Background: an optimization exercise with open tools, aiming at a short achievable clock period and few clock cycles. Do not read the settings as production practice. Only simulation tests tie the RTL to the original design; equivalence was not proved. The series may have gaps, and a smaller design here may also do less where the tests do not look. Power figures rest on the tool's default switching activity, not on a simulated workload.

--- design.v ---
module ALUcntrl
(
input [3:0] Opcode,
input [3:0] OpcodeExt_ImmHi,
input [15:0] Reg2Data,
input [3:0] Rsrc_ImmLo,
output reg [3:0] ALUctrl,
output reg [15:0] Rsrc_Imm
);
reg [15:0] signExt, zeroExt, shiftExt;
reg [7:0] Imm;
parameter ADDI = 4'b0101;
parameter SUBI = 4'b1001;
parameter CMPI = 4'b1011;
parameter ANDI = 4'b0001;
parameter ORI = 4'b0010;
parameter XORI = 4'b0011;
parameter MOVI = 4'b1101;
parameter LSH= 4'b1000;
parameter LUI = 4'b1111;
parameter ADD = 4'b0101;
parameter SUB = 4'b1001;
parameter CMP = 4'b1011;
parameter AND = 4'b0001;
parameter OR = 4'b0010;
parameter XOR = 4'b0011;
parameter MOV = 4'b1101;
always@(*) begin
	Rsrc_Imm <= 16'b0;
	Imm <= {OpcodeExt_ImmHi[3:0], Rsrc_ImmLo[3:0]};  
	zeroExt <= {8'b00000000, Imm[7:0]};  
	signExt <= {{8{Imm[7]}}, Imm[7:0]};  
	shiftExt <= {{12{Rsrc_ImmLo[3]}}, Imm[3:0]};  
	case(Opcode) 
		ADDI: begin ALUctrl <= 4'b0101; Rsrc_Imm <= signExt; end
		SUBI: begin ALUctrl <= 4'b1001; Rsrc_Imm <= signExt; end
		CMPI: begin ALUctrl <= 4'b1011; Rsrc_Imm <= signExt; end
		ANDI: begin ALUctrl <= 4'b0001; Rsrc_Imm <= zeroExt; end
		ORI: begin ALUctrl <= 4'b0010; Rsrc_Imm <= zeroExt; end
		XORI: begin ALUctrl <= 4'b0011; Rsrc_Imm <= zeroExt; end
		MOVI: begin ALUctrl <= 4'b1101; Rsrc_Imm <= zeroExt; end
		LSH:
			if(OpcodeExt_ImmHi[2])  
			begin
				ALUctrl <= 4'b0100;
			end
		else if (OpcodeExt_ImmHi[0])
			begin
				ALUctrl <= 4'b0111;  
				Rsrc_Imm <= shiftExt;
			end
		else 
			begin
				ALUctrl <= 4'b0000;  
				Rsrc_Imm <= shiftExt;
			end
		LUI:
		begin
			ALUctrl <= 4'b1111; 
			Rsrc_Imm <= {8'b0, Imm[7:0]};
		end
		default: case(OpcodeExt_ImmHi)  
			ADD: begin ALUctrl <= 4'b0101; Rsrc_Imm <= Reg2Data; end
			SUB: begin ALUctrl <= 4'b1001; Rsrc_Imm <= Reg2Data; end
			CMP: begin ALUctrl <= 4'b1011; Rsrc_Imm <= Reg2Data; end
			AND: begin ALUctrl <= 4'b0001; Rsrc_Imm <= Reg2Data; end
			OR: begin ALUctrl <= 4'b0010; Rsrc_Imm <= Reg2Data; end
			XOR: begin ALUctrl <= 4'b0011; Rsrc_Imm <= Reg2Data; end
			MOV: begin ALUctrl <= 4'b1101; Rsrc_Imm <= Reg2Data; end
			default: begin ALUctrl <= 4'b0000; Rsrc_Imm <= Reg2Data; end 
			endcase
		endcase
	end
endmodule
module ALU (
	input clk,
	input Reset,
	input ALUen,
	input [15:0] Rdest,
	input [15:0] Rsrc,
	input [3:0] alucont,
	output reg [15:0] result,
	output reg [15:0] PSR
);
parameter ADD = 4'b0101;
parameter SUB = 4'b1001;
parameter AND = 4'b0001;
parameter OR = 4'b0010;
parameter XOR = 4'b0011;
parameter LSH = 4'b0100;
parameter LSHI = 4'b0000;
parameter RSHI = 4'b0111;
parameter CMP = 4'b1011;
parameter MOV = 4'b1101;
parameter LUI = 4'b1111;
reg [16:0] temp;   
reg [15:0] PSR_next;  
always @(posedge clk) begin
	if (~Reset) PSR <= 16'b0;
	else PSR <= PSR_next & 16'h00E5;
end
always @(*) begin
	result = 16'b0;
	temp = 17'b0;
	PSR_next = PSR;
	if (ALUen) begin
	case (alucont)
		AND: result = Rdest & Rsrc;  
		OR: result = Rdest | Rsrc;   
		XOR: result = Rdest ^ Rsrc;  
		MOV: result = Rsrc; 		 
		ADD: begin
			temp = Rdest + Rsrc;  
			result = temp[15:0];  
			PSR_next[0] = temp[16];  
			PSR_next[5] = (Rdest[15] == Rsrc[15]) && (result[15] != Rdest[15]);  
		end
		SUB: begin
			temp = Rdest + (~Rsrc + 1);  
			result = temp[15:0];  
			PSR_next[0] = temp[16];  
			PSR_next[5] = (Rdest[15] != Rsrc[15]) && (result[15] != Rdest[15]);  
		end
		LSH: begin
			if (Rsrc == 16'b1111111111111111) begin       
				 result = Rdest >> 1;          				 
			end else if (Rsrc == 16'h0001) begin			 
				 result = Rdest << 1;          				 
			end else begin
				 result = Rdest;               				 
			end
      end
		LSHI:begin
			result = Rdest << Rsrc;  
		end
		RSHI:begin
			result = Rdest >> Rsrc;  
		end
		CMP: begin
			temp = Rdest - Rsrc;	 
		   result = 16'b0;
			PSR_next[6] = (temp[15:0] == 16'b0);    
			PSR_next[7] = temp[16];                 
			PSR_next[2] = (temp[15] == 1'b1);       
		end
		LUI:
			result = (Rsrc << 8) | Rdest[7:0];  
		default: result = 16'b0;  
	endcase
	end
end
endmodule
module mux(
input [15:0] data1, data2,
input select,
output [15:0] dataout
);
assign dataout = select ? data1 : data2;
endmodule
module Controller(
input clk,
input Reset,
input [3:0] OpCode,
input [3:0] OpCodeExt_ImmHi,
input [3:0] RSource_ImmLo,     
output reg AluEn,
output reg MemMuxEn,
output reg RegFileEn,
output reg MemWriteEn,
output reg PCEn,
output reg InstrEn,
output reg PCRead,
output reg PCWrite
);
reg [3:0] state;
reg [3:0] NS;
parameter FETCH = 4'b0000;
parameter DECODE = 4'b0001;
parameter MEMEX = 4'b0010;  
parameter ALUEX = 4'b0011;  
parameter REGWB = 4'b0111;
parameter MEMWB = 4'b0100;
parameter JEX = 4'b0101;
parameter JEXWB = 4'b1000;
parameter PCUPDATE = 4'b1111;
parameter MEMTYPE = 4'b0100;
parameter BranchTYPE = 4'b1100;
always @(posedge clk) begin
	if(~Reset)
	begin
	state <= FETCH;
	end
	else state <= NS;
end
always @(*) begin
	NS <= FETCH;
	case(state)
		FETCH:NS<= DECODE;
		DECODE:begin
			case(OpCode)
				MEMTYPE:begin
					if(OpCodeExt_ImmHi == 4'b0000 || OpCodeExt_ImmHi == 4'b0100)begin
					NS <= MEMEX;  
					end
					if(OpCodeExt_ImmHi == 4'b1100 || OpCodeExt_ImmHi == 4'b1000 || OpCodeExt_ImmHi == 4'b1111)begin
					NS <= JEX;  
					end
				end
				BranchTYPE: NS <= JEX;
				default: NS <= ALUEX;
				endcase
		end
		MEMEX:NS <= MEMWB;
		ALUEX:NS <= REGWB;
		REGWB: NS <= JEX;
		MEMWB: NS <= JEX;
		JEX: NS <= JEXWB;
		JEXWB: NS <= PCUPDATE;
		PCUPDATE: NS <= FETCH;
		default:NS <= FETCH;
	endcase
		if(~Reset)
		begin
			NS <= FETCH;
		end
end
always @(*) begin
	AluEn <= 0;
	MemMuxEn <= 0;
	RegFileEn <= 0;
	PCEn <= 0;
	MemWriteEn <= 0;
	InstrEn <= 0;
	PCRead <= 0;
	PCWrite <= 0;
	case(state)
		FETCH:begin
			AluEn <= 0;
			MemMuxEn <= 0;
			RegFileEn <= 0;
			PCEn <= 0;
			MemWriteEn <= 0;
			InstrEn <= 1;
			PCRead <= 1;
			PCWrite <= 0;
		end
		DECODE:begin
		end
		MEMEX: begin
		MemMuxEn <= 1;
		end
		ALUEX:AluEn <= 1;
		MEMWB:begin
			if(OpCode == 4'b0100 && OpCodeExt_ImmHi == 4'b0100) begin
				MemWriteEn <=1;
				RegFileEn <= 0;
			end
			else if(OpCode == 4'b0100 && OpCodeExt_ImmHi == 4'b0000)begin
				MemMuxEn <= 1;
				RegFileEn <= 1;
			end
			else
			RegFileEn <=1;
		end
		REGWB: begin
		if((OpCode == 4'b0000 && OpCodeExt_ImmHi == 4'b1011)||(OpCode == 4'b1011 || (OpCode == 4'b0100 && OpCodeExt_ImmHi == 4'b0100))) RegFileEn <=0;
		else RegFileEn <=1;
		AluEn <= 1;
		end
		JEX: begin
			PCEn <= 1;
		end
		JEXWB: begin
			PCWrite <=1;
			MemWriteEn <= 1;
		end
		PCUPDATE: begin
			PCRead <= 1;
		end
		default: RegFileEn <=0;
		endcase
end
endmodule
module InstrReg(
input clk,
input En,
input [15:0] instruction,
output reg[3:0] opcode,
output reg[3:0] opcodeExt_ImmHi,
output reg[3:0] Rdest,
output reg[3:0] Rsrc_ImmLo
);
always @(posedge clk)
	if(En)begin
		opcode <= instruction[15:12];  
		Rdest <= instruction[11:8];	 
		opcodeExt_ImmHi <= instruction[7:4];	 
		Rsrc_ImmLo <= instruction[3:0];  
	end
endmodule
module PCControl(
input clk, PCen, Reset,
input [15:0] PSR,             
input [15:0] RegData,
input [3:0] dispLo,           
input [3:0] OpcodeExt_dispHi,
input [3:0] CondRlink,        
input [3:0] Opcode,           
output reg [15:0]PC           
);
reg [3:0] RlinkIndex;
reg [15:0] Rlink [7:0];
parameter JUMP = 4'b0100;
parameter BCOND = 4'b1100;
parameter EQ = 4'b0000;  
parameter NE = 4'b0001;  
parameter GE = 4'b1101;  
parameter CS = 4'b0010;  
parameter CC = 4'b0011;  
parameter HI = 4'b0100;  
parameter LS = 4'b0101;  
parameter LO = 4'b1010;  
parameter HS = 4'b1011;  
parameter GT = 4'b0110;  
parameter LE = 4'b0111;  
parameter FS = 4'b1000;  
parameter FC = 4'b1001;  
parameter LT = 4'b1100;  
parameter UC = 4'b1110;  
parameter JAL = 4'b1000;  
parameter JCOND = 4'b1100;  
parameter RET = 4'b1111;  
always @(posedge clk) begin
if(~Reset) begin
	PC <= 16'h0;
	RlinkIndex <= 4'd0;
end
else if(PCen)begin
    case (Opcode)
        JUMP: begin
            case (OpcodeExt_dispHi)
                JAL: begin
						  if (RlinkIndex < 8) begin
								Rlink[RlinkIndex] <= PC + 1'b1;
								RlinkIndex <= RlinkIndex + 1'b1;
							end
                    PC <= RegData;
                end
                JCOND: begin
                    case (CondRlink)
                        EQ: PC <= PSR[6] ? RegData : PC + 1'b1;   
                        NE: PC <= ~PSR[6] ? RegData : PC + 1'b1;  
                        GE: PC <= (PSR[7] | PSR[6]) ? RegData : PC + 1'b1;  
                        CS: PC <= PSR[0] ? RegData : PC + 1'b1;  
                        CC: PC <= ~PSR[0] ? RegData : PC + 1'b1;  
                        HI: PC <= PSR[2] ? RegData : PC + 1'b1;  
                        LS: PC <= ~PSR[2] ? RegData : PC + 1'b1;  
                        LO: PC <= (~PSR[2] & ~PSR[6]) ? RegData : PC + 1'b1;  
                        HS: PC <= (PSR[2] | PSR[6]) ? RegData : PC + 1'b1;  
                        GT: PC <= PSR[7] ? RegData : PC + 1'b1;  
                        LE: PC <= ~PSR[7] ? RegData : PC + 1'b1;  
                        FS: PC <= PSR[5] ? RegData : PC + 1'b1;  
                        FC: PC <= ~PSR[5] ? RegData : PC + 1'b1;  
                        LT: PC <= (~PSR[7] & ~PSR[6]) ? RegData : PC + 1'b1;  
                        UC: PC <= RegData;  
                        default: PC <= PC + 1'b1;  
                    endcase
                end
                RET: begin
					 if(RlinkIndex >0) begin
							RlinkIndex <= RlinkIndex - 1;
                    PC <= Rlink[RlinkIndex - 1];
                end else begin
						 PC <= PC +1;
						 end
					 end
                default: PC <= PC + 1'b1;  
            endcase
        end
        BCOND: begin
            case (CondRlink)
                EQ: PC <= PSR[6] ? PC + {{8{OpcodeExt_dispHi[3]}},OpcodeExt_dispHi[3:0], dispLo[3:0]} : PC + 1'b1;   
                NE: PC <= ~PSR[6] ? PC + {{8{OpcodeExt_dispHi[3]}},OpcodeExt_dispHi[3:0], dispLo[3:0]} : PC + 1'b1;  
                GE: PC <= (PSR[7] | PSR[6]) ? PC + {{8{OpcodeExt_dispHi[3]}},OpcodeExt_dispHi[3:0], dispLo[3:0]} : PC + 1'b1;  
                CS: PC <= PSR[0] ? PC + {{8{OpcodeExt_dispHi[3]}},OpcodeExt_dispHi[3:0], dispLo[3:0]} : PC + 1'b1;  
                CC: PC <= ~PSR[0] ? PC + {{8{OpcodeExt_dispHi[3]}},OpcodeExt_dispHi[3:0], dispLo[3:0]} : PC + 1'b1;  
                HI: PC <= PSR[2] ? PC + {{8{OpcodeExt_dispHi[3]}},OpcodeExt_dispHi[3:0], dispLo[3:0]} : PC + 1'b1;  
                LS: PC <= ~PSR[2] ? PC + {{8{OpcodeExt_dispHi[3]}},OpcodeExt_dispHi[3:0], dispLo[3:0]} : PC + 1'b1;  
                LO: PC <= (~PSR[2] & ~PSR[6]) ? PC + {{8{OpcodeExt_dispHi[3]}},OpcodeExt_dispHi[3:0], dispLo[3:0]} : PC + 1'b1;  
                HS: PC <= (PSR[2] | PSR[6]) ? PC + {{8{OpcodeExt_dispHi[3]}},OpcodeExt_dispHi[3:0], dispLo[3:0]} : PC + 1'b1;  
                GT: PC <= PSR[7] ? PC + {{8{OpcodeExt_dispHi[3]}},OpcodeExt_dispHi[3:0], dispLo[3:0]} : PC + 1'b1;  
                LE: PC <= ~PSR[7] ? PC + {{8{OpcodeExt_dispHi[3]}},OpcodeExt_dispHi[3:0], dispLo[3:0]} : PC + 1'b1;  
                FS: PC <= PSR[5] ? PC + {{8{OpcodeExt_dispHi[3]}},OpcodeExt_dispHi[3:0], dispLo[3:0]} : PC + 1'b1;  
                FC: PC <= ~PSR[5] ? PC + {{8{OpcodeExt_dispHi[3]}},OpcodeExt_dispHi[3:0], dispLo[3:0]} : PC + 1'b1;  
                LT: PC <= (~PSR[7] & ~PSR[6]) ? PC + {{8{OpcodeExt_dispHi[3]}},OpcodeExt_dispHi[3:0], dispLo[3:0]} : PC + 1'b1;  
                UC: PC <= PC + {{8{OpcodeExt_dispHi[3]}},OpcodeExt_dispHi[3:0], dispLo[3:0]};  
                default: PC <= PC + 1'b1;  
            endcase
        end
        default: PC <= PC + 1'b1;  
    endcase
	 end
end
endmodule
module RegFile (
	 input Reset,
    input clk,                     
    input En,                      
    input [3:0] read_addr,         
    input [3:0] readwrite_addr,    
    input [15:0] write_data,       
    output [15:0] read_data1,      
    output [15:0] read_data2       
);
	reg [15:0] registers [15:0];
	integer i;  
always @(posedge clk) begin
        if (!Reset) begin
            for (i = 0; i < 16; i = i + 1) begin
		    registers[i] <= 16'h0000;  
            end
        end 
	else if (En) begin  
            registers[readwrite_addr] <= write_data;  
        end
		  end
 assign read_data2 = registers[read_addr];  
 assign read_data1 = registers[readwrite_addr];  
endmodule
module CPUCore(
input clk,
input Reset,
output wire [15:0] mem_addr,
output wire        mem_we,
output wire [15:0] mem_wdata,
input  wire [15:0] mem_rdata
);
wire[3:0] OpCodeExt_ImmHi;
wire[3:0] OpCode;
wire[3:0] Rdest;
wire[3:0] Rsrc_ImmLo;
wire AluEn;
wire MemMuxEn;
wire RegFileEn;
wire MemWriteEn;
wire PCEn;
wire InstrEn;
wire PCRead;
wire PCWrite;
wire [15:0] PC;
wire[15:0] read_data1;  
wire[15:0] read_data2;
wire [15:0] MemData;
wire [15:0] Rsrc_ImmData;
wire [15:0] ALUResult;
wire [15:0] PSR;
wire [3:0]alucont;
wire [15:0] Mem_a1;
wire [15:0] MemAddr;
wire [15:0] AluMuxOut;
wire [15:0] MemDataFromMux;
assign MemData   = mem_rdata;
assign mem_addr  = MemAddr;
assign mem_we    = MemWriteEn;
assign mem_wdata = MemDataFromMux;
InstrReg InstrReg(
.clk(clk),
.En(InstrEn),
.instruction(MemData),
.opcode(OpCode),
.opcodeExt_ImmHi(OpCodeExt_ImmHi),
.Rdest(Rdest),
.Rsrc_ImmLo(Rsrc_ImmLo)
);
Controller Controller(
	.clk(clk),
	.Reset(Reset),
	.OpCode(OpCode),
	.OpCodeExt_ImmHi(OpCodeExt_ImmHi),
	.RSource_ImmLo(Rsrc_ImmLo),
	.AluEn(AluEn),
	.MemMuxEn(MemMuxEn),
	.RegFileEn(RegFileEn),
	.PCEn(PCEn),
	.PCRead(PCRead),
	.PCWrite(PCWrite),
	.MemWriteEn(MemWriteEn),
	.InstrEn(InstrEn)
);
PCControl PCControl(
	.Reset(Reset),
	.clk(clk),
	.PSR(PSR),
	.PCen(PCEn),
	.RegData(read_data2),
	.dispLo(Rsrc_ImmLo),   
	.OpcodeExt_dispHi(OpCodeExt_ImmHi),
	.CondRlink(Rdest),
	.Opcode(OpCode),  
	.PC(PC)  
);
RegFile RegFile (
	 .Reset(Reset),
    .clk(clk),                 
    .En(RegFileEn),                  
    .read_addr(Rsrc_ImmLo),  
    .readwrite_addr(Rdest),    
    .write_data(AluMuxOut),   
    .read_data1(read_data1),  
    .read_data2(read_data2)   
);
ALUcntrl ALUcntrl
(
	.Opcode(OpCode),
	.OpcodeExt_ImmHi(OpCodeExt_ImmHi),
	.Reg2Data(read_data2),
	.Rsrc_ImmLo(Rsrc_ImmLo),
	.ALUctrl(alucont),
	.Rsrc_Imm(Rsrc_ImmData)
);
ALU ALU (
	.clk(clk),
	.Reset(Reset),
	.ALUen(AluEn),
	.Rdest(read_data1),
	.Rsrc(Rsrc_ImmData),
	.alucont(alucont),
	.result(ALUResult),
	.PSR(PSR)
);
mux muxALu(
.select(MemMuxEn),
.data1(MemData),
.data2(ALUResult),
.dataout(AluMuxOut)
);
mux muxMEM1(
.select(PCWrite),
.data1(16'h8000),
.data2(read_data2),  
.dataout(Mem_a1)
);
mux muxMEM2(
.select(PCRead),
.data1(PC),
.data2(Mem_a1),
.dataout(MemAddr)
);
mux muxMEMdata(
.select(PCWrite),
.data1(PC),
.data2(read_data1),
.dataout(MemDataFromMux)
);
endmodule
--- run.sh ---
#!/bin/bash
# synth_recipe.tcl (not shown) runs the flow's synth.tcl, then flattens the netlist and writes it again
# the make line also repeats each setting of config.mk as NAME=value (left out here)
make -C /OpenROAD-flow-scripts/flow DESIGN_CONFIG=/design/flow/config.mk WORK_HOME=/design/flow/orfs CLKGATE_MAP_FILE= SYNTH_SCRIPT=/design/flow/synth_recipe.tcl finish
--- config.mk ---
export PLATFORM = sky130hd
export DESIGN_NAME = CPUCore
export DESIGN_NICKNAME = CPUCore
export VERILOG_FILES = /design/flow/design.v
export SDC_FILE = /design/flow/constraint.sdc
export NUM_CORES = 4
export LEC_CHECK = 0
export CAP_MARGIN = 20
export CORE_MARGIN = 2
export CORE_UTILIZATION = 40
export PLACE_DENSITY = 0.6
export SLEW_MARGIN = 20
--- constraint.sdc ---
create_clock -name core_clock -period 8.0 [get_ports {clk}]
set_input_delay 1.6000 -clock core_clock [delete_from_list [all_inputs] [get_ports {clk}]]
set_output_delay 1.6000 -clock core_clock [all_outputs]
set_load 0.01 [all_outputs]
==> flow_metrics.py, run 1 <==
metrics = {
    "yosys": {
        "synth_fa_ha_area_share_pct": 2.41,
        "synth_top_area_share_pct": 39.0,
        "syn_inst": 3130,
        "synth_compound_area_share_pct": 18.1,
        "yosysTopAreaCell": "edfxtp_1",
        "async_flop_share_pct": 0,
        "synthMuxAreaShare_pct": 15.2,
        "synth-edff-count": 400,
        "yosys.area_share.simple_pct": 17.0,
        "yosysUniqueCellTypes": 94,
        "syn_nets": 3206,
        "yosysMostFrequentCell": "nor2_1",
        "synth_area_leaders": "edfxtp_1 (39%), mux4_2 (12%), nor2_1 (5.6%)",
        "synth_top_family_by_area": "compound AO/OA/AOI/OAI gates",
        "synth_ff_type": "edfxtp_1",
        "synth.avg_cell_area_um2": 9.83,
        "synth_area_mm2": 0.0308,
        "synth_common_cells": "nor2_1 (460), edfxtp_1 (400), nand2_1 (331)",
        "seq_area_frac_synth_pct": 41.4,
        "synth_xor_area_share_pct": 1.37,
        "ys_ff_latch": 437,
        "ys_warn_count": 6,
    },
    "timing": {
        "grt_setup_unrepaired": "no",
        "fin_crit_ns": 6.72,
        "tightest_slew_ns": 1.24,
        "setup-violations-final": 0,
        "whs_ns": 0.622,
        "maxSlewHeadroom_pct": 17.1,
        "finalHoldViolations": 0,
        "worst_slack_ns": 1.28,
        "max_clock_freq_ghz": 0.149,
        "final_max_slew_viol_count": 0,
        "skew_ns": 0.0622,
        "fin_setup_tns_ns": 0,
        "period_share_pct": 84.0,
    },
    "worst_setup_path": {
        "endpoint_kind": "flip-flop",
        "critPathLaunch": "InstrReg.opcode[1]$_DFFE_PP_",
        "crit_fanout": 20,
        "crit_family": "compound AO/OA/AOI/OAI gates",
        "crit_end": "RegFile.registers[0][15]$_SDFFCE_PN0P_",
        "crit_type": "flip-flop to flip-flop",
        "r2r_slack_ns": 1.28,
        "rr_startpoint": "InstrReg.opcode[1]$_DFFE_PP_",
        "cp.required_ns": 8.31,
        "crit_chain": "nor2b_1 > a2111oi_0 > o2111ai_1 > and2_1 > inv_1 > buf_4 > ha_1 > a2111oi_0 > buf_4 > o31ai_1 > nor4_1 > o41ai_1 > and2_1 > nor4_1 > o21ai_0 > a41o_1 > nor2_1",
        "worst_path_max_delay_cell": "a2111oi_0",
        "startpoint_type": "flip-flop",
        "arrival_ns": 7.03,
        "ff2ff_path_depth": 17,
        "cp.depth": 17,
        "critPathMaxStageDelay_ns": 0.96,
        "path_buf_inv": 3,
        "timing.rr.end": "RegFile.registers[0][15]$_SDFFCE_PN0P_",
    },
    "clocking": {
        "clk_latency_ns": 0.65,
        "clk_pin_slew_ns": 0.06,
        "postCtsHoldBufs": 0,
        "cts_buffers": 48,
        "ctsResizeCount": 0,
        "cts_setup_buffers": 0,
        "tritoncts": "built",
        "cts.path.max_buffers": 3,
    },
    "global_routing": {
        "grt_busiest_layer": "met2",
        "grt_use_met2_pct": 51.1,
        "antenna_found_initial": 8,
        "grt_use_total_pct": 34.4,
        "grt_max_degree": 50,
        "grt_pass1_wl_um": 196000,
        "grt.overflow.total": 0,
        "grt_pass1_vias": 27109,
        "grt.met1_usage_pct": 47.2,
    },
    "finish": {
        "regArea_mm2": 0.0128,
        "layout-drive-gt1-share_pct": 14.3,
        "multiInputGateArea_mm2": 0.0167,
        "largest_register_ffs": 256,
        "fin_cells": 4180,
        "num-nets-final": 3188,
        "fill_cells": 7238,
        "area_delta_synth_final_pct": 10.6,
    },
    "floorplan": {
        "die_area_mm2": 0.0792,
        "die_width_um": 281,
        "start_util_pct": 40.5,
        "die_y_um": 281,
        "fp-row-count": 101,
        "core-area_mm2": 0.0761,
        "io_pins": 51,
    },
    "placed_design": {
        "gp_congestion": 1.02,
        "io_buffers": 50,
        "dp_slack_ns": 1.56,
        "hpwl_um": 98600,
        "dp.cells": 4092,
    },
    "outcome": {
        "outcome": "no timing/DRC/antenna violations",
    },
    "route": {
        "vias_per_cell": 6.92,
        "ant_nets": 0,
        "wl_per_cell_um": 33.3,
        "drc_errors": 0,
        "first_iter_violations": 4574,
        "wl_met3_um": 17400,
        "wl_met2_um": 59600,
        "drtPass1Iterations": 9,
        "wl_met1_um": 54700,
        "highest_layer": "met5",
    },
    "min_path": {
        "holdPathStages": 2,
        "min_to": "PCControl.RlinkIndex[1]$_SDFFE_PN0P_",
        "hold_path_class": "flip-flop to flip-flop",
        "worstHoldStart": "PCControl.RlinkIndex[1]$_SDFFE_PN0P_",
    },
    "power": {
        "p_leak_nw": 11.8,
        "peakVddDrop_v": 0.000203,
        "p_per_area_mw_per_mm2": 313,
    },
    "job": {
        "maxCapViolations": 0,
    },
}
Testbench counts for the RTL of run 1, summed over its fixed seeds: cycles 635,459.
==> run 1: through the flow <==
stage / util (%) / total power, W / area (µm²)
floorplan: - / 0.00625 / 30800
global placement: 42.7 / 0.00831 / 32500
detailed placement: 42.7 / 0.00829 / 32500
CTS: 44.7 / 0.0105 / 34000
global route: 44.7 / 0.0110 / 34000
finish: 44.7 / 0.0107 / 34000
==> run 1: power breakdown <==
| part | switching, W | internal, W | total, W |
|---|---|---|---|
| Combinational | 0.00376 | 0.00192 | 0.00568 |
| Clock | 0.000977 | 0.00119 | 0.00216 |
| Sequential | 0.000226 | 0.00259 | 0.00281 |
==> run 1: layout make-up <==
cell class                      count  area share [%]
Multi-Input combinational cell   2373            49.1
Clock buffer                       61            3.67
Tap cell                         1030            3.79
Timing Repair Buffer              179            4.30
Sequential cell                   437            37.5
Inverter                           73           0.805
Clock inverter                     26           0.794
Antenna cell                        1         0.00735
==> run 1: cell usage in the layout (no fill, tap or decap), types with 49 or more instances in the layout <==
cell type and instances:
buf_4 129, o21ai_0 216, nand2_1 327, clkdlybuf4s50_1 49
ha_1 56, mux4_2 162, nand3_1 68, mux2i_1 71
nor2_1 458, a21oi_1 195, edfxtp_1 400, inv_1 66
nor3_1 84
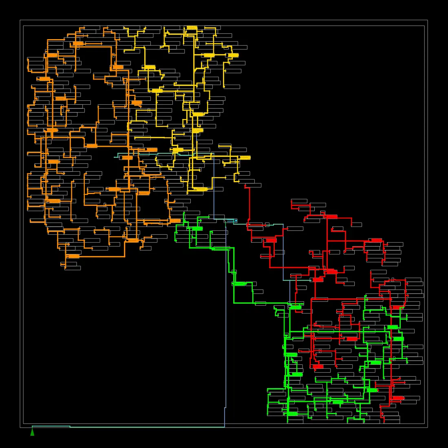
Figure 1: run 1, CTS result over the die.
Num Clock Sinks: 437
root cell of the clock tree: clkbuf_16
H-tree levels: 2

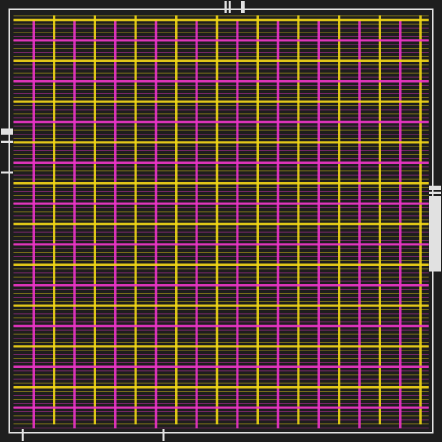
Figure 2: run 1, floorplan with the power grid.
(1.5 px per µm) Pins as bars on the die edge.
| colour | net |
|---|---|
| yellow | VDD |
| magenta | VSS |
met4 straps: 20
met1 rails: 102
rows: 101

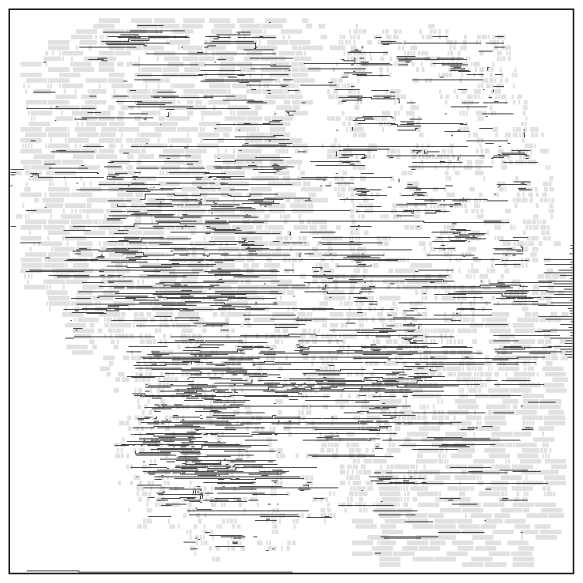
Figure 3: run 1, M3 wires.
(2 px per µm) Cells faint in the background.
main direction: horizontal
share of all routed wire: 12%
wire length on this layer: 17400 µm
longest straight run: 193 µm
overall routed net length: 139000 µm
grt met3 use: 8.81%
DR vias: 28913

## Run 2: files that changed since run 1, shown whole
==> design.v <==
module CPUCore(
input clk,
input Reset,
output wire [15:0] mem_addr,
output wire        mem_we,
output wire [15:0] mem_wdata,
input  wire [15:0] mem_rdata
);
localparam CW = 9;             
localparam CN = 1 << CW;
localparam TW = 16 - CW;
localparam QD = 4;             
localparam FL = 3;             
localparam FD = 8;             
integer k, kq;
reg [15:0] pa, pwd;
reg        pwe;
reg        p_fetch, p_load;    
reg [3:0]  p_ldrd;
reg        r_fetch, r_load;    
reg [3:0]  r_ldrd;
reg [15:0] r_addr;
assign mem_addr  = pa;
assign mem_we    = pwe;
assign mem_wdata = pwd;
reg [15:0] regs [0:15];
reg [15:0] PSR;
reg [15:0] rlink [0:7];
reg [3:0]  ridx;
reg [15:0] pend;               
reg [15:0]   cd [0:CN-1];
reg [TW-1:0] ct [0:CN-1];
reg [CN-1:0] cv;
reg [15:0] qpc;
reg [15:0] qi  [0:QD-1];
reg [15:0] qp  [0:QD-1];
reg [QD-1:0] qf;               
reg [TW-1:0] qt [0:QD-1];      
reg [QD-1:0] qc;
reg [QD-1:0] qv;               
integer kv;
always @(*)
	for (kv = 0; kv < QD; kv = kv + 1)
		qv[kv] = qf[kv] || (qc[kv] && qt[kv] == qp[kv][15:CW]);
reg [QD-1:0] qs;               
reg [2:0]  qn;                 
reg [CN-1:0] qoh;              
wire byp = r_fetch && (r_addr == qpc);
reg [15:0]   c_d;
reg [TW-1:0] c_t;
reg          c_v;
integer ko;
always @(*) begin
	c_d = 16'b0; c_t = {TW{1'b0}}; c_v = 1'b0;
	for (ko = 0; ko < CN; ko = ko + 1) begin
		c_d = c_d | (cd[ko] & {16{qoh[ko]}});
		c_t = c_t | (ct[ko] & {TW{qoh[ko]}});
		c_v = c_v | (cv[ko] & qoh[ko]);
	end
end
reg [15:0] fa [0:FD-1];
reg [15:0] fd [0:FD-1];
reg [FD-1:0] fwe, fld;
reg [3:0]  frd [0:FD-1];
reg [2:0]  frp, fwp;
reg [3:0]  fn;
wire [2:0] fwp1 = fwp + 3'd1;
wire [15:0] hi  = qi[0];
wire [15:0] hpc = qp[0];
wire        hv  = (qn != 3'd0) && qv[0];
wire [3:0] op  = hi[15:12];
wire [3:0] rd  = hi[11:8];
wire [3:0] ext = hi[7:4];
wire [3:0] rs  = hi[3:0];
reg [15:0] RA_q, RB_q, lastres;
reg        fA, fB, rdy;
wire [15:0] RA = fA ? lastres : RA_q;
wire [15:0] RB = fB ? lastres : RB_q;
wire is_ls   = (op == 4'b0100) && (ext == 4'b0000 || ext == 4'b0100);
wire is_load = is_ls && (ext == 4'b0000);
wire is_jmp  = (op == 4'b0100) && !is_ls;
wire is_br   = (op == 4'b1100);
wire is_alu  = !(op == 4'b0100) && !is_br;
wire hazard = !is_br && (pend[rd] || pend[rs]);
wire go = hv && rdy && !hazard && (fn <= FD - 2);
reg [3:0]  actl;
reg [15:0] bsrc;
wire [7:0] imm = {ext, rs};
always @(*) begin
	bsrc = 16'b0;
	case (op)
	4'b0101: begin actl = 4'b0101; bsrc = {{8{imm[7]}}, imm}; end
	4'b1001: begin actl = 4'b1001; bsrc = {{8{imm[7]}}, imm}; end
	4'b1011: begin actl = 4'b1011; bsrc = {{8{imm[7]}}, imm}; end
	4'b0001: begin actl = 4'b0001; bsrc = {8'b0, imm}; end
	4'b0010: begin actl = 4'b0010; bsrc = {8'b0, imm}; end
	4'b0011: begin actl = 4'b0011; bsrc = {8'b0, imm}; end
	4'b1101: begin actl = 4'b1101; bsrc = {8'b0, imm}; end
	4'b1000:
		if (ext[2]) actl = 4'b0100;
		else if (ext[0]) begin actl = 4'b0111; bsrc = {{12{rs[3]}}, rs}; end
		else begin actl = 4'b0000; bsrc = {{12{rs[3]}}, rs}; end
	4'b1111: begin actl = 4'b1111; bsrc = {8'b0, imm}; end
	default: begin
		bsrc = RB;
		case (ext)
		4'b0101, 4'b1001, 4'b1011, 4'b0001, 4'b0010, 4'b0011, 4'b1101: actl = ext;
		default: actl = 4'b0000;
		endcase
	end
	endcase
end
reg [15:0] ares;
reg [15:0] psr_n;
reg [16:0] t;
always @(*) begin
	ares = 16'b0;
	psr_n = PSR;
	t = 17'b0;
	case (actl)
	4'b0001: ares = RA & bsrc;
	4'b0010: ares = RA | bsrc;
	4'b0011: ares = RA ^ bsrc;
	4'b1101: ares = bsrc;
	4'b0101: begin
		t = RA + bsrc;
		ares = t[15:0];
		psr_n[0] = t[16];
		psr_n[5] = (RA[15] == bsrc[15]) && (ares[15] != RA[15]);
	end
	4'b1001: begin
		t = RA + (~bsrc + 1);
		ares = t[15:0];
		psr_n[0] = t[16];
		psr_n[5] = (RA[15] != bsrc[15]) && (ares[15] != RA[15]);
	end
	4'b0100: ares = RA;
	4'b0000: ares = RA << bsrc;
	4'b0111: ares = RA >> bsrc;
	4'b1011: begin
		t = RA - bsrc;
		ares = 16'b0;
		psr_n[6] = (t[15:0] == 16'b0);
		psr_n[7] = t[16];
		psr_n[2] = t[15];
	end
	4'b1111: ares = (bsrc << 8) | RA[7:0];
	default: ares = 16'b0;
	endcase
end
wire alu_wb = is_alu && !((op == 4'b0000 && ext == 4'b1011) || op == 4'b1011);
reg cond;
always @(*) begin
	case (rd)
	4'b0000: cond = PSR[6];
	4'b0001: cond = ~PSR[6];
	4'b1101: cond = PSR[7] | PSR[6];
	4'b0010: cond = PSR[0];
	4'b0011: cond = ~PSR[0];
	4'b0100: cond = PSR[2];
	4'b0101: cond = ~PSR[2];
	4'b1010: cond = ~PSR[2] & ~PSR[6];
	4'b1011: cond = PSR[2] | PSR[6];
	4'b0110: cond = PSR[7];
	4'b0111: cond = ~PSR[7];
	4'b1000: cond = PSR[5];
	4'b1001: cond = ~PSR[5];
	4'b1100: cond = ~PSR[7] & ~PSR[6];
	4'b1110: cond = 1'b1;
	default: cond = 1'b0;
	endcase
end
wire [15:0] pc1 = hpc + 16'd1;
wire is_jal  = is_jmp && ext == 4'b1000;
wire is_jc   = is_jmp && ext == 4'b1100;
wire is_ret  = is_jmp && ext == 4'b1111;
wire ret_ok  = (ridx != 4'd0);
wire [2:0]  rtopi = ridx[2:0] - 3'd1;
wire [15:0] rtop = rlink[rtopi];
wire taken = is_br ? cond : (is_jal | (is_jc & cond) | (is_ret & ret_ok));
reg [15:0] tgt;
always @(*) begin
	if (is_br)       tgt = hpc + {{8{ext[3]}}, ext, rs};
	else if (is_ret) tgt = rtop;
	else             tgt = RB;
end
wire [15:0] npc = taken ? tgt : pc1;
wire flush = go && taken;
integer kf;
reg        fsel_any;
reg [1:0]  fsel;
always @(*) begin
	fsel_any = 1'b0; fsel = 2'd0;
	for (kf = FL - 1; kf >= 0; kf = kf - 1)
		if (kf < qn && !qv[kf] && !qs[kf]) begin fsel_any = 1'b1; fsel = kf[1:0]; end
end
wire do_fetch = fsel_any && !flush;
reg fconf;
integer kc;
always @(*) begin
	fconf = 1'b0;
	for (kc = 0; kc < FD; kc = kc + 1)
		if (fa[kc] == RB && fwe[kc] && ((kc - frp) & (FD - 1)) < fn) fconf = 1'b1;
end
wire ld_now   = go && is_load && !fconf && !do_fetch;
wire do_fifo  = !do_fetch && !ld_now && (fn != 4'd0);
reg [15:0] ni [0:QD-1];
reg [15:0] np [0:QD-1];
reg [QD-1:0] nv, ns, nc;
reg [TW-1:0] nt [0:QD-1];
reg [QD-1:0] uv, us;
reg [15:0] ui [0:QD-1];
reg [2:0] nn;
wire push = (qn < QD) && !flush;
wire pop  = go;
always @(*) begin
	for (kq = 0; kq < QD; kq = kq + 1) begin
		uv[kq] = qf[kq];
		ui[kq] = qi[kq];
		us[kq] = qs[kq] || (do_fetch && fsel == kq);
		if (!qf[kq] && r_fetch && qp[kq] == r_addr) begin
			uv[kq] = 1'b1; ui[kq] = mem_rdata;
		end
	end
	for (kq = 0; kq < QD; kq = kq + 1) begin
		if (pop && kq < QD - 1) begin
			ni[kq] = ui[kq+1]; np[kq] = qp[kq+1]; nv[kq] = uv[kq+1]; ns[kq] = us[kq+1];
			nt[kq] = qt[kq+1]; nc[kq] = qc[kq+1];
		end else if (pop) begin
			ni[kq] = ui[kq]; np[kq] = qp[kq]; nv[kq] = 1'b0; ns[kq] = 1'b0;
			nt[kq] = qt[kq]; nc[kq] = 1'b0;
		end else begin
			ni[kq] = ui[kq]; np[kq] = qp[kq]; nv[kq] = uv[kq]; ns[kq] = us[kq];
			nt[kq] = qt[kq]; nc[kq] = qc[kq];
		end
	end
	nn = qn - {2'b0, pop};
	if (push) begin
		for (kq = 0; kq < QD; kq = kq + 1)
			if (kq == nn) begin
				ni[kq] = byp ? mem_rdata : c_d;
				np[kq] = qpc;
				nv[kq] = byp;
				ns[kq] = 1'b0;
				nt[kq] = c_t;
				nc[kq] = c_v;
			end
		nn = nn + 3'd1;
	end
end
wire [15:0] nh  = pop ? qi[1] : qi[0];
wire [3:0]  nrd = nh[11:8];
wire [3:0]  nrs = nh[3:0];
wire ex_wr = go && alu_wb;
always @(posedge clk) begin
	if (!Reset || flush) rdy <= 1'b0;
	else rdy <= pop ? (qn >= 3'd2 && qv[1]) : (qn >= 3'd1 && qv[0]);
	RA_q <= (r_load && r_ldrd == nrd) ? mem_rdata : regs[nrd];
	RB_q <= (r_load && r_ldrd == nrs) ? mem_rdata : regs[nrs];
	fA <= ex_wr && rd == nrd;
	fB <= ex_wr && rd == nrs;
	if (go) lastres <= ares;
end
always @(posedge clk) begin
	if (!Reset) begin
		pa <= 16'h0; pwe <= 1'b0; pwd <= 16'h0;
		p_fetch <= 1'b0; p_load <= 1'b0; p_ldrd <= 4'd0;
		r_fetch <= 1'b1; r_load <= 1'b0; r_ldrd <= 4'd0; r_addr <= 16'h0;
		cv <= {CN{1'b0}};
		qpc <= 16'h0; qoh <= {{(CN-1){1'b0}}, 1'b1}; qn <= 3'd0; qf <= {QD{1'b0}}; qc <= {QD{1'b0}}; qs <= {QD{1'b0}};
		frp <= 2'd0; fwp <= 2'd0; fn <= 3'd0;
		PSR <= 16'h0; ridx <= 4'd0; pend <= 16'h0;
		for (k = 0; k < 16; k = k + 1) regs[k] <= 16'h0;
	end else begin
		r_fetch <= p_fetch; r_load <= p_load; r_ldrd <= p_ldrd; r_addr <= pa;
		if (do_fetch) begin
			pa <= qp[fsel]; pwe <= 1'b0; p_fetch <= 1'b1; p_load <= 1'b0;
		end else if (ld_now) begin
			pa <= RB; pwe <= 1'b0; p_fetch <= 1'b0; p_load <= 1'b1; p_ldrd <= rd;
		end else if (do_fifo) begin
			pa <= fa[frp]; pwe <= fwe[frp]; pwd <= fd[frp];
			p_fetch <= 1'b0; p_load <= fld[frp]; p_ldrd <= frd[frp];
		end else begin
			pwe <= 1'b0; p_fetch <= 1'b0; p_load <= 1'b0;
		end
		if (r_fetch) begin
			cd[r_addr[CW-1:0]] <= mem_rdata;
			ct[r_addr[CW-1:0]] <= r_addr[15:CW];
			cv[r_addr[CW-1:0]] <= 1'b1;
		end
		if (ld_now) begin
			fa[fwp] <= 16'h8000; fd[fwp] <= pc1; fwe[fwp] <= 1'b1; fld[fwp] <= 1'b0;
			fwp <= fwp + 3'd1;
		end else if (go && is_ls) begin
			fa[fwp] <= RB; fd[fwp] <= RA; fwe[fwp] <= !is_load; fld[fwp] <= is_load; frd[fwp] <= rd;
			fa[fwp1] <= 16'h8000; fd[fwp1] <= pc1; fwe[fwp1] <= 1'b1; fld[fwp1] <= 1'b0;
			fwp <= fwp + 3'd2;
		end else if (go) begin
			fa[fwp] <= 16'h8000; fd[fwp] <= npc; fwe[fwp] <= 1'b1; fld[fwp] <= 1'b0;
			fwp <= fwp + 3'd1;
		end
		if (do_fifo) frp <= frp + 3'd1;
		fn <= fn - {3'b0, do_fifo} + (go ? ((is_ls && !ld_now) ? 4'd2 : 4'd1) : 4'd0);
		if (r_load) regs[r_ldrd] <= mem_rdata;
		for (k = 0; k < 16; k = k + 1)
			pend[k] <= (pend[k] && !(r_load && r_ldrd == k)) || (go && is_load && rd == k);
		if (go && is_alu) begin
			PSR <= psr_n & 16'h00E5;
			if (alu_wb) regs[rd] <= ares;
		end
		if (go && is_jal) begin
			if (ridx < 4'd8) begin
				rlink[ridx[2:0]] <= pc1;
				ridx <= ridx + 4'd1;
			end
		end
		if (go && is_ret && ret_ok) ridx <= ridx - 4'd1;
		if (flush) begin
			qpc <= tgt; qoh <= {{(CN-1){1'b0}}, 1'b1} << tgt[CW-1:0]; qn <= 3'd0; qf <= {QD{1'b0}}; qc <= {QD{1'b0}}; qs <= {QD{1'b0}};
		end else begin
			qpc <= qpc + {15'd0, push};
			if (push) qoh <= {qoh[CN-2:0], qoh[CN-1]};
			qn <= nn;
			for (k = 0; k < QD; k = k + 1) begin
				qi[k] <= ni[k]; qp[k] <= np[k]; qt[k] <= nt[k];
			end
			qf <= nv; qc <= nc; qs <= ns;
		end
	end
end
endmodule
==> config.mk <==
export PLATFORM = sky130hd
export DESIGN_NAME = CPUCore
export DESIGN_NICKNAME = CPUCore
export VERILOG_FILES = /design/flow/design.v
export SDC_FILE = /design/flow/constraint.sdc
export NUM_CORES = 4
export LEC_CHECK = 0
export CAP_MARGIN = 20
export CORE_MARGIN = 2
export CORE_UTILIZATION = 40
export PLACE_DENSITY = 0.6
export SETUP_SLACK_MARGIN = 5
export SLEW_MARGIN = 20
export SYNTH_MEMORY_MAX_BITS = 65536
==> run 2 against run 1 <==
  * The run now fails in 5_1_grt
  * Synthesized cell count grew to 11 times the previous value
  * Area after synthesis grew to 17 times the previous value
==> flow_metrics.py, run 2 <==
metrics = {
    "outcome": {
        "outcome": "aborted with a tool error",
        "stop_stage": "5_1_grt",
        "error": "[ERROR GRT-0116] Global routing finished with congestion. Check the congestion regions in the DRC Viewer.",
    },
    "placed_design": {
        "io_buffers": 50,
        "gp_congestion": 1.31,
        "dp_slack_ns": 1.06,
        "hpwl_um": 3850000,
    },
    "clocking": {
        "postCtsHoldBufs": 0,
        "cts.path.max_buffers": 6,
        "clock-sinks": 13825,
        "cts_htree_levels": 7,
        "root_buffer": "clkbuf_16",
        "cts_buffers": 1554,
    },
    "yosys": {
        "yosysTopAreaCell": "edfxtp_1",
        "synth_xor_area_share_pct": 0.545,
        "async_flop_share_pct": 0,
        "syn_nets": 33221,
        "synth_area_mm2": 0.522,
        "synth-edff-count": 12508,
        "seq_area_frac_synth_pct": 77.0,
        "synth_area_leaders": "edfxtp_1 (72%), dfxtp_1 (5.0%), a221oi_1 (3.5%)",
        "synth_top_family_by_area": "compound AO/OA/AOI/OAI gates",
        "yosysUniqueCellTypes": 96,
        "synth.avg_cell_area_um2": 15.8,
        "synth_compound_area_share_pct": 13.1,
        "ys_ff_latch": 13825,
        "yosysMostFrequentCell": "edfxtp_1",
        "synth_top_area_share_pct": 71.9,
        "yosys.area_share.simple_pct": 5.83,
        "syn_inst": 33085,
        "synth_ff_type": "edfxtp_1",
        "synth_fa_ha_area_share_pct": 0.290,
        "synthMuxAreaShare_pct": 1.33,
        "synth_common_cells": "edfxtp_1 (12508), nor2_1 (3054), clkbuf_1 (2301)",
        "ys_warn_count": 11,
    },
    "global_routing": {
        "grt_busiest_layer": "met2",
        "grt_pass1_vias": 576948,
        "grt_pass1_wl_um": 8240000,
        "grt_max_degree": 180,
        "grt_use_total_pct": 96.1,
        "use_met3_pct": 93.4,
        "grt.met1_usage_pct": 94.4,
        "grt.overflow.total": 36684,
        "grt_use_met2_pct": 102,
    },
    "floorplan": {
        "die_width_um": 1150,
        "die_y_um": 1150,
        "start_util_pct": 40.1,
        "fp-row-count": 419,
        "io_pins": 51,
    },
}
Testbench counts for the RTL of run 2, summed over its fixed seeds: cycles 147,732.
-- run 2: cell count changes after synthesis, moves of 564 or more --
cell,previous run,this run
a21oi_1,195,759
a221oi_1,42,2100
a22o_1,18,2097
a22oi_1,24,2096
clkbuf_1,169,2301
dfxtp_1,37,1317
edfxtp_1,400,12508
nand2_1,331,1033
nand3_1,68,904
nand4_1,36,899
nor2_1,460,3054
-- run 2: worst max path at each step --
stage	to	slack (ns)
floorplan	qi[0][0]$_DFFE_PP_	3.01
global placement	qi[2][1]$_DFFE_PP_	-0.25
detailed placement	fn[2]$_SDFF_PN0_	1.06
CTS	qi[3][12]$_DFFE_PP_	3.44
-- run 2: what timing repair did --
action                     4_1_cts
gates resized for setup       6737
gates cloned                   348
pin swaps                     1608
setup buffers                 2674
setup endpoints to repair    15857
-- run 2: per-stage QoR --
| stage | area, µm² | power, W | instances | util [%] |
|---|---|---|---|---|
| 4_1_cts | 696000 | 0.247 | 57480 | 53.5 |
| 3_3_place_gp | 576000 | 0.162 | 51512 | 44.3 |
| 2_1_floorplan | 523000 | 0.104 | 33085 | - |
| 3_5_place_dp | 580000 | 0.162 | 51704 | 44.6 |
## Run 3: files that changed since run 2, shown whole
==> design.v <==
module CPUCore(
input clk,
input Reset,
output wire [15:0] mem_addr,
output wire        mem_we,
output wire [15:0] mem_wdata,
input  wire [15:0] mem_rdata
);
localparam CW = 8;             
localparam CN = 1 << CW;
localparam TW = 16 - CW;
localparam QD = 4;             
localparam FL = 4;             
localparam FD = 4;             
integer k;
reg [15:0] pa, pwd;
reg        pwe;
reg        p_fetch, p_load;    
reg [3:0]  p_ldrd;
reg        r_fetch, r_load;    
reg [3:0]  r_ldrd;
reg [15:0] r_addr;
assign mem_addr  = pa;
assign mem_we    = pwe;
assign mem_wdata = pwd;
reg [15:0] regs [0:15];
reg [15:0] PSR;
reg [15:0] rlink [0:7];
reg [3:0]  ridx;
reg [15:0] pend;               
reg [15:0]   cd [0:CN-1];
reg [TW-1:0] ct [0:CN-1];
reg [CN-1:0] cv;
reg [15:0] qpc;
reg [15:0] qi  [0:QD-1];
reg [15:0] qp  [0:QD-1];
reg [QD-1:0] qv;               
reg [QD-1:0] qs;               
reg [2:0]  qn;                 
wire [CW-1:0] qidx = qpc[CW-1:0];
wire hit = cv[qidx] && (ct[qidx] == qpc[15:CW]);
wire byp = r_fetch && (r_addr == qpc);
reg [15:0] fa [0:FD-1];
reg [15:0] fd [0:FD-1];
reg [FD-1:0] fwe, fld;
reg [3:0]  frd [0:FD-1];
reg [1:0]  frp, fwp;
reg [2:0]  fn;
wire [1:0] fwp1 = fwp + 2'd1;
wire [15:0] hi  = qi[0];
wire [15:0] hpc = qp[0];
wire        hv  = (qn != 3'd0) && qv[0];
wire [3:0] op  = hi[15:12];
wire [3:0] rd  = hi[11:8];
wire [3:0] ext = hi[7:4];
wire [3:0] rs  = hi[3:0];
wire [15:0] RA = regs[rd];
wire [15:0] RB = regs[rs];
wire is_ls   = (op == 4'b0100) && (ext == 4'b0000 || ext == 4'b0100);
wire is_load = is_ls && (ext == 4'b0000);
wire is_jmp  = (op == 4'b0100) && !is_ls;
wire is_br   = (op == 4'b1100);
wire is_alu  = !(op == 4'b0100) && !is_br;
wire hazard = !is_br && (pend[rd] || pend[rs]);
wire go = hv && !hazard && (fn <= FD - 2);
reg [3:0]  actl;
reg [15:0] bsrc;
wire [7:0] imm = {ext, rs};
always @(*) begin
	bsrc = 16'b0;
	case (op)
	4'b0101: begin actl = 4'b0101; bsrc = {{8{imm[7]}}, imm}; end
	4'b1001: begin actl = 4'b1001; bsrc = {{8{imm[7]}}, imm}; end
	4'b1011: begin actl = 4'b1011; bsrc = {{8{imm[7]}}, imm}; end
	4'b0001: begin actl = 4'b0001; bsrc = {8'b0, imm}; end
	4'b0010: begin actl = 4'b0010; bsrc = {8'b0, imm}; end
	4'b0011: begin actl = 4'b0011; bsrc = {8'b0, imm}; end
	4'b1101: begin actl = 4'b1101; bsrc = {8'b0, imm}; end
	4'b1000:
		if (ext[2]) actl = 4'b0100;
		else if (ext[0]) begin actl = 4'b0111; bsrc = {{12{rs[3]}}, rs}; end
		else begin actl = 4'b0000; bsrc = {{12{rs[3]}}, rs}; end
	4'b1111: begin actl = 4'b1111; bsrc = {8'b0, imm}; end
	default: begin
		bsrc = RB;
		case (ext)
		4'b0101, 4'b1001, 4'b1011, 4'b0001, 4'b0010, 4'b0011, 4'b1101: actl = ext;
		default: actl = 4'b0000;
		endcase
	end
	endcase
end
reg [15:0] ares;
reg [15:0] psr_n;
reg [16:0] t;
always @(*) begin
	ares = 16'b0;
	psr_n = PSR;
	t = 17'b0;
	case (actl)
	4'b0001: ares = RA & bsrc;
	4'b0010: ares = RA | bsrc;
	4'b0011: ares = RA ^ bsrc;
	4'b1101: ares = bsrc;
	4'b0101: begin
		t = RA + bsrc;
		ares = t[15:0];
		psr_n[0] = t[16];
		psr_n[5] = (RA[15] == bsrc[15]) && (ares[15] != RA[15]);
	end
	4'b1001: begin
		t = RA + (~bsrc + 1);
		ares = t[15:0];
		psr_n[0] = t[16];
		psr_n[5] = (RA[15] != bsrc[15]) && (ares[15] != RA[15]);
	end
	4'b0100: ares = RA;
	4'b0000: ares = RA << bsrc;
	4'b0111: ares = RA >> bsrc;
	4'b1011: begin
		t = RA - bsrc;
		ares = 16'b0;
		psr_n[6] = (t[15:0] == 16'b0);
		psr_n[7] = t[16];
		psr_n[2] = t[15];
	end
	4'b1111: ares = (bsrc << 8) | RA[7:0];
	default: ares = 16'b0;
	endcase
end
wire alu_wb = is_alu && !((op == 4'b0000 && ext == 4'b1011) || op == 4'b1011);
reg cond;
always @(*) begin
	case (rd)
	4'b0000: cond = PSR[6];
	4'b0001: cond = ~PSR[6];
	4'b1101: cond = PSR[7] | PSR[6];
	4'b0010: cond = PSR[0];
	4'b0011: cond = ~PSR[0];
	4'b0100: cond = PSR[2];
	4'b0101: cond = ~PSR[2];
	4'b1010: cond = ~PSR[2] & ~PSR[6];
	4'b1011: cond = PSR[2] | PSR[6];
	4'b0110: cond = PSR[7];
	4'b0111: cond = ~PSR[7];
	4'b1000: cond = PSR[5];
	4'b1001: cond = ~PSR[5];
	4'b1100: cond = ~PSR[7] & ~PSR[6];
	4'b1110: cond = 1'b1;
	default: cond = 1'b0;
	endcase
end
wire [15:0] pc1 = hpc + 16'd1;
wire is_jal  = is_jmp && ext == 4'b1000;
wire is_jc   = is_jmp && ext == 4'b1100;
wire is_ret  = is_jmp && ext == 4'b1111;
wire ret_ok  = (ridx != 4'd0);
wire [2:0]  rtopi = ridx[2:0] - 3'd1;
wire [15:0] rtop = rlink[rtopi];
wire taken = is_br ? cond : (is_jal | (is_jc & cond) | (is_ret & ret_ok));
reg [15:0] tgt;
always @(*) begin
	if (is_br)       tgt = hpc + {{8{ext[3]}}, ext, rs};
	else if (is_ret) tgt = rtop;
	else             tgt = RB;
end
wire [15:0] npc = taken ? tgt : pc1;
wire flush = go && taken;
reg        fsel_any;
reg [1:0]  fsel;
always @(*) begin
	fsel_any = 1'b0; fsel = 2'd0;
	for (k = FL - 1; k >= 0; k = k - 1)
		if (k < qn && !qv[k] && !qs[k]) begin fsel_any = 1'b1; fsel = k; end
end
wire do_fetch = fsel_any && !flush;
wire do_fifo  = !do_fetch && (fn != 3'd0);
reg [15:0] ni [0:QD-1];
reg [15:0] np [0:QD-1];
reg [QD-1:0] nv, ns;
reg [QD-1:0] uv, us;
reg [15:0] ui [0:QD-1];
reg [2:0] nn;
wire push = (qn < QD) && !flush;
wire pop  = go;
always @(*) begin
	for (k = 0; k < QD; k = k + 1) begin
		uv[k] = qv[k];
		ui[k] = qi[k];
		us[k] = qs[k] || (do_fetch && fsel == k);
		if (!qv[k] && r_fetch && qp[k] == r_addr) begin
			uv[k] = 1'b1; ui[k] = mem_rdata;
		end
	end
	for (k = 0; k < QD; k = k + 1) begin
		if (pop && k < QD - 1) begin
			ni[k] = ui[k+1]; np[k] = qp[k+1]; nv[k] = uv[k+1]; ns[k] = us[k+1];
		end else if (pop) begin
			ni[k] = ui[k]; np[k] = qp[k]; nv[k] = 1'b0; ns[k] = 1'b0;
		end else begin
			ni[k] = ui[k]; np[k] = qp[k]; nv[k] = uv[k]; ns[k] = us[k];
		end
	end
	nn = qn - {2'b0, pop};
	if (push) begin
		for (k = 0; k < QD; k = k + 1)
			if (k == nn) begin
				ni[k] = byp ? mem_rdata : cd[qidx];
				np[k] = qpc;
				nv[k] = hit || byp;
				ns[k] = 1'b0;
			end
		nn = nn + 3'd1;
	end
end
always @(posedge clk) begin
	if (!Reset) begin
		pa <= 16'h0; pwe <= 1'b0; pwd <= 16'h0;
		p_fetch <= 1'b0; p_load <= 1'b0; p_ldrd <= 4'd0;
		r_fetch <= 1'b1; r_load <= 1'b0; r_ldrd <= 4'd0; r_addr <= 16'h0;
		cv <= {CN{1'b0}};
		qpc <= 16'h0; qn <= 3'd0; qv <= {QD{1'b0}}; qs <= {QD{1'b0}};
		frp <= 2'd0; fwp <= 2'd0; fn <= 3'd0;
		PSR <= 16'h0; ridx <= 4'd0; pend <= 16'h0;
		for (k = 0; k < 16; k = k + 1) regs[k] <= 16'h0;
	end else begin
		r_fetch <= p_fetch; r_load <= p_load; r_ldrd <= p_ldrd; r_addr <= pa;
		if (do_fetch) begin
			pa <= qp[fsel]; pwe <= 1'b0; p_fetch <= 1'b1; p_load <= 1'b0;
		end else if (do_fifo) begin
			pa <= fa[frp]; pwe <= fwe[frp]; pwd <= fd[frp];
			p_fetch <= 1'b0; p_load <= fld[frp]; p_ldrd <= frd[frp];
		end else begin
			pwe <= 1'b0; p_fetch <= 1'b0; p_load <= 1'b0;
		end
		if (r_fetch) begin
			cd[r_addr[CW-1:0]] <= mem_rdata;
			ct[r_addr[CW-1:0]] <= r_addr[15:CW];
			cv[r_addr[CW-1:0]] <= 1'b1;
		end
		if (go && is_ls) begin
			fa[fwp] <= RB; fd[fwp] <= RA; fwe[fwp] <= !is_load; fld[fwp] <= is_load; frd[fwp] <= rd;
			fa[fwp1] <= 16'h8000; fd[fwp1] <= pc1; fwe[fwp1] <= 1'b1; fld[fwp1] <= 1'b0;
			fwp <= fwp + 2'd2;
		end else if (go) begin
			fa[fwp] <= 16'h8000; fd[fwp] <= npc; fwe[fwp] <= 1'b1; fld[fwp] <= 1'b0;
			fwp <= fwp + 2'd1;
		end
		if (do_fifo) frp <= frp + 2'd1;
		fn <= fn - {2'b0, do_fifo} + (go ? (is_ls ? 3'd2 : 3'd1) : 3'd0);
		if (r_load) regs[r_ldrd] <= mem_rdata;
		for (k = 0; k < 16; k = k + 1)
			pend[k] <= (pend[k] && !(r_load && r_ldrd == k)) || (go && is_load && rd == k);
		if (go && is_alu) begin
			PSR <= psr_n & 16'h00E5;
			if (alu_wb) regs[rd] <= ares;
		end
		if (go && is_jal) begin
			if (ridx < 4'd8) begin
				rlink[ridx[2:0]] <= pc1;
				ridx <= ridx + 4'd1;
			end
		end
		if (go && is_ret && ret_ok) ridx <= ridx - 4'd1;
		if (flush) begin
			qpc <= tgt; qn <= 3'd0; qv <= {QD{1'b0}}; qs <= {QD{1'b0}};
		end else begin
			qpc <= qpc + {15'd0, push};
			qn <= nn;
			for (k = 0; k < QD; k = k + 1) begin
				qi[k] <= ni[k]; qp[k] <= np[k];
			end
			qv <= nv; qs <= ns;
		end
	end
end
endmodule
==> config.mk <==
export PLATFORM = sky130hd
export DESIGN_NAME = CPUCore
export DESIGN_NICKNAME = CPUCore
export VERILOG_FILES = /design/flow/design.v
export SDC_FILE = /design/flow/constraint.sdc
export NUM_CORES = 4
export LEC_CHECK = 0
export ABC_CLOCK_PERIOD_IN_PS = 4000
export CAP_MARGIN = 20
export CORE_MARGIN = 2
export CORE_UTILIZATION = 40
export PLACE_DENSITY = 0.6
export SETUP_SLACK_MARGIN = 3.5
export SLEW_MARGIN = 20
export SYNTH_MEMORY_MAX_BITS = 65536
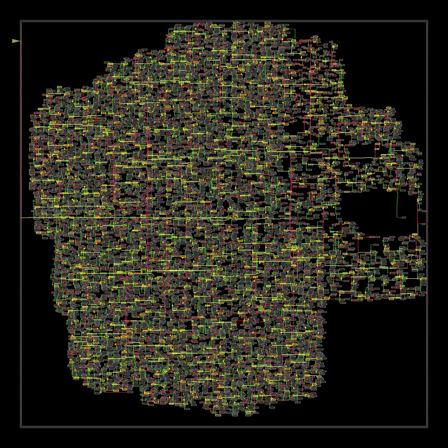
Figure 4: run 3, clock routing.
Clk power: 0.0334 W
seq_cells: 7194

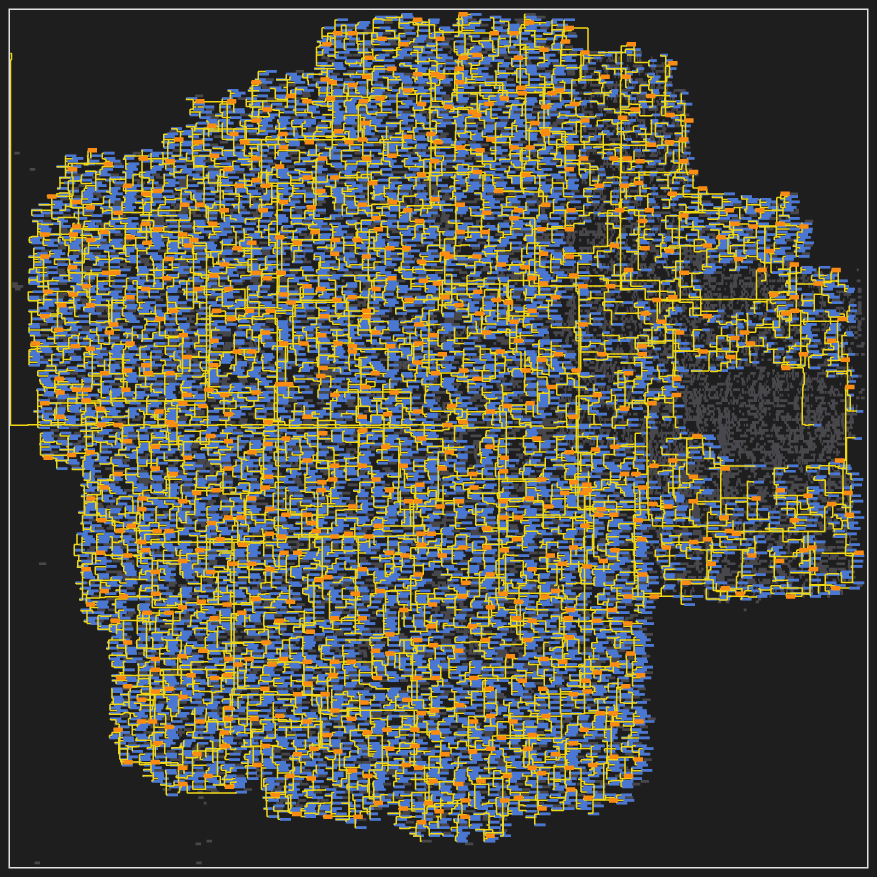
Figure 5: run 3, routed clock nets over the placement.
(1 px per µm)
[blue] flip-flops | count: 7194
[orange] clock-net drivers | count: 735
[yellow] clock wires | length: 83.5 mm
routed clock nets: 736

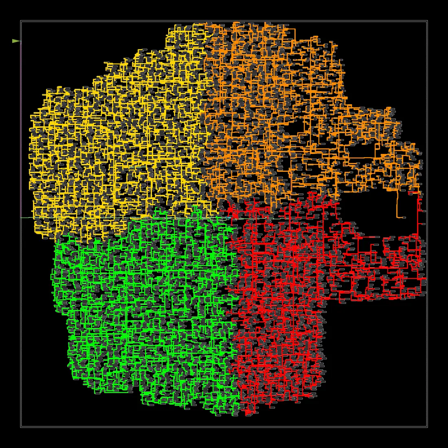
Figure 6: run 3, CTS result over the die.
Num CTS Buffers: 735
Num Clock Sinks: 7194
H-tree levels: 6

==> run 3 against run 2 <==
  * The run now finishes clean
  * Area after synthesis shrank 44%
  * Synthesized cell count shrank 55%
==> flow_metrics.py, run 3 <==
metrics = {
    "finish": {
        "antenna_cells": 28,
        "largest_register_ffs": 4096,
        "post-route-cell-area_mm2": 0.339,
        "layout-drive-gt1-share_pct": 31.1,
        "fin_util_pct": 46.7,
        "seq_share_pct": 62.4,
        "clk_share_pct": 6.87,
        "nClkBuffers": 936,
        "num-nets-final": 15638,
        "multiInputGateArea_mm2": 0.0795,
        "fin_cells": 25771,
        "area_delta_synth_final_pct": 16.4,
        "buffers": 964,
        "buf_share_pct": 3.50,
        "layout_common_cells": "edfxtp_1 (6744), mux4_2 (2321), nor2_1 (1139), clkbuf_16 (753), buf_4 (583)",
        "fill_cells": 59911,
        "largest_class": "registers",
        "num-nonclk-inverters": 119,
        "regArea_mm2": 0.212,
        "layout_commonest_cell": "edfxtp_1",
        "multi_input_area_share_pct": 23.5,
        "multi_input_comb_cells": 6519,
    },
    "floorplan": {
        "fp-row-count": 313,
        "io_pins": 51,
        "die_y_um": 857,
        "die_width_um": 857,
        "die_area_mm2": 0.734,
        "start_util_pct": 40.1,
        "taps": 9607,
        "core-area_mm2": 0.726,
    },
    "global_routing": {
        "antenna_found_initial": 50,
        "grt_max_degree": 218,
        "grt_pass1_vias": 151768,
        "grt_use_total_pct": 22.9,
        "grt_pass1_wl_um": 1200000,
        "grt.overflow.total": 0,
    },
    "route": {
        "wl_met3_um": 78000,
        "drc_errors": 0,
        "ant_nets": 0,
        "highest_layer": "met5",
        "wl_met1_um": 344000,
        "first_iter_violations": 21457,
        "vias_per_cell": 6.01,
        "drtPass1Iterations": 8,
        "via_count": 154896,
        "wl_per_cell_um": 33.6,
        "wl_met2_um": 409000,
        "routed_wl_um": 865000,
    },
    "worst_setup_path": {
        "crit_chain": "buf_6 > buf_12 > buf_16 > buf_12 > buf_16 > buf_12 > clkbuf_16 > mux4_2 > mux4_2 > mux4_2 > mux4_2 > mux2i_4 > o21ai_2 > mux2_4",
        "crit_type": "flip-flop to flip-flop",
        "ff2ff_path_depth": 14,
        "startpoint_type": "flip-flop",
        "cp.required_ns": 8.99,
        "arrival_ns": 5.71,
        "r2r_slack_ns": 3.28,
        "critPathMaxStageDelay_ns": 0.66,
        "crit_family": "multiplexers",
        "worst_path_max_delay_cell": "mux4_2",
        "crit_top_cell": "mux4_2",
        "critPathLaunch": "qpc[0]$_SDFF_PN0_",
        "path_buf_inv": 7,
        "endpoint_kind": "flip-flop",
        "crit_fanout": 8,
        "rr_startpoint": "qpc[0]$_SDFF_PN0_",
        "cp.depth": 14,
    },
    "yosys": {
        "synth-edff-count": 6744,
        "yosysTopAreaCell": "edfxtp_1",
        "synth_top_area_share_pct": 69.6,
        "synth_ff_type": "edfxtp_1",
        "seq_area_frac_synth_pct": 72.7,
        "syn_nets": 14903,
        "yosysMostFrequentCell": "edfxtp_1",
        "synth_area_leaders": "edfxtp_1 (70%), mux4_2 (18%), dfxtp_1 (3.1%)",
        "ys_warn_count": 8,
        "ys_ff_latch": 7194,
        "async_flop_share_pct": 0,
        "synth_common_cells": "edfxtp_1 (6744), mux4_2 (2318), nor2_1 (1432)",
        "yosysUniqueCellTypes": 102,
        "synth.avg_cell_area_um2": 19.7,
        "synth_area_mm2": 0.291,
        "syn_inst": 14798,
    },
    "clocking": {
        "clk_pin_slew_ns": 0.06,
        "tritoncts": "built",
        "cts.path.max_buffers": 4,
        "root_buffer": "clkbuf_16",
        "postCtsHoldBufs": 0,
        "clk_latency_ns": 1.13,
    },
    "job": {
        "maxCapViolations": 0,
    },
    "placed_design": {
        "io_buffers": 50,
        "gp_congestion": 0.893,
        "dp.cells": 23983,
        "dp_slack_ns": 1.76,
        "hpwl_um": 493000,
        "placed_cell_area_mm2": 0.307,
    },
    "min_path": {
        "worstHoldStart": "p_fetch$_SDFF_PN0_",
        "min_to": "r_fetch$_SDFF_PN1_",
        "holdPathStages": 1,
        "hold_path_class": "flip-flop to flip-flop",
    },
    "power": {
        "total_power_w": 0.121,
        "p_per_area_mw_per_mm2": 358,
        "peakVddDrop_v": 0.000439,
        "p_clk_share_pct": 27.6,
        "p_leak_nw": 105,
        "pwr-share-comb_pct": 36.3,
        "swShare_pct": 33.9,
        "switching_power_w": 0.0411,
        "p_seq_share_pct": 36.2,
        "power.internal_w": 0.0802,
    },
    "timing": {
        "tightest_slew_ns": 1.28,
        "finalHoldViolations": 0,
        "max_clock_freq_ghz": 0.212,
        "fin_crit_ns": 4.72,
        "final_max_slew_viol_count": 0,
        "period_share_pct": 59.0,
        "setup-violations-final": 0,
        "whs_ns": 0.422,
        "skew_ns": 0.0829,
        "fin_setup_tns_ns": 0,
        "worst_slack_ns": 3.28,
        "maxSlewHeadroom_pct": 14.0,
        "grt_setup_unrepaired": "yes",
    },
    "outcome": {
        "outcome": "no timing/DRC/antenna violations",
    },
}
Testbench counts for the RTL of run 3, summed over its fixed seeds: cycles 160,147.
[run 3: power groups by stage]
stage / clock network [W] / registers (W) / logic [W]
2_1_floorplan: 0 / 0.0443 / 0.0233
3_3_place_gp: 0 / 0.0450 / 0.0356
3_5_place_dp: 0 / 0.0450 / 0.0357
4_1_cts: 0.0338 / 0.0438 / 0.0415
5_1_grt: 0.0353 / 0.0439 / 0.0458
6_report: 0.0334 / 0.0439 / 0.0440
[run 3: routing by layer]
| metal | vias to the layer above | track usage (%) |
|---|---|---|
| met1 | 83338 | 31.9 |
| met4 | 8 | 7.96 |
| met5 | - | 0 |
| met3 | 1422 | 4.14 |
| li1 | 62354 | - |
| met2 | 7774 | 36.4 |
[run 3: cells by family after synthesis]
family                   share of synthesized area [%]
buffers and inverters                             1.50
adder cells (fa/ha/maj)                          0.384
AND/OR/NAND/NOR                                   3.78
flip-flops                                        72.7
XOR/XNOR                                         0.475
AO/OA/AOI/OAI                                     2.57
multiplexers                                      18.6
[run 3: timing repair]
item | CTS | global route
gates resized for setup | 478 | 298
setup endpoints to repair | 1084 | 753
pin swaps | 102 | 117
buffers inserted | 194 | 137
gates cloned | 40 | 13
## Run 4: files that changed since run 3, shown whole
==> design.v <==
module CPUCore(
input clk,
input Reset,
output wire [15:0] mem_addr,
output wire        mem_we,
output wire [15:0] mem_wdata,
input  wire [15:0] mem_rdata
);
localparam CW = 9;             
localparam CN = 1 << CW;
localparam TW = 16 - CW;
localparam QD = 4;             
localparam FL = 3;             
localparam FD = 8;             
localparam BW = 5;             
localparam BN = 1 << BW;
integer k, kq;
reg [15:0] pa, pwd;
reg        pwe;
reg        p_fetch, p_load;    
reg [3:0]  p_ldrd;
reg        r_fetch, r_load;    
reg [3:0]  r_ldrd;
reg [15:0] r_addr;
assign mem_addr  = pa;
assign mem_we    = pwe;
assign mem_wdata = pwd;
reg [15:0] regs [0:15];
reg [15:0] PSR;
reg [15:0] rlink [0:7];
reg [3:0]  ridx;
reg [15:0] pend;               
reg [15:0]   cd [0:CN-1];
reg [TW-1:0] ct [0:CN-1];
reg [CN-1:0] cv;
reg [15:0] qpc;
reg [15:0] qi  [0:QD-1];
reg [15:0] qp  [0:QD-1];
reg [QD-1:0] qf;               
reg [TW-1:0] qt [0:QD-1];      
reg [QD-1:0] qc;
reg [QD-1:0] qv;               
integer kv;
always @(*)
	for (kv = 0; kv < QD; kv = kv + 1)
		qv[kv] = qf[kv] || (qc[kv] && qt[kv] == qp[kv][15:CW]);
reg [QD-1:0] qs;               
reg [2:0]  qn;                 
reg [CN-1:0] qoh;              
reg [QD-1:0] qpt;              
reg [15:0] qptg [0:QD-1];      
reg [BN-1:0]  bv, bret, bcall;
reg [15-BW:0] btag [0:BN-1];
reg [15:0]    btgt [0:BN-1];
reg [15:0]    fr [0:7];
reg [3:0]     fridx;
reg [BN-1:0]  boh;             
reg [15-BW:0] b_tag;
reg [15:0]    b_tgt;
reg           b_v, b_ret, b_call;
integer kb;
always @(*) begin
	b_tag = 0; b_tgt = 16'b0; b_v = 1'b0; b_ret = 1'b0; b_call = 1'b0;
	for (kb = 0; kb < BN; kb = kb + 1) begin
		b_tag  = b_tag  | (btag[kb] & {(16-BW){boh[kb]}});
		b_tgt  = b_tgt  | (btgt[kb] & {16{boh[kb]}});
		b_v    = b_v    | (bv[kb] & boh[kb]);
		b_ret  = b_ret  | (bret[kb] & boh[kb]);
		b_call = b_call | (bcall[kb] & boh[kb]);
	end
end
wire bhit  = b_v && (b_tag == qpc[15:BW]);
wire [2:0] fri1 = fridx[2:0] - 3'd1;
wire fr_ok = (fridx != 4'd0);
wire [15:0] frtop = fr[fri1];
wire p_tk  = bhit && (!b_ret || fr_ok);
wire [15:0] p_tg = b_ret ? frtop : b_tgt;
wire byp = r_fetch && (r_addr == qpc);
localparam GN = CN / 4;
reg [15:0]   g_d [0:GN-1];
reg [TW-1:0] g_t [0:GN-1];
reg [GN-1:0] g_v;
integer ko;
always @(*)
	for (ko = 0; ko < GN; ko = ko + 1) begin
		g_d[ko] = (cd[4*ko] & {16{qoh[4*ko]}}) | (cd[4*ko+1] & {16{qoh[4*ko+1]}})
		        | (cd[4*ko+2] & {16{qoh[4*ko+2]}}) | (cd[4*ko+3] & {16{qoh[4*ko+3]}});
		g_t[ko] = (ct[4*ko] & {TW{qoh[4*ko]}}) | (ct[4*ko+1] & {TW{qoh[4*ko+1]}})
		        | (ct[4*ko+2] & {TW{qoh[4*ko+2]}}) | (ct[4*ko+3] & {TW{qoh[4*ko+3]}});
		g_v[ko] = (cv[4*ko] & qoh[4*ko]) | (cv[4*ko+1] & qoh[4*ko+1])
		        | (cv[4*ko+2] & qoh[4*ko+2]) | (cv[4*ko+3] & qoh[4*ko+3]);
	end
wire [CW-3:0] gsel = qpc[CW-1:2];
wire [15:0]   c_d = g_d[gsel];
wire [TW-1:0] c_t = g_t[gsel];
wire          c_v = g_v[gsel];
reg [15:0] fa [0:FD-1];
reg [15:0] fd [0:FD-1];
reg [FD-1:0] fwe, fld;
reg [3:0]  frd [0:FD-1];
reg [2:0]  frp, fwp;
reg [3:0]  fn;
wire [2:0] fwp1 = fwp + 3'd1;
wire [15:0] hi  = qi[0];
wire [15:0] hpc = qp[0];
wire        hv  = (qn != 3'd0) && qv[0];
wire [3:0] op  = hi[15:12];
wire [3:0] rd  = hi[11:8];
wire [3:0] ext = hi[7:4];
wire [3:0] rs  = hi[3:0];
reg [15:0] RA_q, RB_q, lastres, brtgt_q;
reg        fA, fB, rdy, bmatch_q, rbmatch_q, retmatch_q;
wire [15:0] RA = fA ? lastres : RA_q;
wire [15:0] RB = fB ? lastres : RB_q;
wire is_ls   = (op == 4'b0100) && (ext == 4'b0000 || ext == 4'b0100);
wire is_load = is_ls && (ext == 4'b0000);
wire is_jmp  = (op == 4'b0100) && !is_ls;
wire is_br   = (op == 4'b1100);
wire is_alu  = !(op == 4'b0100) && !is_br;
reg  hz_q, fok;                
wire hazard = !is_br && hz_q;
wire go = hv && rdy && !hazard && fok;
localparam K_ADD = 0, K_SUB = 1, K_CMP = 2, K_AND = 3, K_OR = 4, K_XOR = 5,
           K_MOV = 6, K_KEEP = 7, K_SHL = 8, K_SHR = 9, K_LUI = 10;
reg [10:0] acls;               
reg [15:0] bq;                 
reg        fBa;                
wire [15:0] AO = RA;
wire [15:0] BO = fBa ? lastres : bq;
wire        subop = acls[K_SUB] | acls[K_CMP];
wire [16:0] s17 = {1'b0, AO} + {1'b0, BO ^ {16{subop}}} + {16'b0, subop};
wire [15:0] sum = s17[15:0];
wire        cout = s17[16];
wire        shbig = |BO[15:4];
wire [15:0] shl = shbig ? 16'b0 : (AO << BO[3:0]);
wire [15:0] shr = shbig ? 16'b0 : (AO >> BO[3:0]);
wire [15:0] ares = ({16{acls[K_ADD] | acls[K_SUB]}} & sum)
                 | ({16{acls[K_AND]}}  & (AO & BO))
                 | ({16{acls[K_OR]}}   & (AO | BO))
                 | ({16{acls[K_XOR]}}  & (AO ^ BO))
                 | ({16{acls[K_MOV]}}  & BO)
                 | ({16{acls[K_KEEP]}} & AO)
                 | ({16{acls[K_SHL]}}  & shl)
                 | ({16{acls[K_SHR]}}  & shr)
                 | ({16{acls[K_LUI]}}  & {BO[7:0], AO[7:0]});
reg [15:0] psr_n;
always @(*) begin
	psr_n = PSR;
	if (acls[K_ADD]) begin
		psr_n[0] = cout;
		psr_n[5] = (AO[15] == BO[15]) && (sum[15] != AO[15]);
	end
	if (acls[K_SUB]) begin
		psr_n[0] = !cout;
		psr_n[5] = (AO[15] != BO[15]) && (sum[15] != AO[15]);
	end
	if (acls[K_CMP]) begin
		psr_n[6] = (AO == BO);
		psr_n[7] = !cout;
		psr_n[2] = sum[15];
	end
end
function [27:0] adec;
	input [15:0] w;
	reg [3:0] o, e, r;
	reg [7:0] im;
	reg [10:0] c;
	reg ui;
	reg [15:0] iv;
	begin
		o = w[15:12]; e = w[7:4]; r = w[3:0]; im = w[7:0];
		c = 11'b0; ui = 1'b1; iv = 16'b0;
		case (o)
		4'b0101: begin c[K_ADD] = 1'b1; iv = {{8{im[7]}}, im}; end
		4'b1001: begin c[K_SUB] = 1'b1; iv = {{8{im[7]}}, im}; end
		4'b1011: begin c[K_CMP] = 1'b1; iv = {{8{im[7]}}, im}; end
		4'b0001: begin c[K_AND] = 1'b1; iv = {8'b0, im}; end
		4'b0010: begin c[K_OR]  = 1'b1; iv = {8'b0, im}; end
		4'b0011: begin c[K_XOR] = 1'b1; iv = {8'b0, im}; end
		4'b1101: begin c[K_MOV] = 1'b1; iv = {8'b0, im}; end
		4'b1000:
			if (e[2]) c[K_KEEP] = 1'b1;
			else if (e[0]) begin c[K_SHR] = 1'b1; iv = {{12{r[3]}}, r}; end
			else begin c[K_SHL] = 1'b1; iv = {{12{r[3]}}, r}; end
		4'b1111: begin c[K_LUI] = 1'b1; iv = {8'b0, im}; end
		default: begin
			ui = 1'b0;
			case (e)
			4'b0101: c[K_ADD] = 1'b1;
			4'b1001: c[K_SUB] = 1'b1;
			4'b1011: c[K_CMP] = 1'b1;
			4'b0001: c[K_AND] = 1'b1;
			4'b0010: c[K_OR]  = 1'b1;
			4'b0011: c[K_XOR] = 1'b1;
			4'b1101: c[K_MOV] = 1'b1;
			default: c[K_SHL] = 1'b1;
			endcase
		end
		endcase
		adec = {c, ui, iv};
	end
endfunction
wire alu_wb = is_alu && !((op == 4'b0000 && ext == 4'b1011) || op == 4'b1011);
reg cond;
always @(*) begin
	case (rd)
	4'b0000: cond = PSR[6];
	4'b0001: cond = ~PSR[6];
	4'b1101: cond = PSR[7] | PSR[6];
	4'b0010: cond = PSR[0];
	4'b0011: cond = ~PSR[0];
	4'b0100: cond = PSR[2];
	4'b0101: cond = ~PSR[2];
	4'b1010: cond = ~PSR[2] & ~PSR[6];
	4'b1011: cond = PSR[2] | PSR[6];
	4'b0110: cond = PSR[7];
	4'b0111: cond = ~PSR[7];
	4'b1000: cond = PSR[5];
	4'b1001: cond = ~PSR[5];
	4'b1100: cond = ~PSR[7] & ~PSR[6];
	4'b1110: cond = 1'b1;
	default: cond = 1'b0;
	endcase
end
wire [15:0] pc1 = hpc + 16'd1;
wire is_jal  = is_jmp && ext == 4'b1000;
wire is_jc   = is_jmp && ext == 4'b1100;
wire is_ret  = is_jmp && ext == 4'b1111;
wire ret_ok  = (ridx != 4'd0);
reg  [15:0] rtop;               
wire [2:0]  rtopi2 = ridx[2:0] - 3'd2;
wire taken = is_br ? cond : (is_jal | (is_jc & cond) | (is_ret & ret_ok));
reg [15:0] tgt;
always @(*) begin
	if (is_br)       tgt = brtgt_q;
	else if (is_ret) tgt = rtop;
	else             tgt = RB;
end
wire [15:0] npc = taken ? tgt : pc1;
wire lmatch = (lastres == qptg[0]);
wire tmatch = is_br ? bmatch_q : is_ret ? retmatch_q : fB ? lmatch : rbmatch_q;
wire mis   = (taken != qpt[0]) || (taken && !tmatch);
wire flush = go && mis;
wire is_cti = is_br || is_jmp;
wire jal_push = go && is_jal && (ridx < 4'd8);
wire ret_pop  = go && is_ret && ret_ok;
wire [3:0] ridx_n = jal_push ? ridx + 4'd1 : ret_pop ? ridx - 4'd1 : ridx;
integer kf;
reg        fsel_any;
reg [1:0]  fsel;
always @(*) begin
	fsel_any = 1'b0; fsel = 2'd0;
	for (kf = FL - 1; kf >= 0; kf = kf - 1)
		if (kf < qn && !qv[kf] && !qs[kf]) begin fsel_any = 1'b1; fsel = kf[1:0]; end
end
wire do_fetch = fsel_any;
reg fconf;
integer kc;
always @(*) begin
	fconf = 1'b0;
	for (kc = 0; kc < FD; kc = kc + 1)
		if (fa[kc] == RB && fwe[kc] && ((kc - frp) & (FD - 1)) < fn) fconf = 1'b1;
end
wire ld_now   = go && is_load && !fconf && !do_fetch;
wire do_fifo  = !do_fetch && !ld_now && (fn != 4'd0);
reg [15:0] ni [0:QD-1];
reg [15:0] np [0:QD-1];
reg [QD-1:0] nv, ns, nc, npt;
reg [15:0] nptg [0:QD-1];
reg [TW-1:0] nt [0:QD-1];
reg [QD-1:0] uv, us;
reg [15:0] ui [0:QD-1];
reg [2:0] nn;
wire push = (qn < QD) && !flush;
wire pop  = go;
always @(*) begin
	for (kq = 0; kq < QD; kq = kq + 1) begin
		uv[kq] = qf[kq];
		ui[kq] = qi[kq];
		us[kq] = qs[kq] || (do_fetch && fsel == kq);
		if (!qf[kq] && r_fetch && qp[kq] == r_addr) begin
			uv[kq] = 1'b1; ui[kq] = mem_rdata;
		end
	end
	for (kq = 0; kq < QD; kq = kq + 1) begin
		if (pop && kq < QD - 1) begin
			ni[kq] = ui[kq+1]; np[kq] = qp[kq+1]; nv[kq] = uv[kq+1]; ns[kq] = us[kq+1];
			nt[kq] = qt[kq+1]; nc[kq] = qc[kq+1]; npt[kq] = qpt[kq+1]; nptg[kq] = qptg[kq+1];
		end else if (pop) begin
			ni[kq] = ui[kq]; np[kq] = qp[kq]; nv[kq] = 1'b0; ns[kq] = 1'b0;
			nt[kq] = qt[kq]; nc[kq] = 1'b0; npt[kq] = 1'b0; nptg[kq] = qptg[kq];
		end else begin
			ni[kq] = ui[kq]; np[kq] = qp[kq]; nv[kq] = uv[kq]; ns[kq] = us[kq];
			nt[kq] = qt[kq]; nc[kq] = qc[kq]; npt[kq] = qpt[kq]; nptg[kq] = qptg[kq];
		end
	end
	nn = qn - {2'b0, pop};
	if (push) begin
		for (kq = 0; kq < QD; kq = kq + 1)
			if (kq == nn) begin
				ni[kq] = byp ? mem_rdata : c_d;
				np[kq] = qpc;
				nv[kq] = byp;
				ns[kq] = 1'b0;
				nt[kq] = c_t;
				nc[kq] = c_v;
				npt[kq] = p_tk;
				nptg[kq] = p_tg;
			end
		nn = nn + 3'd1;
	end
end
wire [3:0]  rd0 = qi[0][11:8], rs0 = qi[0][3:0];
wire [3:0]  rd1 = qi[1][11:8], rs1 = qi[1][3:0];
wire [15:0] ra0 = (r_load && r_ldrd == rd0) ? mem_rdata : regs[rd0];
wire [15:0] rb0 = (r_load && r_ldrd == rs0) ? mem_rdata : regs[rs0];
wire [15:0] ra1 = (r_load && r_ldrd == rd1) ? mem_rdata : regs[rd1];
wire [15:0] rb1 = (r_load && r_ldrd == rs1) ? mem_rdata : regs[rs1];
wire [15:0] bt0 = qp[0] + {{8{qi[0][7]}}, qi[0][7:0]};
wire [15:0] bt1 = qp[1] + {{8{qi[1][7]}}, qi[1][7:0]};
wire ex_wr = go && alu_wb;
wire [27:0] ad0 = adec(qi[0]);
wire [27:0] ad1 = adec(qi[1]);
wire [3:0] fn_n = fn - {3'b0, do_fifo} + (go ? ((is_ls && !ld_now) ? 4'd2 : 4'd1) : 4'd0);
reg [15:0] pend_n;
integer kp;
always @(*)
	for (kp = 0; kp < 16; kp = kp + 1)
		pend_n[kp] = (pend[kp] && !(r_load && r_ldrd == kp)) || (go && is_load && rd == kp);
always @(posedge clk) begin
	if (!Reset || flush) rdy <= 1'b0;
	else rdy <= pop ? (qn >= 3'd2 && qv[1]) : (qn >= 3'd1 && qv[0]);
	RA_q      <= pop ? ra1 : ra0;
	RB_q      <= pop ? rb1 : rb0;
	brtgt_q   <= pop ? bt1 : bt0;
	bmatch_q  <= pop ? (bt1 == qptg[1]) : (bt0 == qptg[0]);
	rbmatch_q <= pop ? (rb1 == qptg[1]) : (rb0 == qptg[0]);
	retmatch_q <= pop ? (jal_push ? (pc1 == qptg[1]) : ret_pop ? (rlink[rtopi2] == qptg[1]) : (rtop == qptg[1]))
	                  : (rtop == qptg[0]);
	acls <= pop ? ad1[27:17] : ad0[27:17];
	bq   <= pop ? (ad1[16] ? ad1[15:0] : rb1) : (ad0[16] ? ad0[15:0] : rb0);
	fBa  <= ex_wr && (pop ? (rd == rs1 && !ad1[16]) : (rd == rs0 && !ad0[16]));
	fA <= ex_wr && (pop ? (rd == rd1) : (rd == rd0));
	fB <= ex_wr && (pop ? (rd == rs1) : (rd == rs0));
	if (go) lastres <= ares;
	if (!Reset) hz_q <= 1'b0;
	else hz_q <= pop ? (pend_n[rd1] || pend_n[rs1]) : (pend_n[rd0] || pend_n[rs0]);
end
always @(posedge clk) begin
	if (!Reset) begin
		pa <= 16'h0; pwe <= 1'b0; pwd <= 16'h0;
		p_fetch <= 1'b0; p_load <= 1'b0; p_ldrd <= 4'd0;
		r_fetch <= 1'b1; r_load <= 1'b0; r_ldrd <= 4'd0; r_addr <= 16'h0;
		cv <= {CN{1'b0}};
		qpc <= 16'h0; qoh <= {{(CN-1){1'b0}}, 1'b1}; boh <= {{(BN-1){1'b0}}, 1'b1}; qn <= 3'd0; qf <= {QD{1'b0}}; qc <= {QD{1'b0}}; qs <= {QD{1'b0}};
		frp <= 2'd0; fwp <= 2'd0; fn <= 3'd0; fok <= 1'b1; rtop <= 16'h0;
		PSR <= 16'h0; ridx <= 4'd0; pend <= 16'h0;
		bv <= {BN{1'b0}}; fridx <= 4'd0; qpt <= {QD{1'b0}};
		for (k = 0; k < 16; k = k + 1) regs[k] <= 16'h0;
	end else begin
		r_fetch <= p_fetch; r_load <= p_load; r_ldrd <= p_ldrd; r_addr <= pa;
		if (do_fetch) begin
			pa <= qp[fsel]; pwe <= 1'b0; p_fetch <= 1'b1; p_load <= 1'b0;
		end else if (ld_now) begin
			pa <= RB; pwe <= 1'b0; p_fetch <= 1'b0; p_load <= 1'b1; p_ldrd <= rd;
		end else if (do_fifo) begin
			pa <= fa[frp]; pwe <= fwe[frp]; pwd <= fd[frp];
			p_fetch <= 1'b0; p_load <= fld[frp]; p_ldrd <= frd[frp];
		end else begin
			pwe <= 1'b0; p_fetch <= 1'b0; p_load <= 1'b0;
		end
		if (r_fetch) begin
			cd[r_addr[CW-1:0]] <= mem_rdata;
			ct[r_addr[CW-1:0]] <= r_addr[15:CW];
			cv[r_addr[CW-1:0]] <= 1'b1;
		end
		if (ld_now) begin
			fa[fwp] <= 16'h8000; fd[fwp] <= pc1; fwe[fwp] <= 1'b1; fld[fwp] <= 1'b0;
			fwp <= fwp + 3'd1;
		end else if (go && is_ls) begin
			fa[fwp] <= RB; fd[fwp] <= RA; fwe[fwp] <= !is_load; fld[fwp] <= is_load; frd[fwp] <= rd;
			fa[fwp1] <= 16'h8000; fd[fwp1] <= pc1; fwe[fwp1] <= 1'b1; fld[fwp1] <= 1'b0;
			fwp <= fwp + 3'd2;
		end else if (go) begin
			fa[fwp] <= 16'h8000; fd[fwp] <= npc; fwe[fwp] <= 1'b1; fld[fwp] <= 1'b0;
			fwp <= fwp + 3'd1;
		end
		if (do_fifo) frp <= frp + 3'd1;
		fn <= fn_n;
		fok <= (fn_n <= FD - 2);
		if (r_load) regs[r_ldrd] <= mem_rdata;
		pend <= pend_n;
		if (go && is_alu) begin
			PSR <= psr_n & 16'h00E5;
			if (alu_wb) regs[rd] <= ares;
		end
		if (jal_push) begin
			rlink[ridx[2:0]] <= pc1;
			ridx <= ridx + 4'd1;
			rtop <= pc1;
		end
		if (ret_pop) begin
			ridx <= ridx - 4'd1;
			rtop <= rlink[rtopi2];
		end
		for (k = 0; k < QD; k = k + 1) begin
			qi[k] <= ni[k]; qp[k] <= np[k]; qt[k] <= nt[k]; qptg[k] <= nptg[k];
		end
		if (go && is_cti && taken) begin
			bv[hpc[BW-1:0]] <= 1'b1;
			btag[hpc[BW-1:0]] <= hpc[15:BW];
			btgt[hpc[BW-1:0]] <= tgt;
			bret[hpc[BW-1:0]] <= is_ret;
			bcall[hpc[BW-1:0]] <= is_jal;
		end else if (go && qpt[0] && !taken)
			bv[hpc[BW-1:0]] <= 1'b0;
		if (flush) begin
			qpc <= npc; qoh <= {{(CN-1){1'b0}}, 1'b1} << npc[CW-1:0]; boh <= {{(BN-1){1'b0}}, 1'b1} << npc[BW-1:0]; qn <= 3'd0; qf <= {QD{1'b0}}; qc <= {QD{1'b0}}; qs <= {QD{1'b0}};
			qpt <= {QD{1'b0}};
			for (k = 0; k < 8; k = k + 1)
				fr[k] <= (jal_push && ridx[2:0] == k) ? pc1 : rlink[k];
			fridx <= ridx_n;
		end else begin
			if (push && p_tk) begin
				qpc <= p_tg; qoh <= {{(CN-1){1'b0}}, 1'b1} << p_tg[CW-1:0];
				boh <= {{(BN-1){1'b0}}, 1'b1} << p_tg[BW-1:0];
			end else if (push) begin
				qpc <= qpc + 16'd1; qoh <= {qoh[CN-2:0], qoh[CN-1]};
				boh <= {boh[BN-2:0], boh[BN-1]};
			end
			if (push && bhit && b_ret && fr_ok) fridx <= fridx - 4'd1;
			else if (push && bhit && b_call && fridx < 4'd8) begin
				fr[fridx[2:0]] <= qpc + 16'd1;
				fridx <= fridx + 4'd1;
			end
			qn <= nn;
			qf <= nv; qc <= nc; qs <= ns; qpt <= npt;
		end
	end
end
endmodule
==> config.mk <==
export PLATFORM = sky130hd
export DESIGN_NAME = CPUCore
export DESIGN_NICKNAME = CPUCore
export VERILOG_FILES = /design/flow/design.v
export SDC_FILE = /design/flow/constraint.sdc
export NUM_CORES = 4
export LEC_CHECK = 0
export CAP_MARGIN = 20
export CORE_MARGIN = 2
export CORE_UTILIZATION = 40
export PLACE_DENSITY = 0.6
export SETUP_SLACK_MARGIN = 5
export SLEW_MARGIN = 20
export SYNTH_MEMORY_MAX_BITS = 65536
==> run 4 against run 3 <==
  * The flow now stops in 5_1_grt
  * Area after synthesis rose by 100%
  * Synthesized cell count grew to 2.6 times the previous value
==> flow_metrics.py, run 4 <==
metrics = {
    "yosys": {
        "async_flop_share_pct": 0,
        "synth_fa_ha_area_share_pct": 0.317,
        "synth_ff_type": "edfxtp_1",
        "ys_warn_count": 16,
        "synth_common_cells": "edfxtp_1 (13628), clkbuf_1 (3046), a221oi_1 (2708)",
        "synthMuxAreaShare_pct": 2.70,
        "yosysTopAreaCell": "edfxtp_1",
        "yosysMostFrequentCell": "edfxtp_1",
        "synth.avg_cell_area_um2": 15.5,
        "seq_area_frac_synth_pct": 73.6,
        "yosysUniqueCellTypes": 107,
        "synth_area_leaders": "edfxtp_1 (69%), dfxtp_1 (4.9%), a221oi_1 (4.0%)",
        "ys_ff_latch": 15098,
        "synth_xor_area_share_pct": 0.740,
        "synth-edff-count": 13628,
        "syn_nets": 38707,
        "synth_top_family_by_area": "compound AO/OA/AOI/OAI gates",
        "synth_compound_area_share_pct": 15.7,
        "yosys.area_share.simple_pct": 4.53,
        "syn_inst": 38541,
        "synth_area_mm2": 0.596,
        "synth_top_area_share_pct": 68.7,
    },
    "outcome": {
        "outcome": "aborted with a tool error",
        "error": "[ERROR GRT-0232] Routing congestion too high. Check the congestion heatmap in the GUI.",
        "stop_stage": "5_1_grt",
    },
    "global_routing": {
        "grt_max_degree": 160,
        "grt_use_total_pct": 65.3,
        "grt.overflow.total": 5,
    },
    "floorplan": {
        "fp-row-count": 448,
        "die_y_um": 1220,
        "die_width_um": 1220,
        "io_pins": 51,
        "start_util_pct": 40.1,
    },
    "placed_design": {
        "gp_congestion": 1.22,
        "dp.cells": 59816,
        "dp_slack_ns": 1.14,
        "io_buffers": 50,
        "placed_cell_area_mm2": 0.671,
        "hpwl_um": 3400000,
    },
    "clocking": {
        "cts.path.max_buffers": 6,
        "clock-sinks": 15098,
        "ctsResizeCount": 6861,
        "cts_htree_levels": 7,
        "cts_setup_buffers": 2254,
        "cts_buffers": 1678,
        "postCtsHoldBufs": 0,
        "root_buffer": "clkbuf_16",
    },
}
Testbench counts for the RTL of run 4, summed over its fixed seeds: cycles 138,331.
run 4: cell count changes after synthesis, sizes merged, moves of 619 or more:
| cell | before | now |
|---|---|---|
| a22o | 62 | 2556 |
| dfxtp | 450 | 1470 |
| a22oi | 35 | 1757 |
| mux4 | 2324 | 476 |
| a21oi | 282 | 1019 |
| edfxtp | 6744 | 13628 |
| a221oi | 16 | 2709 |
| nand2 | 414 | 1338 |
| clkbuf | 668 | 3049 |
| o22ai | 79 | 1312 |
| a211oi | 63 | 682 |
run 4: power groups by stage:
stage	clock network, W	logic [W]	registers (W)
2_1_floorplan	0	0.0332	0.0931
3_3_place_gp	0	0.104	0.0988
3_5_place_dp	0	0.107	0.0987
4_1_cts	0.0786	0.125	0.0966
run 4: logic make-up after synthesis:
family	after synthesis
flip-flops	15098
multiplexers	999
buffers and inverters	3662
AND/OR/NAND/NOR	5686
XOR/XNOR	499
adder cells (fa/ha/maj)	148
AO/OA/AOI/OAI	12449
run 4: per-layer routing:
| layer | overflow | track usage (%) |
|---|---|---|
| met5 | 0 | 23.3 |
| met1 | 0 | 64.8 |
| met4 | 4 | 70.4 |
| met3 | 1 | 48.3 |
| met2 | 0 | 80.9 |
==> run 5: changes to the inputs <==
--- a/design.v
+++ b/design.v
@@ -76,24 +76,18 @@
 wire p_tk  = bhit && (!b_ret || fr_ok);
 wire [15:0] p_tg = b_ret ? frtop : b_tgt;
 wire byp = r_fetch && (r_addr == qpc);
-localparam GN = CN / 4;
-reg [15:0]   g_d [0:GN-1];
-reg [TW-1:0] g_t [0:GN-1];
-reg [GN-1:0] g_v;
+reg [15:0]   c_d;
+reg [TW-1:0] c_t;
+reg          c_v;
 integer ko;
-always @(*)
-	for (ko = 0; ko < GN; ko = ko + 1) begin
-		g_d[ko] = (cd[4*ko] & {16{qoh[4*ko]}}) | (cd[4*ko+1] & {16{qoh[4*ko+1]}})
-		        | (cd[4*ko+2] & {16{qoh[4*ko+2]}}) | (cd[4*ko+3] & {16{qoh[4*ko+3]}});
-		g_t[ko] = (ct[4*ko] & {TW{qoh[4*ko]}}) | (ct[4*ko+1] & {TW{qoh[4*ko+1]}})
-		        | (ct[4*ko+2] & {TW{qoh[4*ko+2]}}) | (ct[4*ko+3] & {TW{qoh[4*ko+3]}});
-		g_v[ko] = (cv[4*ko] & qoh[4*ko]) | (cv[4*ko+1] & qoh[4*ko+1])
-		        | (cv[4*ko+2] & qoh[4*ko+2]) | (cv[4*ko+3] & qoh[4*ko+3]);
+always @(*) begin
+	c_d = 16'b0; c_t = {TW{1'b0}}; c_v = 1'b0;
+	for (ko = 0; ko < CN; ko = ko + 1) begin
+		c_d = c_d | (cd[ko] & {16{qoh[ko]}});
+		c_t = c_t | (ct[ko] & {TW{qoh[ko]}});
+		c_v = c_v | (cv[ko] & qoh[ko]);
 	end
-wire [CW-3:0] gsel = qpc[CW-1:2];
-wire [15:0]   c_d = g_d[gsel];
-wire [TW-1:0] c_t = g_t[gsel];
-wire          c_v = g_v[gsel];
+end
 reg [15:0] fa [0:FD-1];
 reg [15:0] fd [0:FD-1];
 reg [FD-1:0] fwe, fld;
--- a/config.mk
+++ b/config.mk
@@ -7,8 +7,8 @@
 export LEC_CHECK = 0
 export CAP_MARGIN = 20
 export CORE_MARGIN = 2
-export CORE_UTILIZATION = 40
-export PLACE_DENSITY = 0.6
+export CORE_UTILIZATION = 25
+export PLACE_DENSITY = 0.5
 export SETUP_SLACK_MARGIN = 5
 export SLEW_MARGIN = 20
 export SYNTH_MEMORY_MAX_BITS = 65536
==> run 5 against run 4 <==
  * Area after synthesis fell by 2.0%
  * Synthesized cell count decreased by 4.1%
  * The flow again stops in 5_1_grt
==> flow_metrics.py, run 5 <==
metrics = {
    "outcome": {
        "outcome": "aborted with a tool error",
        "stop_stage": "5_1_grt",
        "error": "[ERROR GRT-0232] Routing congestion too high. Check the congestion heatmap in the GUI.",
    },
    "yosys": {
        "syn_inst": 36957,
        "yosys.area_share.simple_pct": 5.21,
        "synth_ff_type": "edfxtp_1",
        "syn_nets": 37123,
        "yosysUniqueCellTypes": 109,
        "synth_top_family_by_area": "compound AO/OA/AOI/OAI gates",
        "yosysTopAreaCell": "edfxtp_1",
        "ys_warn_count": 14,
        "synth_top_area_share_pct": 70.1,
        "seq_area_frac_synth_pct": 75.1,
        "synth_fa_ha_area_share_pct": 0.324,
        "synth-edff-count": 13628,
        "ys_ff_latch": 15098,
        "synth_compound_area_share_pct": 13.9,
        "synthMuxAreaShare_pct": 2.43,
        "async_flop_share_pct": 0,
        "synth.avg_cell_area_um2": 15.8,
        "synth_area_mm2": 0.584,
        "synth_area_leaders": "edfxtp_1 (70%), dfxtp_1 (5.0%), a221oi_1 (3.8%)",
        "yosysMostFrequentCell": "edfxtp_1",
        "synth_xor_area_share_pct": 0.714,
        "synth_common_cells": "edfxtp_1 (13628), clkbuf_1 (2522), a221oi_1 (2518)",
    },
    "global_routing": {
        "grt_use_total_pct": 65.7,
        "grt.overflow.total": 2,
        "grt_max_degree": 184,
    },
    "clocking": {
        "clock-sinks": 15098,
        "cts_buffers": 1774,
        "postCtsHoldBufs": 0,
        "root_buffer": "clkbuf_16",
        "cts_htree_levels": 7,
        "cts.path.max_buffers": 6,
    },
    "placed_design": {
        "dp_slack_ns": 1.55,
        "dp.cells": 69717,
        "io_buffers": 50,
        "hpwl_um": 5110000,
        "placed_cell_area_mm2": 0.666,
        "gp_congestion": 1.16,
    },
    "floorplan": {
        "die_width_um": 1530,
        "start_util_pct": 25.0,
        "io_pins": 51,
        "fp-row-count": 561,
        "die_y_um": 1530,
    },
}
Testbench counts for the RTL of run 5, summed over its fixed seeds: cycles 138,331.
-- run 5: changes by cell type after synthesis, sizes merged, moves of 212 or more --
cell	change
nand4	+746
a22oi	+450
a22o	-281
o22ai	-1230
clkbuf	-526
a211oi	-629
o21ai	+367
nand2	+212
-- run 5: how the worst max path moves through the flow --
stage,from,endpoint,slack [ns],cells past startpoint
2_1_floorplan,fridx[0]$_SDFFE_PN0P_,qoh[198]$_SDFFE_PN0P_,3.71,17
4_1_cts,qoh[166]$_SDFFE_PN0P_,flip-flop,3.06,16
3_3_place_gp,qoh[163]$_SDFFE_PN0P_,flip-flop,1.30,13
3_5_place_dp,qi[0][11]$_DFFE_PP_,qoh[376]$_SDFFE_PN0P_,1.55,11
-- run 5: what timing repair did --
action / in CTS
gates resized for setup: 9565
buffers inserted: 4112
setup endpoints to repair: 18165
pin swaps: 1698
cloned: 555
-- run 5: metal layers --
layer / overflow / track usage, %
met1: 0 / 63.1
met2: 2 / 75.2
met3: 0 / 58.1
met4: 0 / 69.5
met5: 0 / 43.6
==> run 6: changes to the inputs <==
--- a/design.v
+++ b/design.v
@@ -46,7 +46,6 @@
 		qv[kv] = qf[kv] || (qc[kv] && qt[kv] == qp[kv][15:CW]);
 reg [QD-1:0] qs;               
 reg [2:0]  qn;                 
-reg [CN-1:0] qoh;              
 reg [QD-1:0] qpt;              
 reg [15:0] qptg [0:QD-1];      
 reg [BN-1:0]  bv, bret, bcall;
@@ -76,18 +75,14 @@
 wire p_tk  = bhit && (!b_ret || fr_ok);
 wire [15:0] p_tg = b_ret ? frtop : b_tgt;
 wire byp = r_fetch && (r_addr == qpc);
-reg [15:0]   c_d;
-reg [TW-1:0] c_t;
-reg          c_v;
-integer ko;
-always @(*) begin
-	c_d = 16'b0; c_t = {TW{1'b0}}; c_v = 1'b0;
-	for (ko = 0; ko < CN; ko = ko + 1) begin
-		c_d = c_d | (cd[ko] & {16{qoh[ko]}});
-		c_t = c_t | (ct[ko] & {TW{qoh[ko]}});
-		c_v = c_v | (cv[ko] & qoh[ko]);
-	end
-end
+reg          f2v, f2f, f2c, f2pt;
+reg [15:0]   f2pc, f2w, f2ptg;
+reg [TW-1:0] f2t;
+wire byp2 = r_fetch && (r_addr == f2pc) && !f2f;
+wire [CW-1:0] qidx = qpc[CW-1:0];
+wire [15:0]   c_d = cd[qidx];
+wire [TW-1:0] c_t = ct[qidx];
+wire          c_v = cv[qidx];
 reg [15:0] fa [0:FD-1];
 reg [15:0] fd [0:FD-1];
 reg [FD-1:0] fwe, fld;
@@ -265,7 +260,8 @@
 reg [QD-1:0] uv, us;
 reg [15:0] ui [0:QD-1];
 reg [2:0] nn;
-wire push = (qn < QD) && !flush;
+wire push = f2v && (qn < QD) && !flush;
+wire adv  = !flush && (!f2v || push);    
 wire pop  = go;
 always @(*) begin
 	for (kq = 0; kq < QD; kq = kq + 1) begin
@@ -292,14 +288,14 @@
 	if (push) begin
 		for (kq = 0; kq < QD; kq = kq + 1)
 			if (kq == nn) begin
-				ni[kq] = byp ? mem_rdata : c_d;
-				np[kq] = qpc;
-				nv[kq] = byp;
+				ni[kq] = byp2 ? mem_rdata : f2w;
+				np[kq] = f2pc;
+				nv[kq] = f2f || byp2;
 				ns[kq] = 1'b0;
-				nt[kq] = c_t;
-				nc[kq] = c_v;
-				npt[kq] = p_tk;
-				nptg[kq] = p_tg;
+				nt[kq] = f2t;
+				nc[kq] = f2c;
+				npt[kq] = f2pt;
+				nptg[kq] = f2ptg;
 			end
 		nn = nn + 3'd1;
 	end
@@ -346,10 +342,10 @@
 		p_fetch <= 1'b0; p_load <= 1'b0; p_ldrd <= 4'd0;
 		r_fetch <= 1'b1; r_load <= 1'b0; r_ldrd <= 4'd0; r_addr <= 16'h0;
 		cv <= {CN{1'b0}};
-		qpc <= 16'h0; qoh <= {{(CN-1){1'b0}}, 1'b1}; boh <= {{(BN-1){1'b0}}, 1'b1}; qn <= 3'd0; qf <= {QD{1'b0}}; qc <= {QD{1'b0}}; qs <= {QD{1'b0}};
+		qpc <= 16'h0; boh <= {{(BN-1){1'b0}}, 1'b1}; qn <= 3'd0; qf <= {QD{1'b0}}; qc <= {QD{1'b0}}; qs <= {QD{1'b0}};
 		frp <= 2'd0; fwp <= 2'd0; fn <= 3'd0; fok <= 1'b1; rtop <= 16'h0;
 		PSR <= 16'h0; ridx <= 4'd0; pend <= 16'h0;
-		bv <= {BN{1'b0}}; fridx <= 4'd0; qpt <= {QD{1'b0}};
+		bv <= {BN{1'b0}}; fridx <= 4'd0; qpt <= {QD{1'b0}}; f2v <= 1'b0;
 		for (k = 0; k < 16; k = k + 1) regs[k] <= 16'h0;
 	end else begin
 		r_fetch <= p_fetch; r_load <= p_load; r_ldrd <= p_ldrd; r_addr <= pa;
@@ -409,21 +405,27 @@
 		end else if (go && qpt[0] && !taken)
 			bv[hpc[BW-1:0]] <= 1'b0;
 		if (flush) begin
-			qpc <= npc; qoh <= {{(CN-1){1'b0}}, 1'b1} << npc[CW-1:0]; boh <= {{(BN-1){1'b0}}, 1'b1} << npc[BW-1:0]; qn <= 3'd0; qf <= {QD{1'b0}}; qc <= {QD{1'b0}}; qs <= {QD{1'b0}};
-			qpt <= {QD{1'b0}};
+			qpc <= npc; boh <= {{(BN-1){1'b0}}, 1'b1} << npc[BW-1:0]; qn <= 3'd0; qf <= {QD{1'b0}}; qc <= {QD{1'b0}}; qs <= {QD{1'b0}};
+			qpt <= {QD{1'b0}}; f2v <= 1'b0;
 			for (k = 0; k < 8; k = k + 1)
 				fr[k] <= (jal_push && ridx[2:0] == k) ? pc1 : rlink[k];
 			fridx <= ridx_n;
 		end else begin
-			if (push && p_tk) begin
-				qpc <= p_tg; qoh <= {{(CN-1){1'b0}}, 1'b1} << p_tg[CW-1:0];
+			if (adv) begin
+				f2pc <= qpc; f2w <= byp ? mem_rdata : c_d; f2f <= byp;
+				f2t <= c_t; f2c <= c_v; f2pt <= p_tk; f2ptg <= p_tg;
+			end
+			if (adv) f2v <= 1'b1;
+			else if (push) f2v <= 1'b0;
+			if (adv && p_tk) begin
+				qpc <= p_tg;
 				boh <= {{(BN-1){1'b0}}, 1'b1} << p_tg[BW-1:0];
-			end else if (push) begin
-				qpc <= qpc + 16'd1; qoh <= {qoh[CN-2:0], qoh[CN-1]};
+			end else if (adv) begin
+				qpc <= qpc + 16'd1;
 				boh <= {boh[BN-2:0], boh[BN-1]};
 			end
-			if (push && bhit && b_ret && fr_ok) fridx <= fridx - 4'd1;
-			else if (push && bhit && b_call && fridx < 4'd8) begin
+			if (adv && bhit && b_ret && fr_ok) fridx <= fridx - 4'd1;
+			else if (adv && bhit && b_call && fridx < 4'd8) begin
 				fr[fridx[2:0]] <= qpc + 16'd1;
 				fridx <= fridx + 4'd1;
 			end
--- a/config.mk
+++ b/config.mk
@@ -7,8 +7,9 @@
 export LEC_CHECK = 0
 export CAP_MARGIN = 20
 export CORE_MARGIN = 2
-export CORE_UTILIZATION = 25
-export PLACE_DENSITY = 0.5
+export CORE_UTILIZATION = 40
+export PLACE_DENSITY = 0.6
 export SETUP_SLACK_MARGIN = 5
 export SLEW_MARGIN = 20
 export SYNTH_MEMORY_MAX_BITS = 65536
+export TNS_END_PERCENT = 10
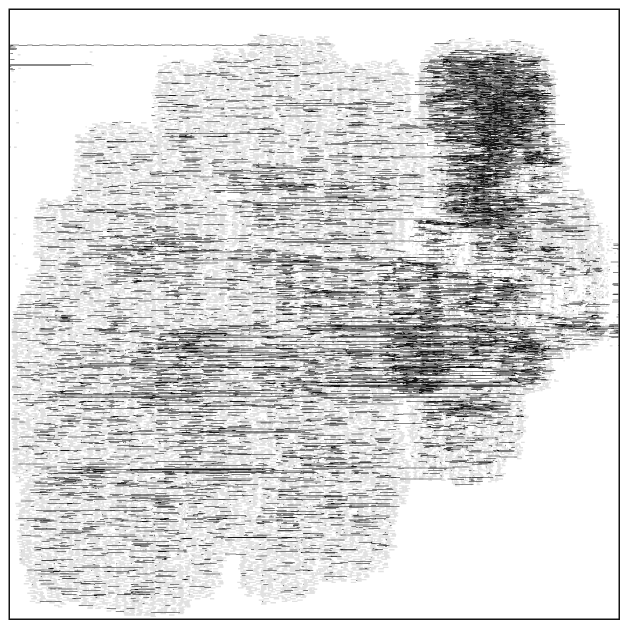
Figure 7: run 6, M3 wires.
(0.5 px per µm) Cells faint in the background.
longest straight run: 409 µm
share of all routed wire: 11%
grt met3 use: 5.79%
overall routed net length: 1930000 µm
DR vias: 326936

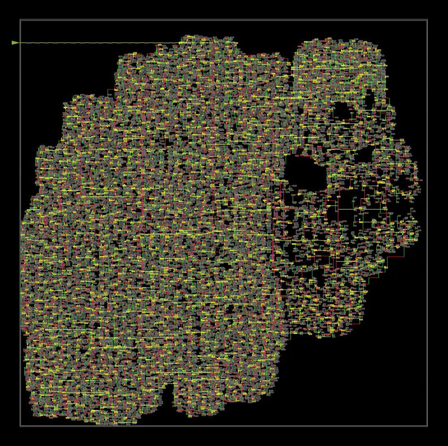
Figure 8: run 6, clock routing.
seq_cells: 14654
CLK BUF: 1968

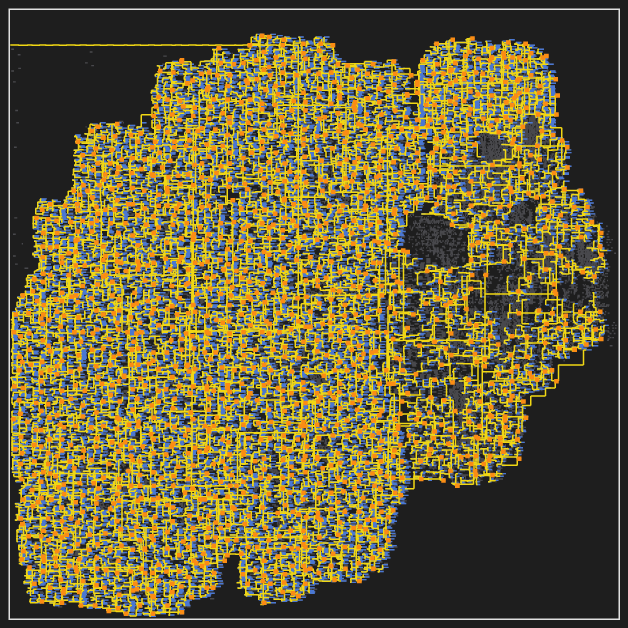
Figure 9: run 6, routed clock nets over the placement.
(0.5 px per µm)
[orange] clock-net drivers | count: 1567
[yellow] clock wires | length: 172 mm
[blue] flip-flops | count: 14654
routed clock nets: 1568

==> run 6 against run 5 <==
  * Area after synthesis is 0.80% higher
  * Synthesized cell count fell by 20%
  * Now fails the layout checks on capacitance limit, slew limit
==> flow_metrics.py, run 6 <==
metrics = {
    "yosys": {
        "async_flop_share_pct": 0,
        "synth_area_leaders": "edfxtp_1 (70%), mux4_2 (17%), dfxtp_1 (3.3%)",
        "synth_ff_type": "edfxtp_1",
        "synth-edff-count": 13686,
        "yosys.area_share.simple_pct": 3.33,
        "synth_top_family_by_area": "multiplexers",
        "synth.avg_cell_area_um2": 19.8,
        "synthMuxAreaShare_pct": 18.2,
        "ys_ff_latch": 14654,
        "syn_nets": 29838,
        "syn_inst": 29673,
        "seq_area_frac_synth_pct": 73.1,
        "yosysMostFrequentCell": "edfxtp_1",
        "ys_warn_count": 14,
        "synth_common_cells": "edfxtp_1 (13686), mux4_2 (4511), nor2_1 (2293)",
        "synth_top_area_share_pct": 69.8,
        "yosysUniqueCellTypes": 98,
        "synth_fa_ha_area_share_pct": 0.319,
        "synth_xor_area_share_pct": 0.746,
        "yosysTopAreaCell": "edfxtp_1",
        "synth_compound_area_share_pct": 2.89,
        "synth_area_mm2": 0.588,
    },
    "clocking": {
        "ctsResizeCount": 1462,
        "cts_htree_levels": 7,
        "cts_buffers": 1567,
        "cts_setup_buffers": 727,
        "tritoncts": "built",
        "cts.path.max_buffers": 6,
        "clk_latency_ns": 1.44,
        "postCtsHoldBufs": 0,
        "root_buffer": "clkbuf_16",
        "clock-sinks": 14654,
    },
    "timing": {
        "skew_ns": 0.192,
        "whs_ns": 0.413,
        "worst_slack_ns": 3.18,
        "final_max_slew_viol_count": 6,
        "max_clock_freq_ghz": 0.207,
        "tightest_slew_ns": 1.55,
        "fin_setup_tns_ns": 0,
        "grt_setup_unrepaired": "yes",
        "maxSlewHeadroom_pct": -3.87,
        "setup-violations-final": 0,
        "finalHoldViolations": 0,
    },
    "outcome": {
        "violations": "capacitance limit, slew limit",
        "outcome": "failed layout checks",
    },
    "floorplan": {
        "start_util_pct": 40.1,
        "io_pins": 51,
        "core-area_mm2": 1.47,
        "die_width_um": 1220,
        "die_area_mm2": 1.48,
        "fp-row-count": 445,
        "die_y_um": 1220,
    },
    "route": {
        "ant_nets": 0,
        "vias_per_cell": 6.19,
        "first_iter_violations": 50215,
        "drtPass1Iterations": 7,
        "drc_errors": 0,
        "wl_per_cell_um": 36.6,
    },
    "worst_setup_path": {
        "worst_path_max_delay_cell": "mux4_2",
        "crit_fanout": 8,
        "endpoint_kind": "flip-flop",
        "crit_end": "f2w[1]$_DFFE_PP_",
        "crit_chain": "buf_16 > buf_16 > buf_16 > buf_6 > buf_12 > buf_16 > mux4_2 > mux4_2 > mux4_2 > mux4_2 > nand2_2 > nor2_1 > a211o_1",
        "crit_family": "multiplexers",
        "cp.required_ns": 9.15,
        "arrival_ns": 5.97,
    },
    "finish": {
        "layout_common_cells": "edfxtp_1 (13686), mux4_2 (4511), nor2_1 (1674), clkbuf_16 (1625), buf_4 (1480)",
        "fin_util_pct": 47.4,
        "layout-drive-gt1-share_pct": 33.1,
        "layout_commonest_cell": "edfxtp_1",
        "largest_register_ffs": 8192,
        "post-route-cell-area_mm2": 0.696,
        "num-nets-final": 32125,
        "fin_cells": 52792,
    },
    "min_path": {
        "holdPathStages": 1,
        "min_to": "r_fetch$_SDFF_PN1_",
    },
    "global_routing": {
        "grt.overflow.total": 0,
        "grt_use_total_pct": 25.2,
        "grt_max_degree": 230,
        "grt_pass1_vias": 318580,
        "grt_pass1_wl_um": 2620000,
        "antenna_found_initial": 150,
    },
    "placed_design": {
        "hpwl_um": 1100000,
        "gp_congestion": 0.913,
        "dp_slack_ns": 2.04,
        "dp.cells": 48539,
        "placed_cell_area_mm2": 0.621,
        "io_buffers": 50,
    },
    "job": {
        "maxCapViolations": 1,
    },
    "power": {
        "p_leak_nw": 218,
    },
}
Testbench counts for the RTL of run 6, summed over its fixed seeds: cycles 142,422.
## run 6: per-layer routing
metal,GRT usage (%),part of all wire [%]
met1,33.7,37
met2,39.4,46
met3,5.79,11
met4,11.9,5.8
met5,0,0.024
## run 6: area by class of cell
cell class	count	area (µm²)	area share (%)
Sequential cell	14654	431000	61.8
Multi-Input combinational cell	12960	159000	22.8
Clock buffer	1968	41600	5.98
Timing Repair Buffer	2612	32900	4.73
Tap cell	19444	24300	3.49
Clock inverter	769	6450	0.927
Inverter	154	744	0.107
Antenna cell	220	551	0.0791
Timing Repair inverter	11	138	0.0198
## run 6: kinds of logic (layout without fill, tap and decap cells)
kind of cell | Yosys count | after routing
XOR/XNOR | 501 | 501
adder cells (fa/ha/maj) | 147 | 147
buffers and inverters | 2118 | 5514
AND/OR/NAND/NOR | 4557 | 4608
multiplexers | 5026 | 5026
AO/OA/AOI/OAI | 2670 | 2678
other | 0 | 220
flip-flops | 14654 | 14654
## run 6: power by group
group	internal, W	total, W	leakage, nW	switching (W)
clock network	0.0398	0.0696	23.5	0.0297
logic	0.00932	0.0259	62.5	0.0166
registers	0.0858	0.0870	132	0.00118
total	0.135	0.183	218	0.0475

## afterwards: timing with drivers on the ports
How much do the figures lean on ideal ports? The routed layouts below were timed once more, with nothing changed but the port constraints.
Step 1: set_driving_cell puts a clkbuf_16 on clk and a buf_2 on each other input, an assumption about the parent block.
Step 2, shift: input delay + t, output delay - t, t = (earliest + latest rising clock arrival at the registers) / 2. This alone moves slack from input paths to output paths.
a / b / c = ideal / step 1 / step 2; a / b = the first two.
run | t, ns | setup WS [ns] | clock arrival spread, ns | worst slew at a driven data input, ns
run 1 | 0.678 | 1.279 / 1.279 / 1.279 | 0.062 / 0.062 | 0.04
run 3 | 1.228 | 3.280 / 3.280 / 2.338 | 0.093 / 0.093 | 0.14
run 6 | 1.532 | 3.175 / 3.175 / 3.010 | 0.192 / 0.192 | 0.35
The setup slack of run 3, which loses most, moves by 0.000 ns with the drivers and by -0.942 ns with both steps.
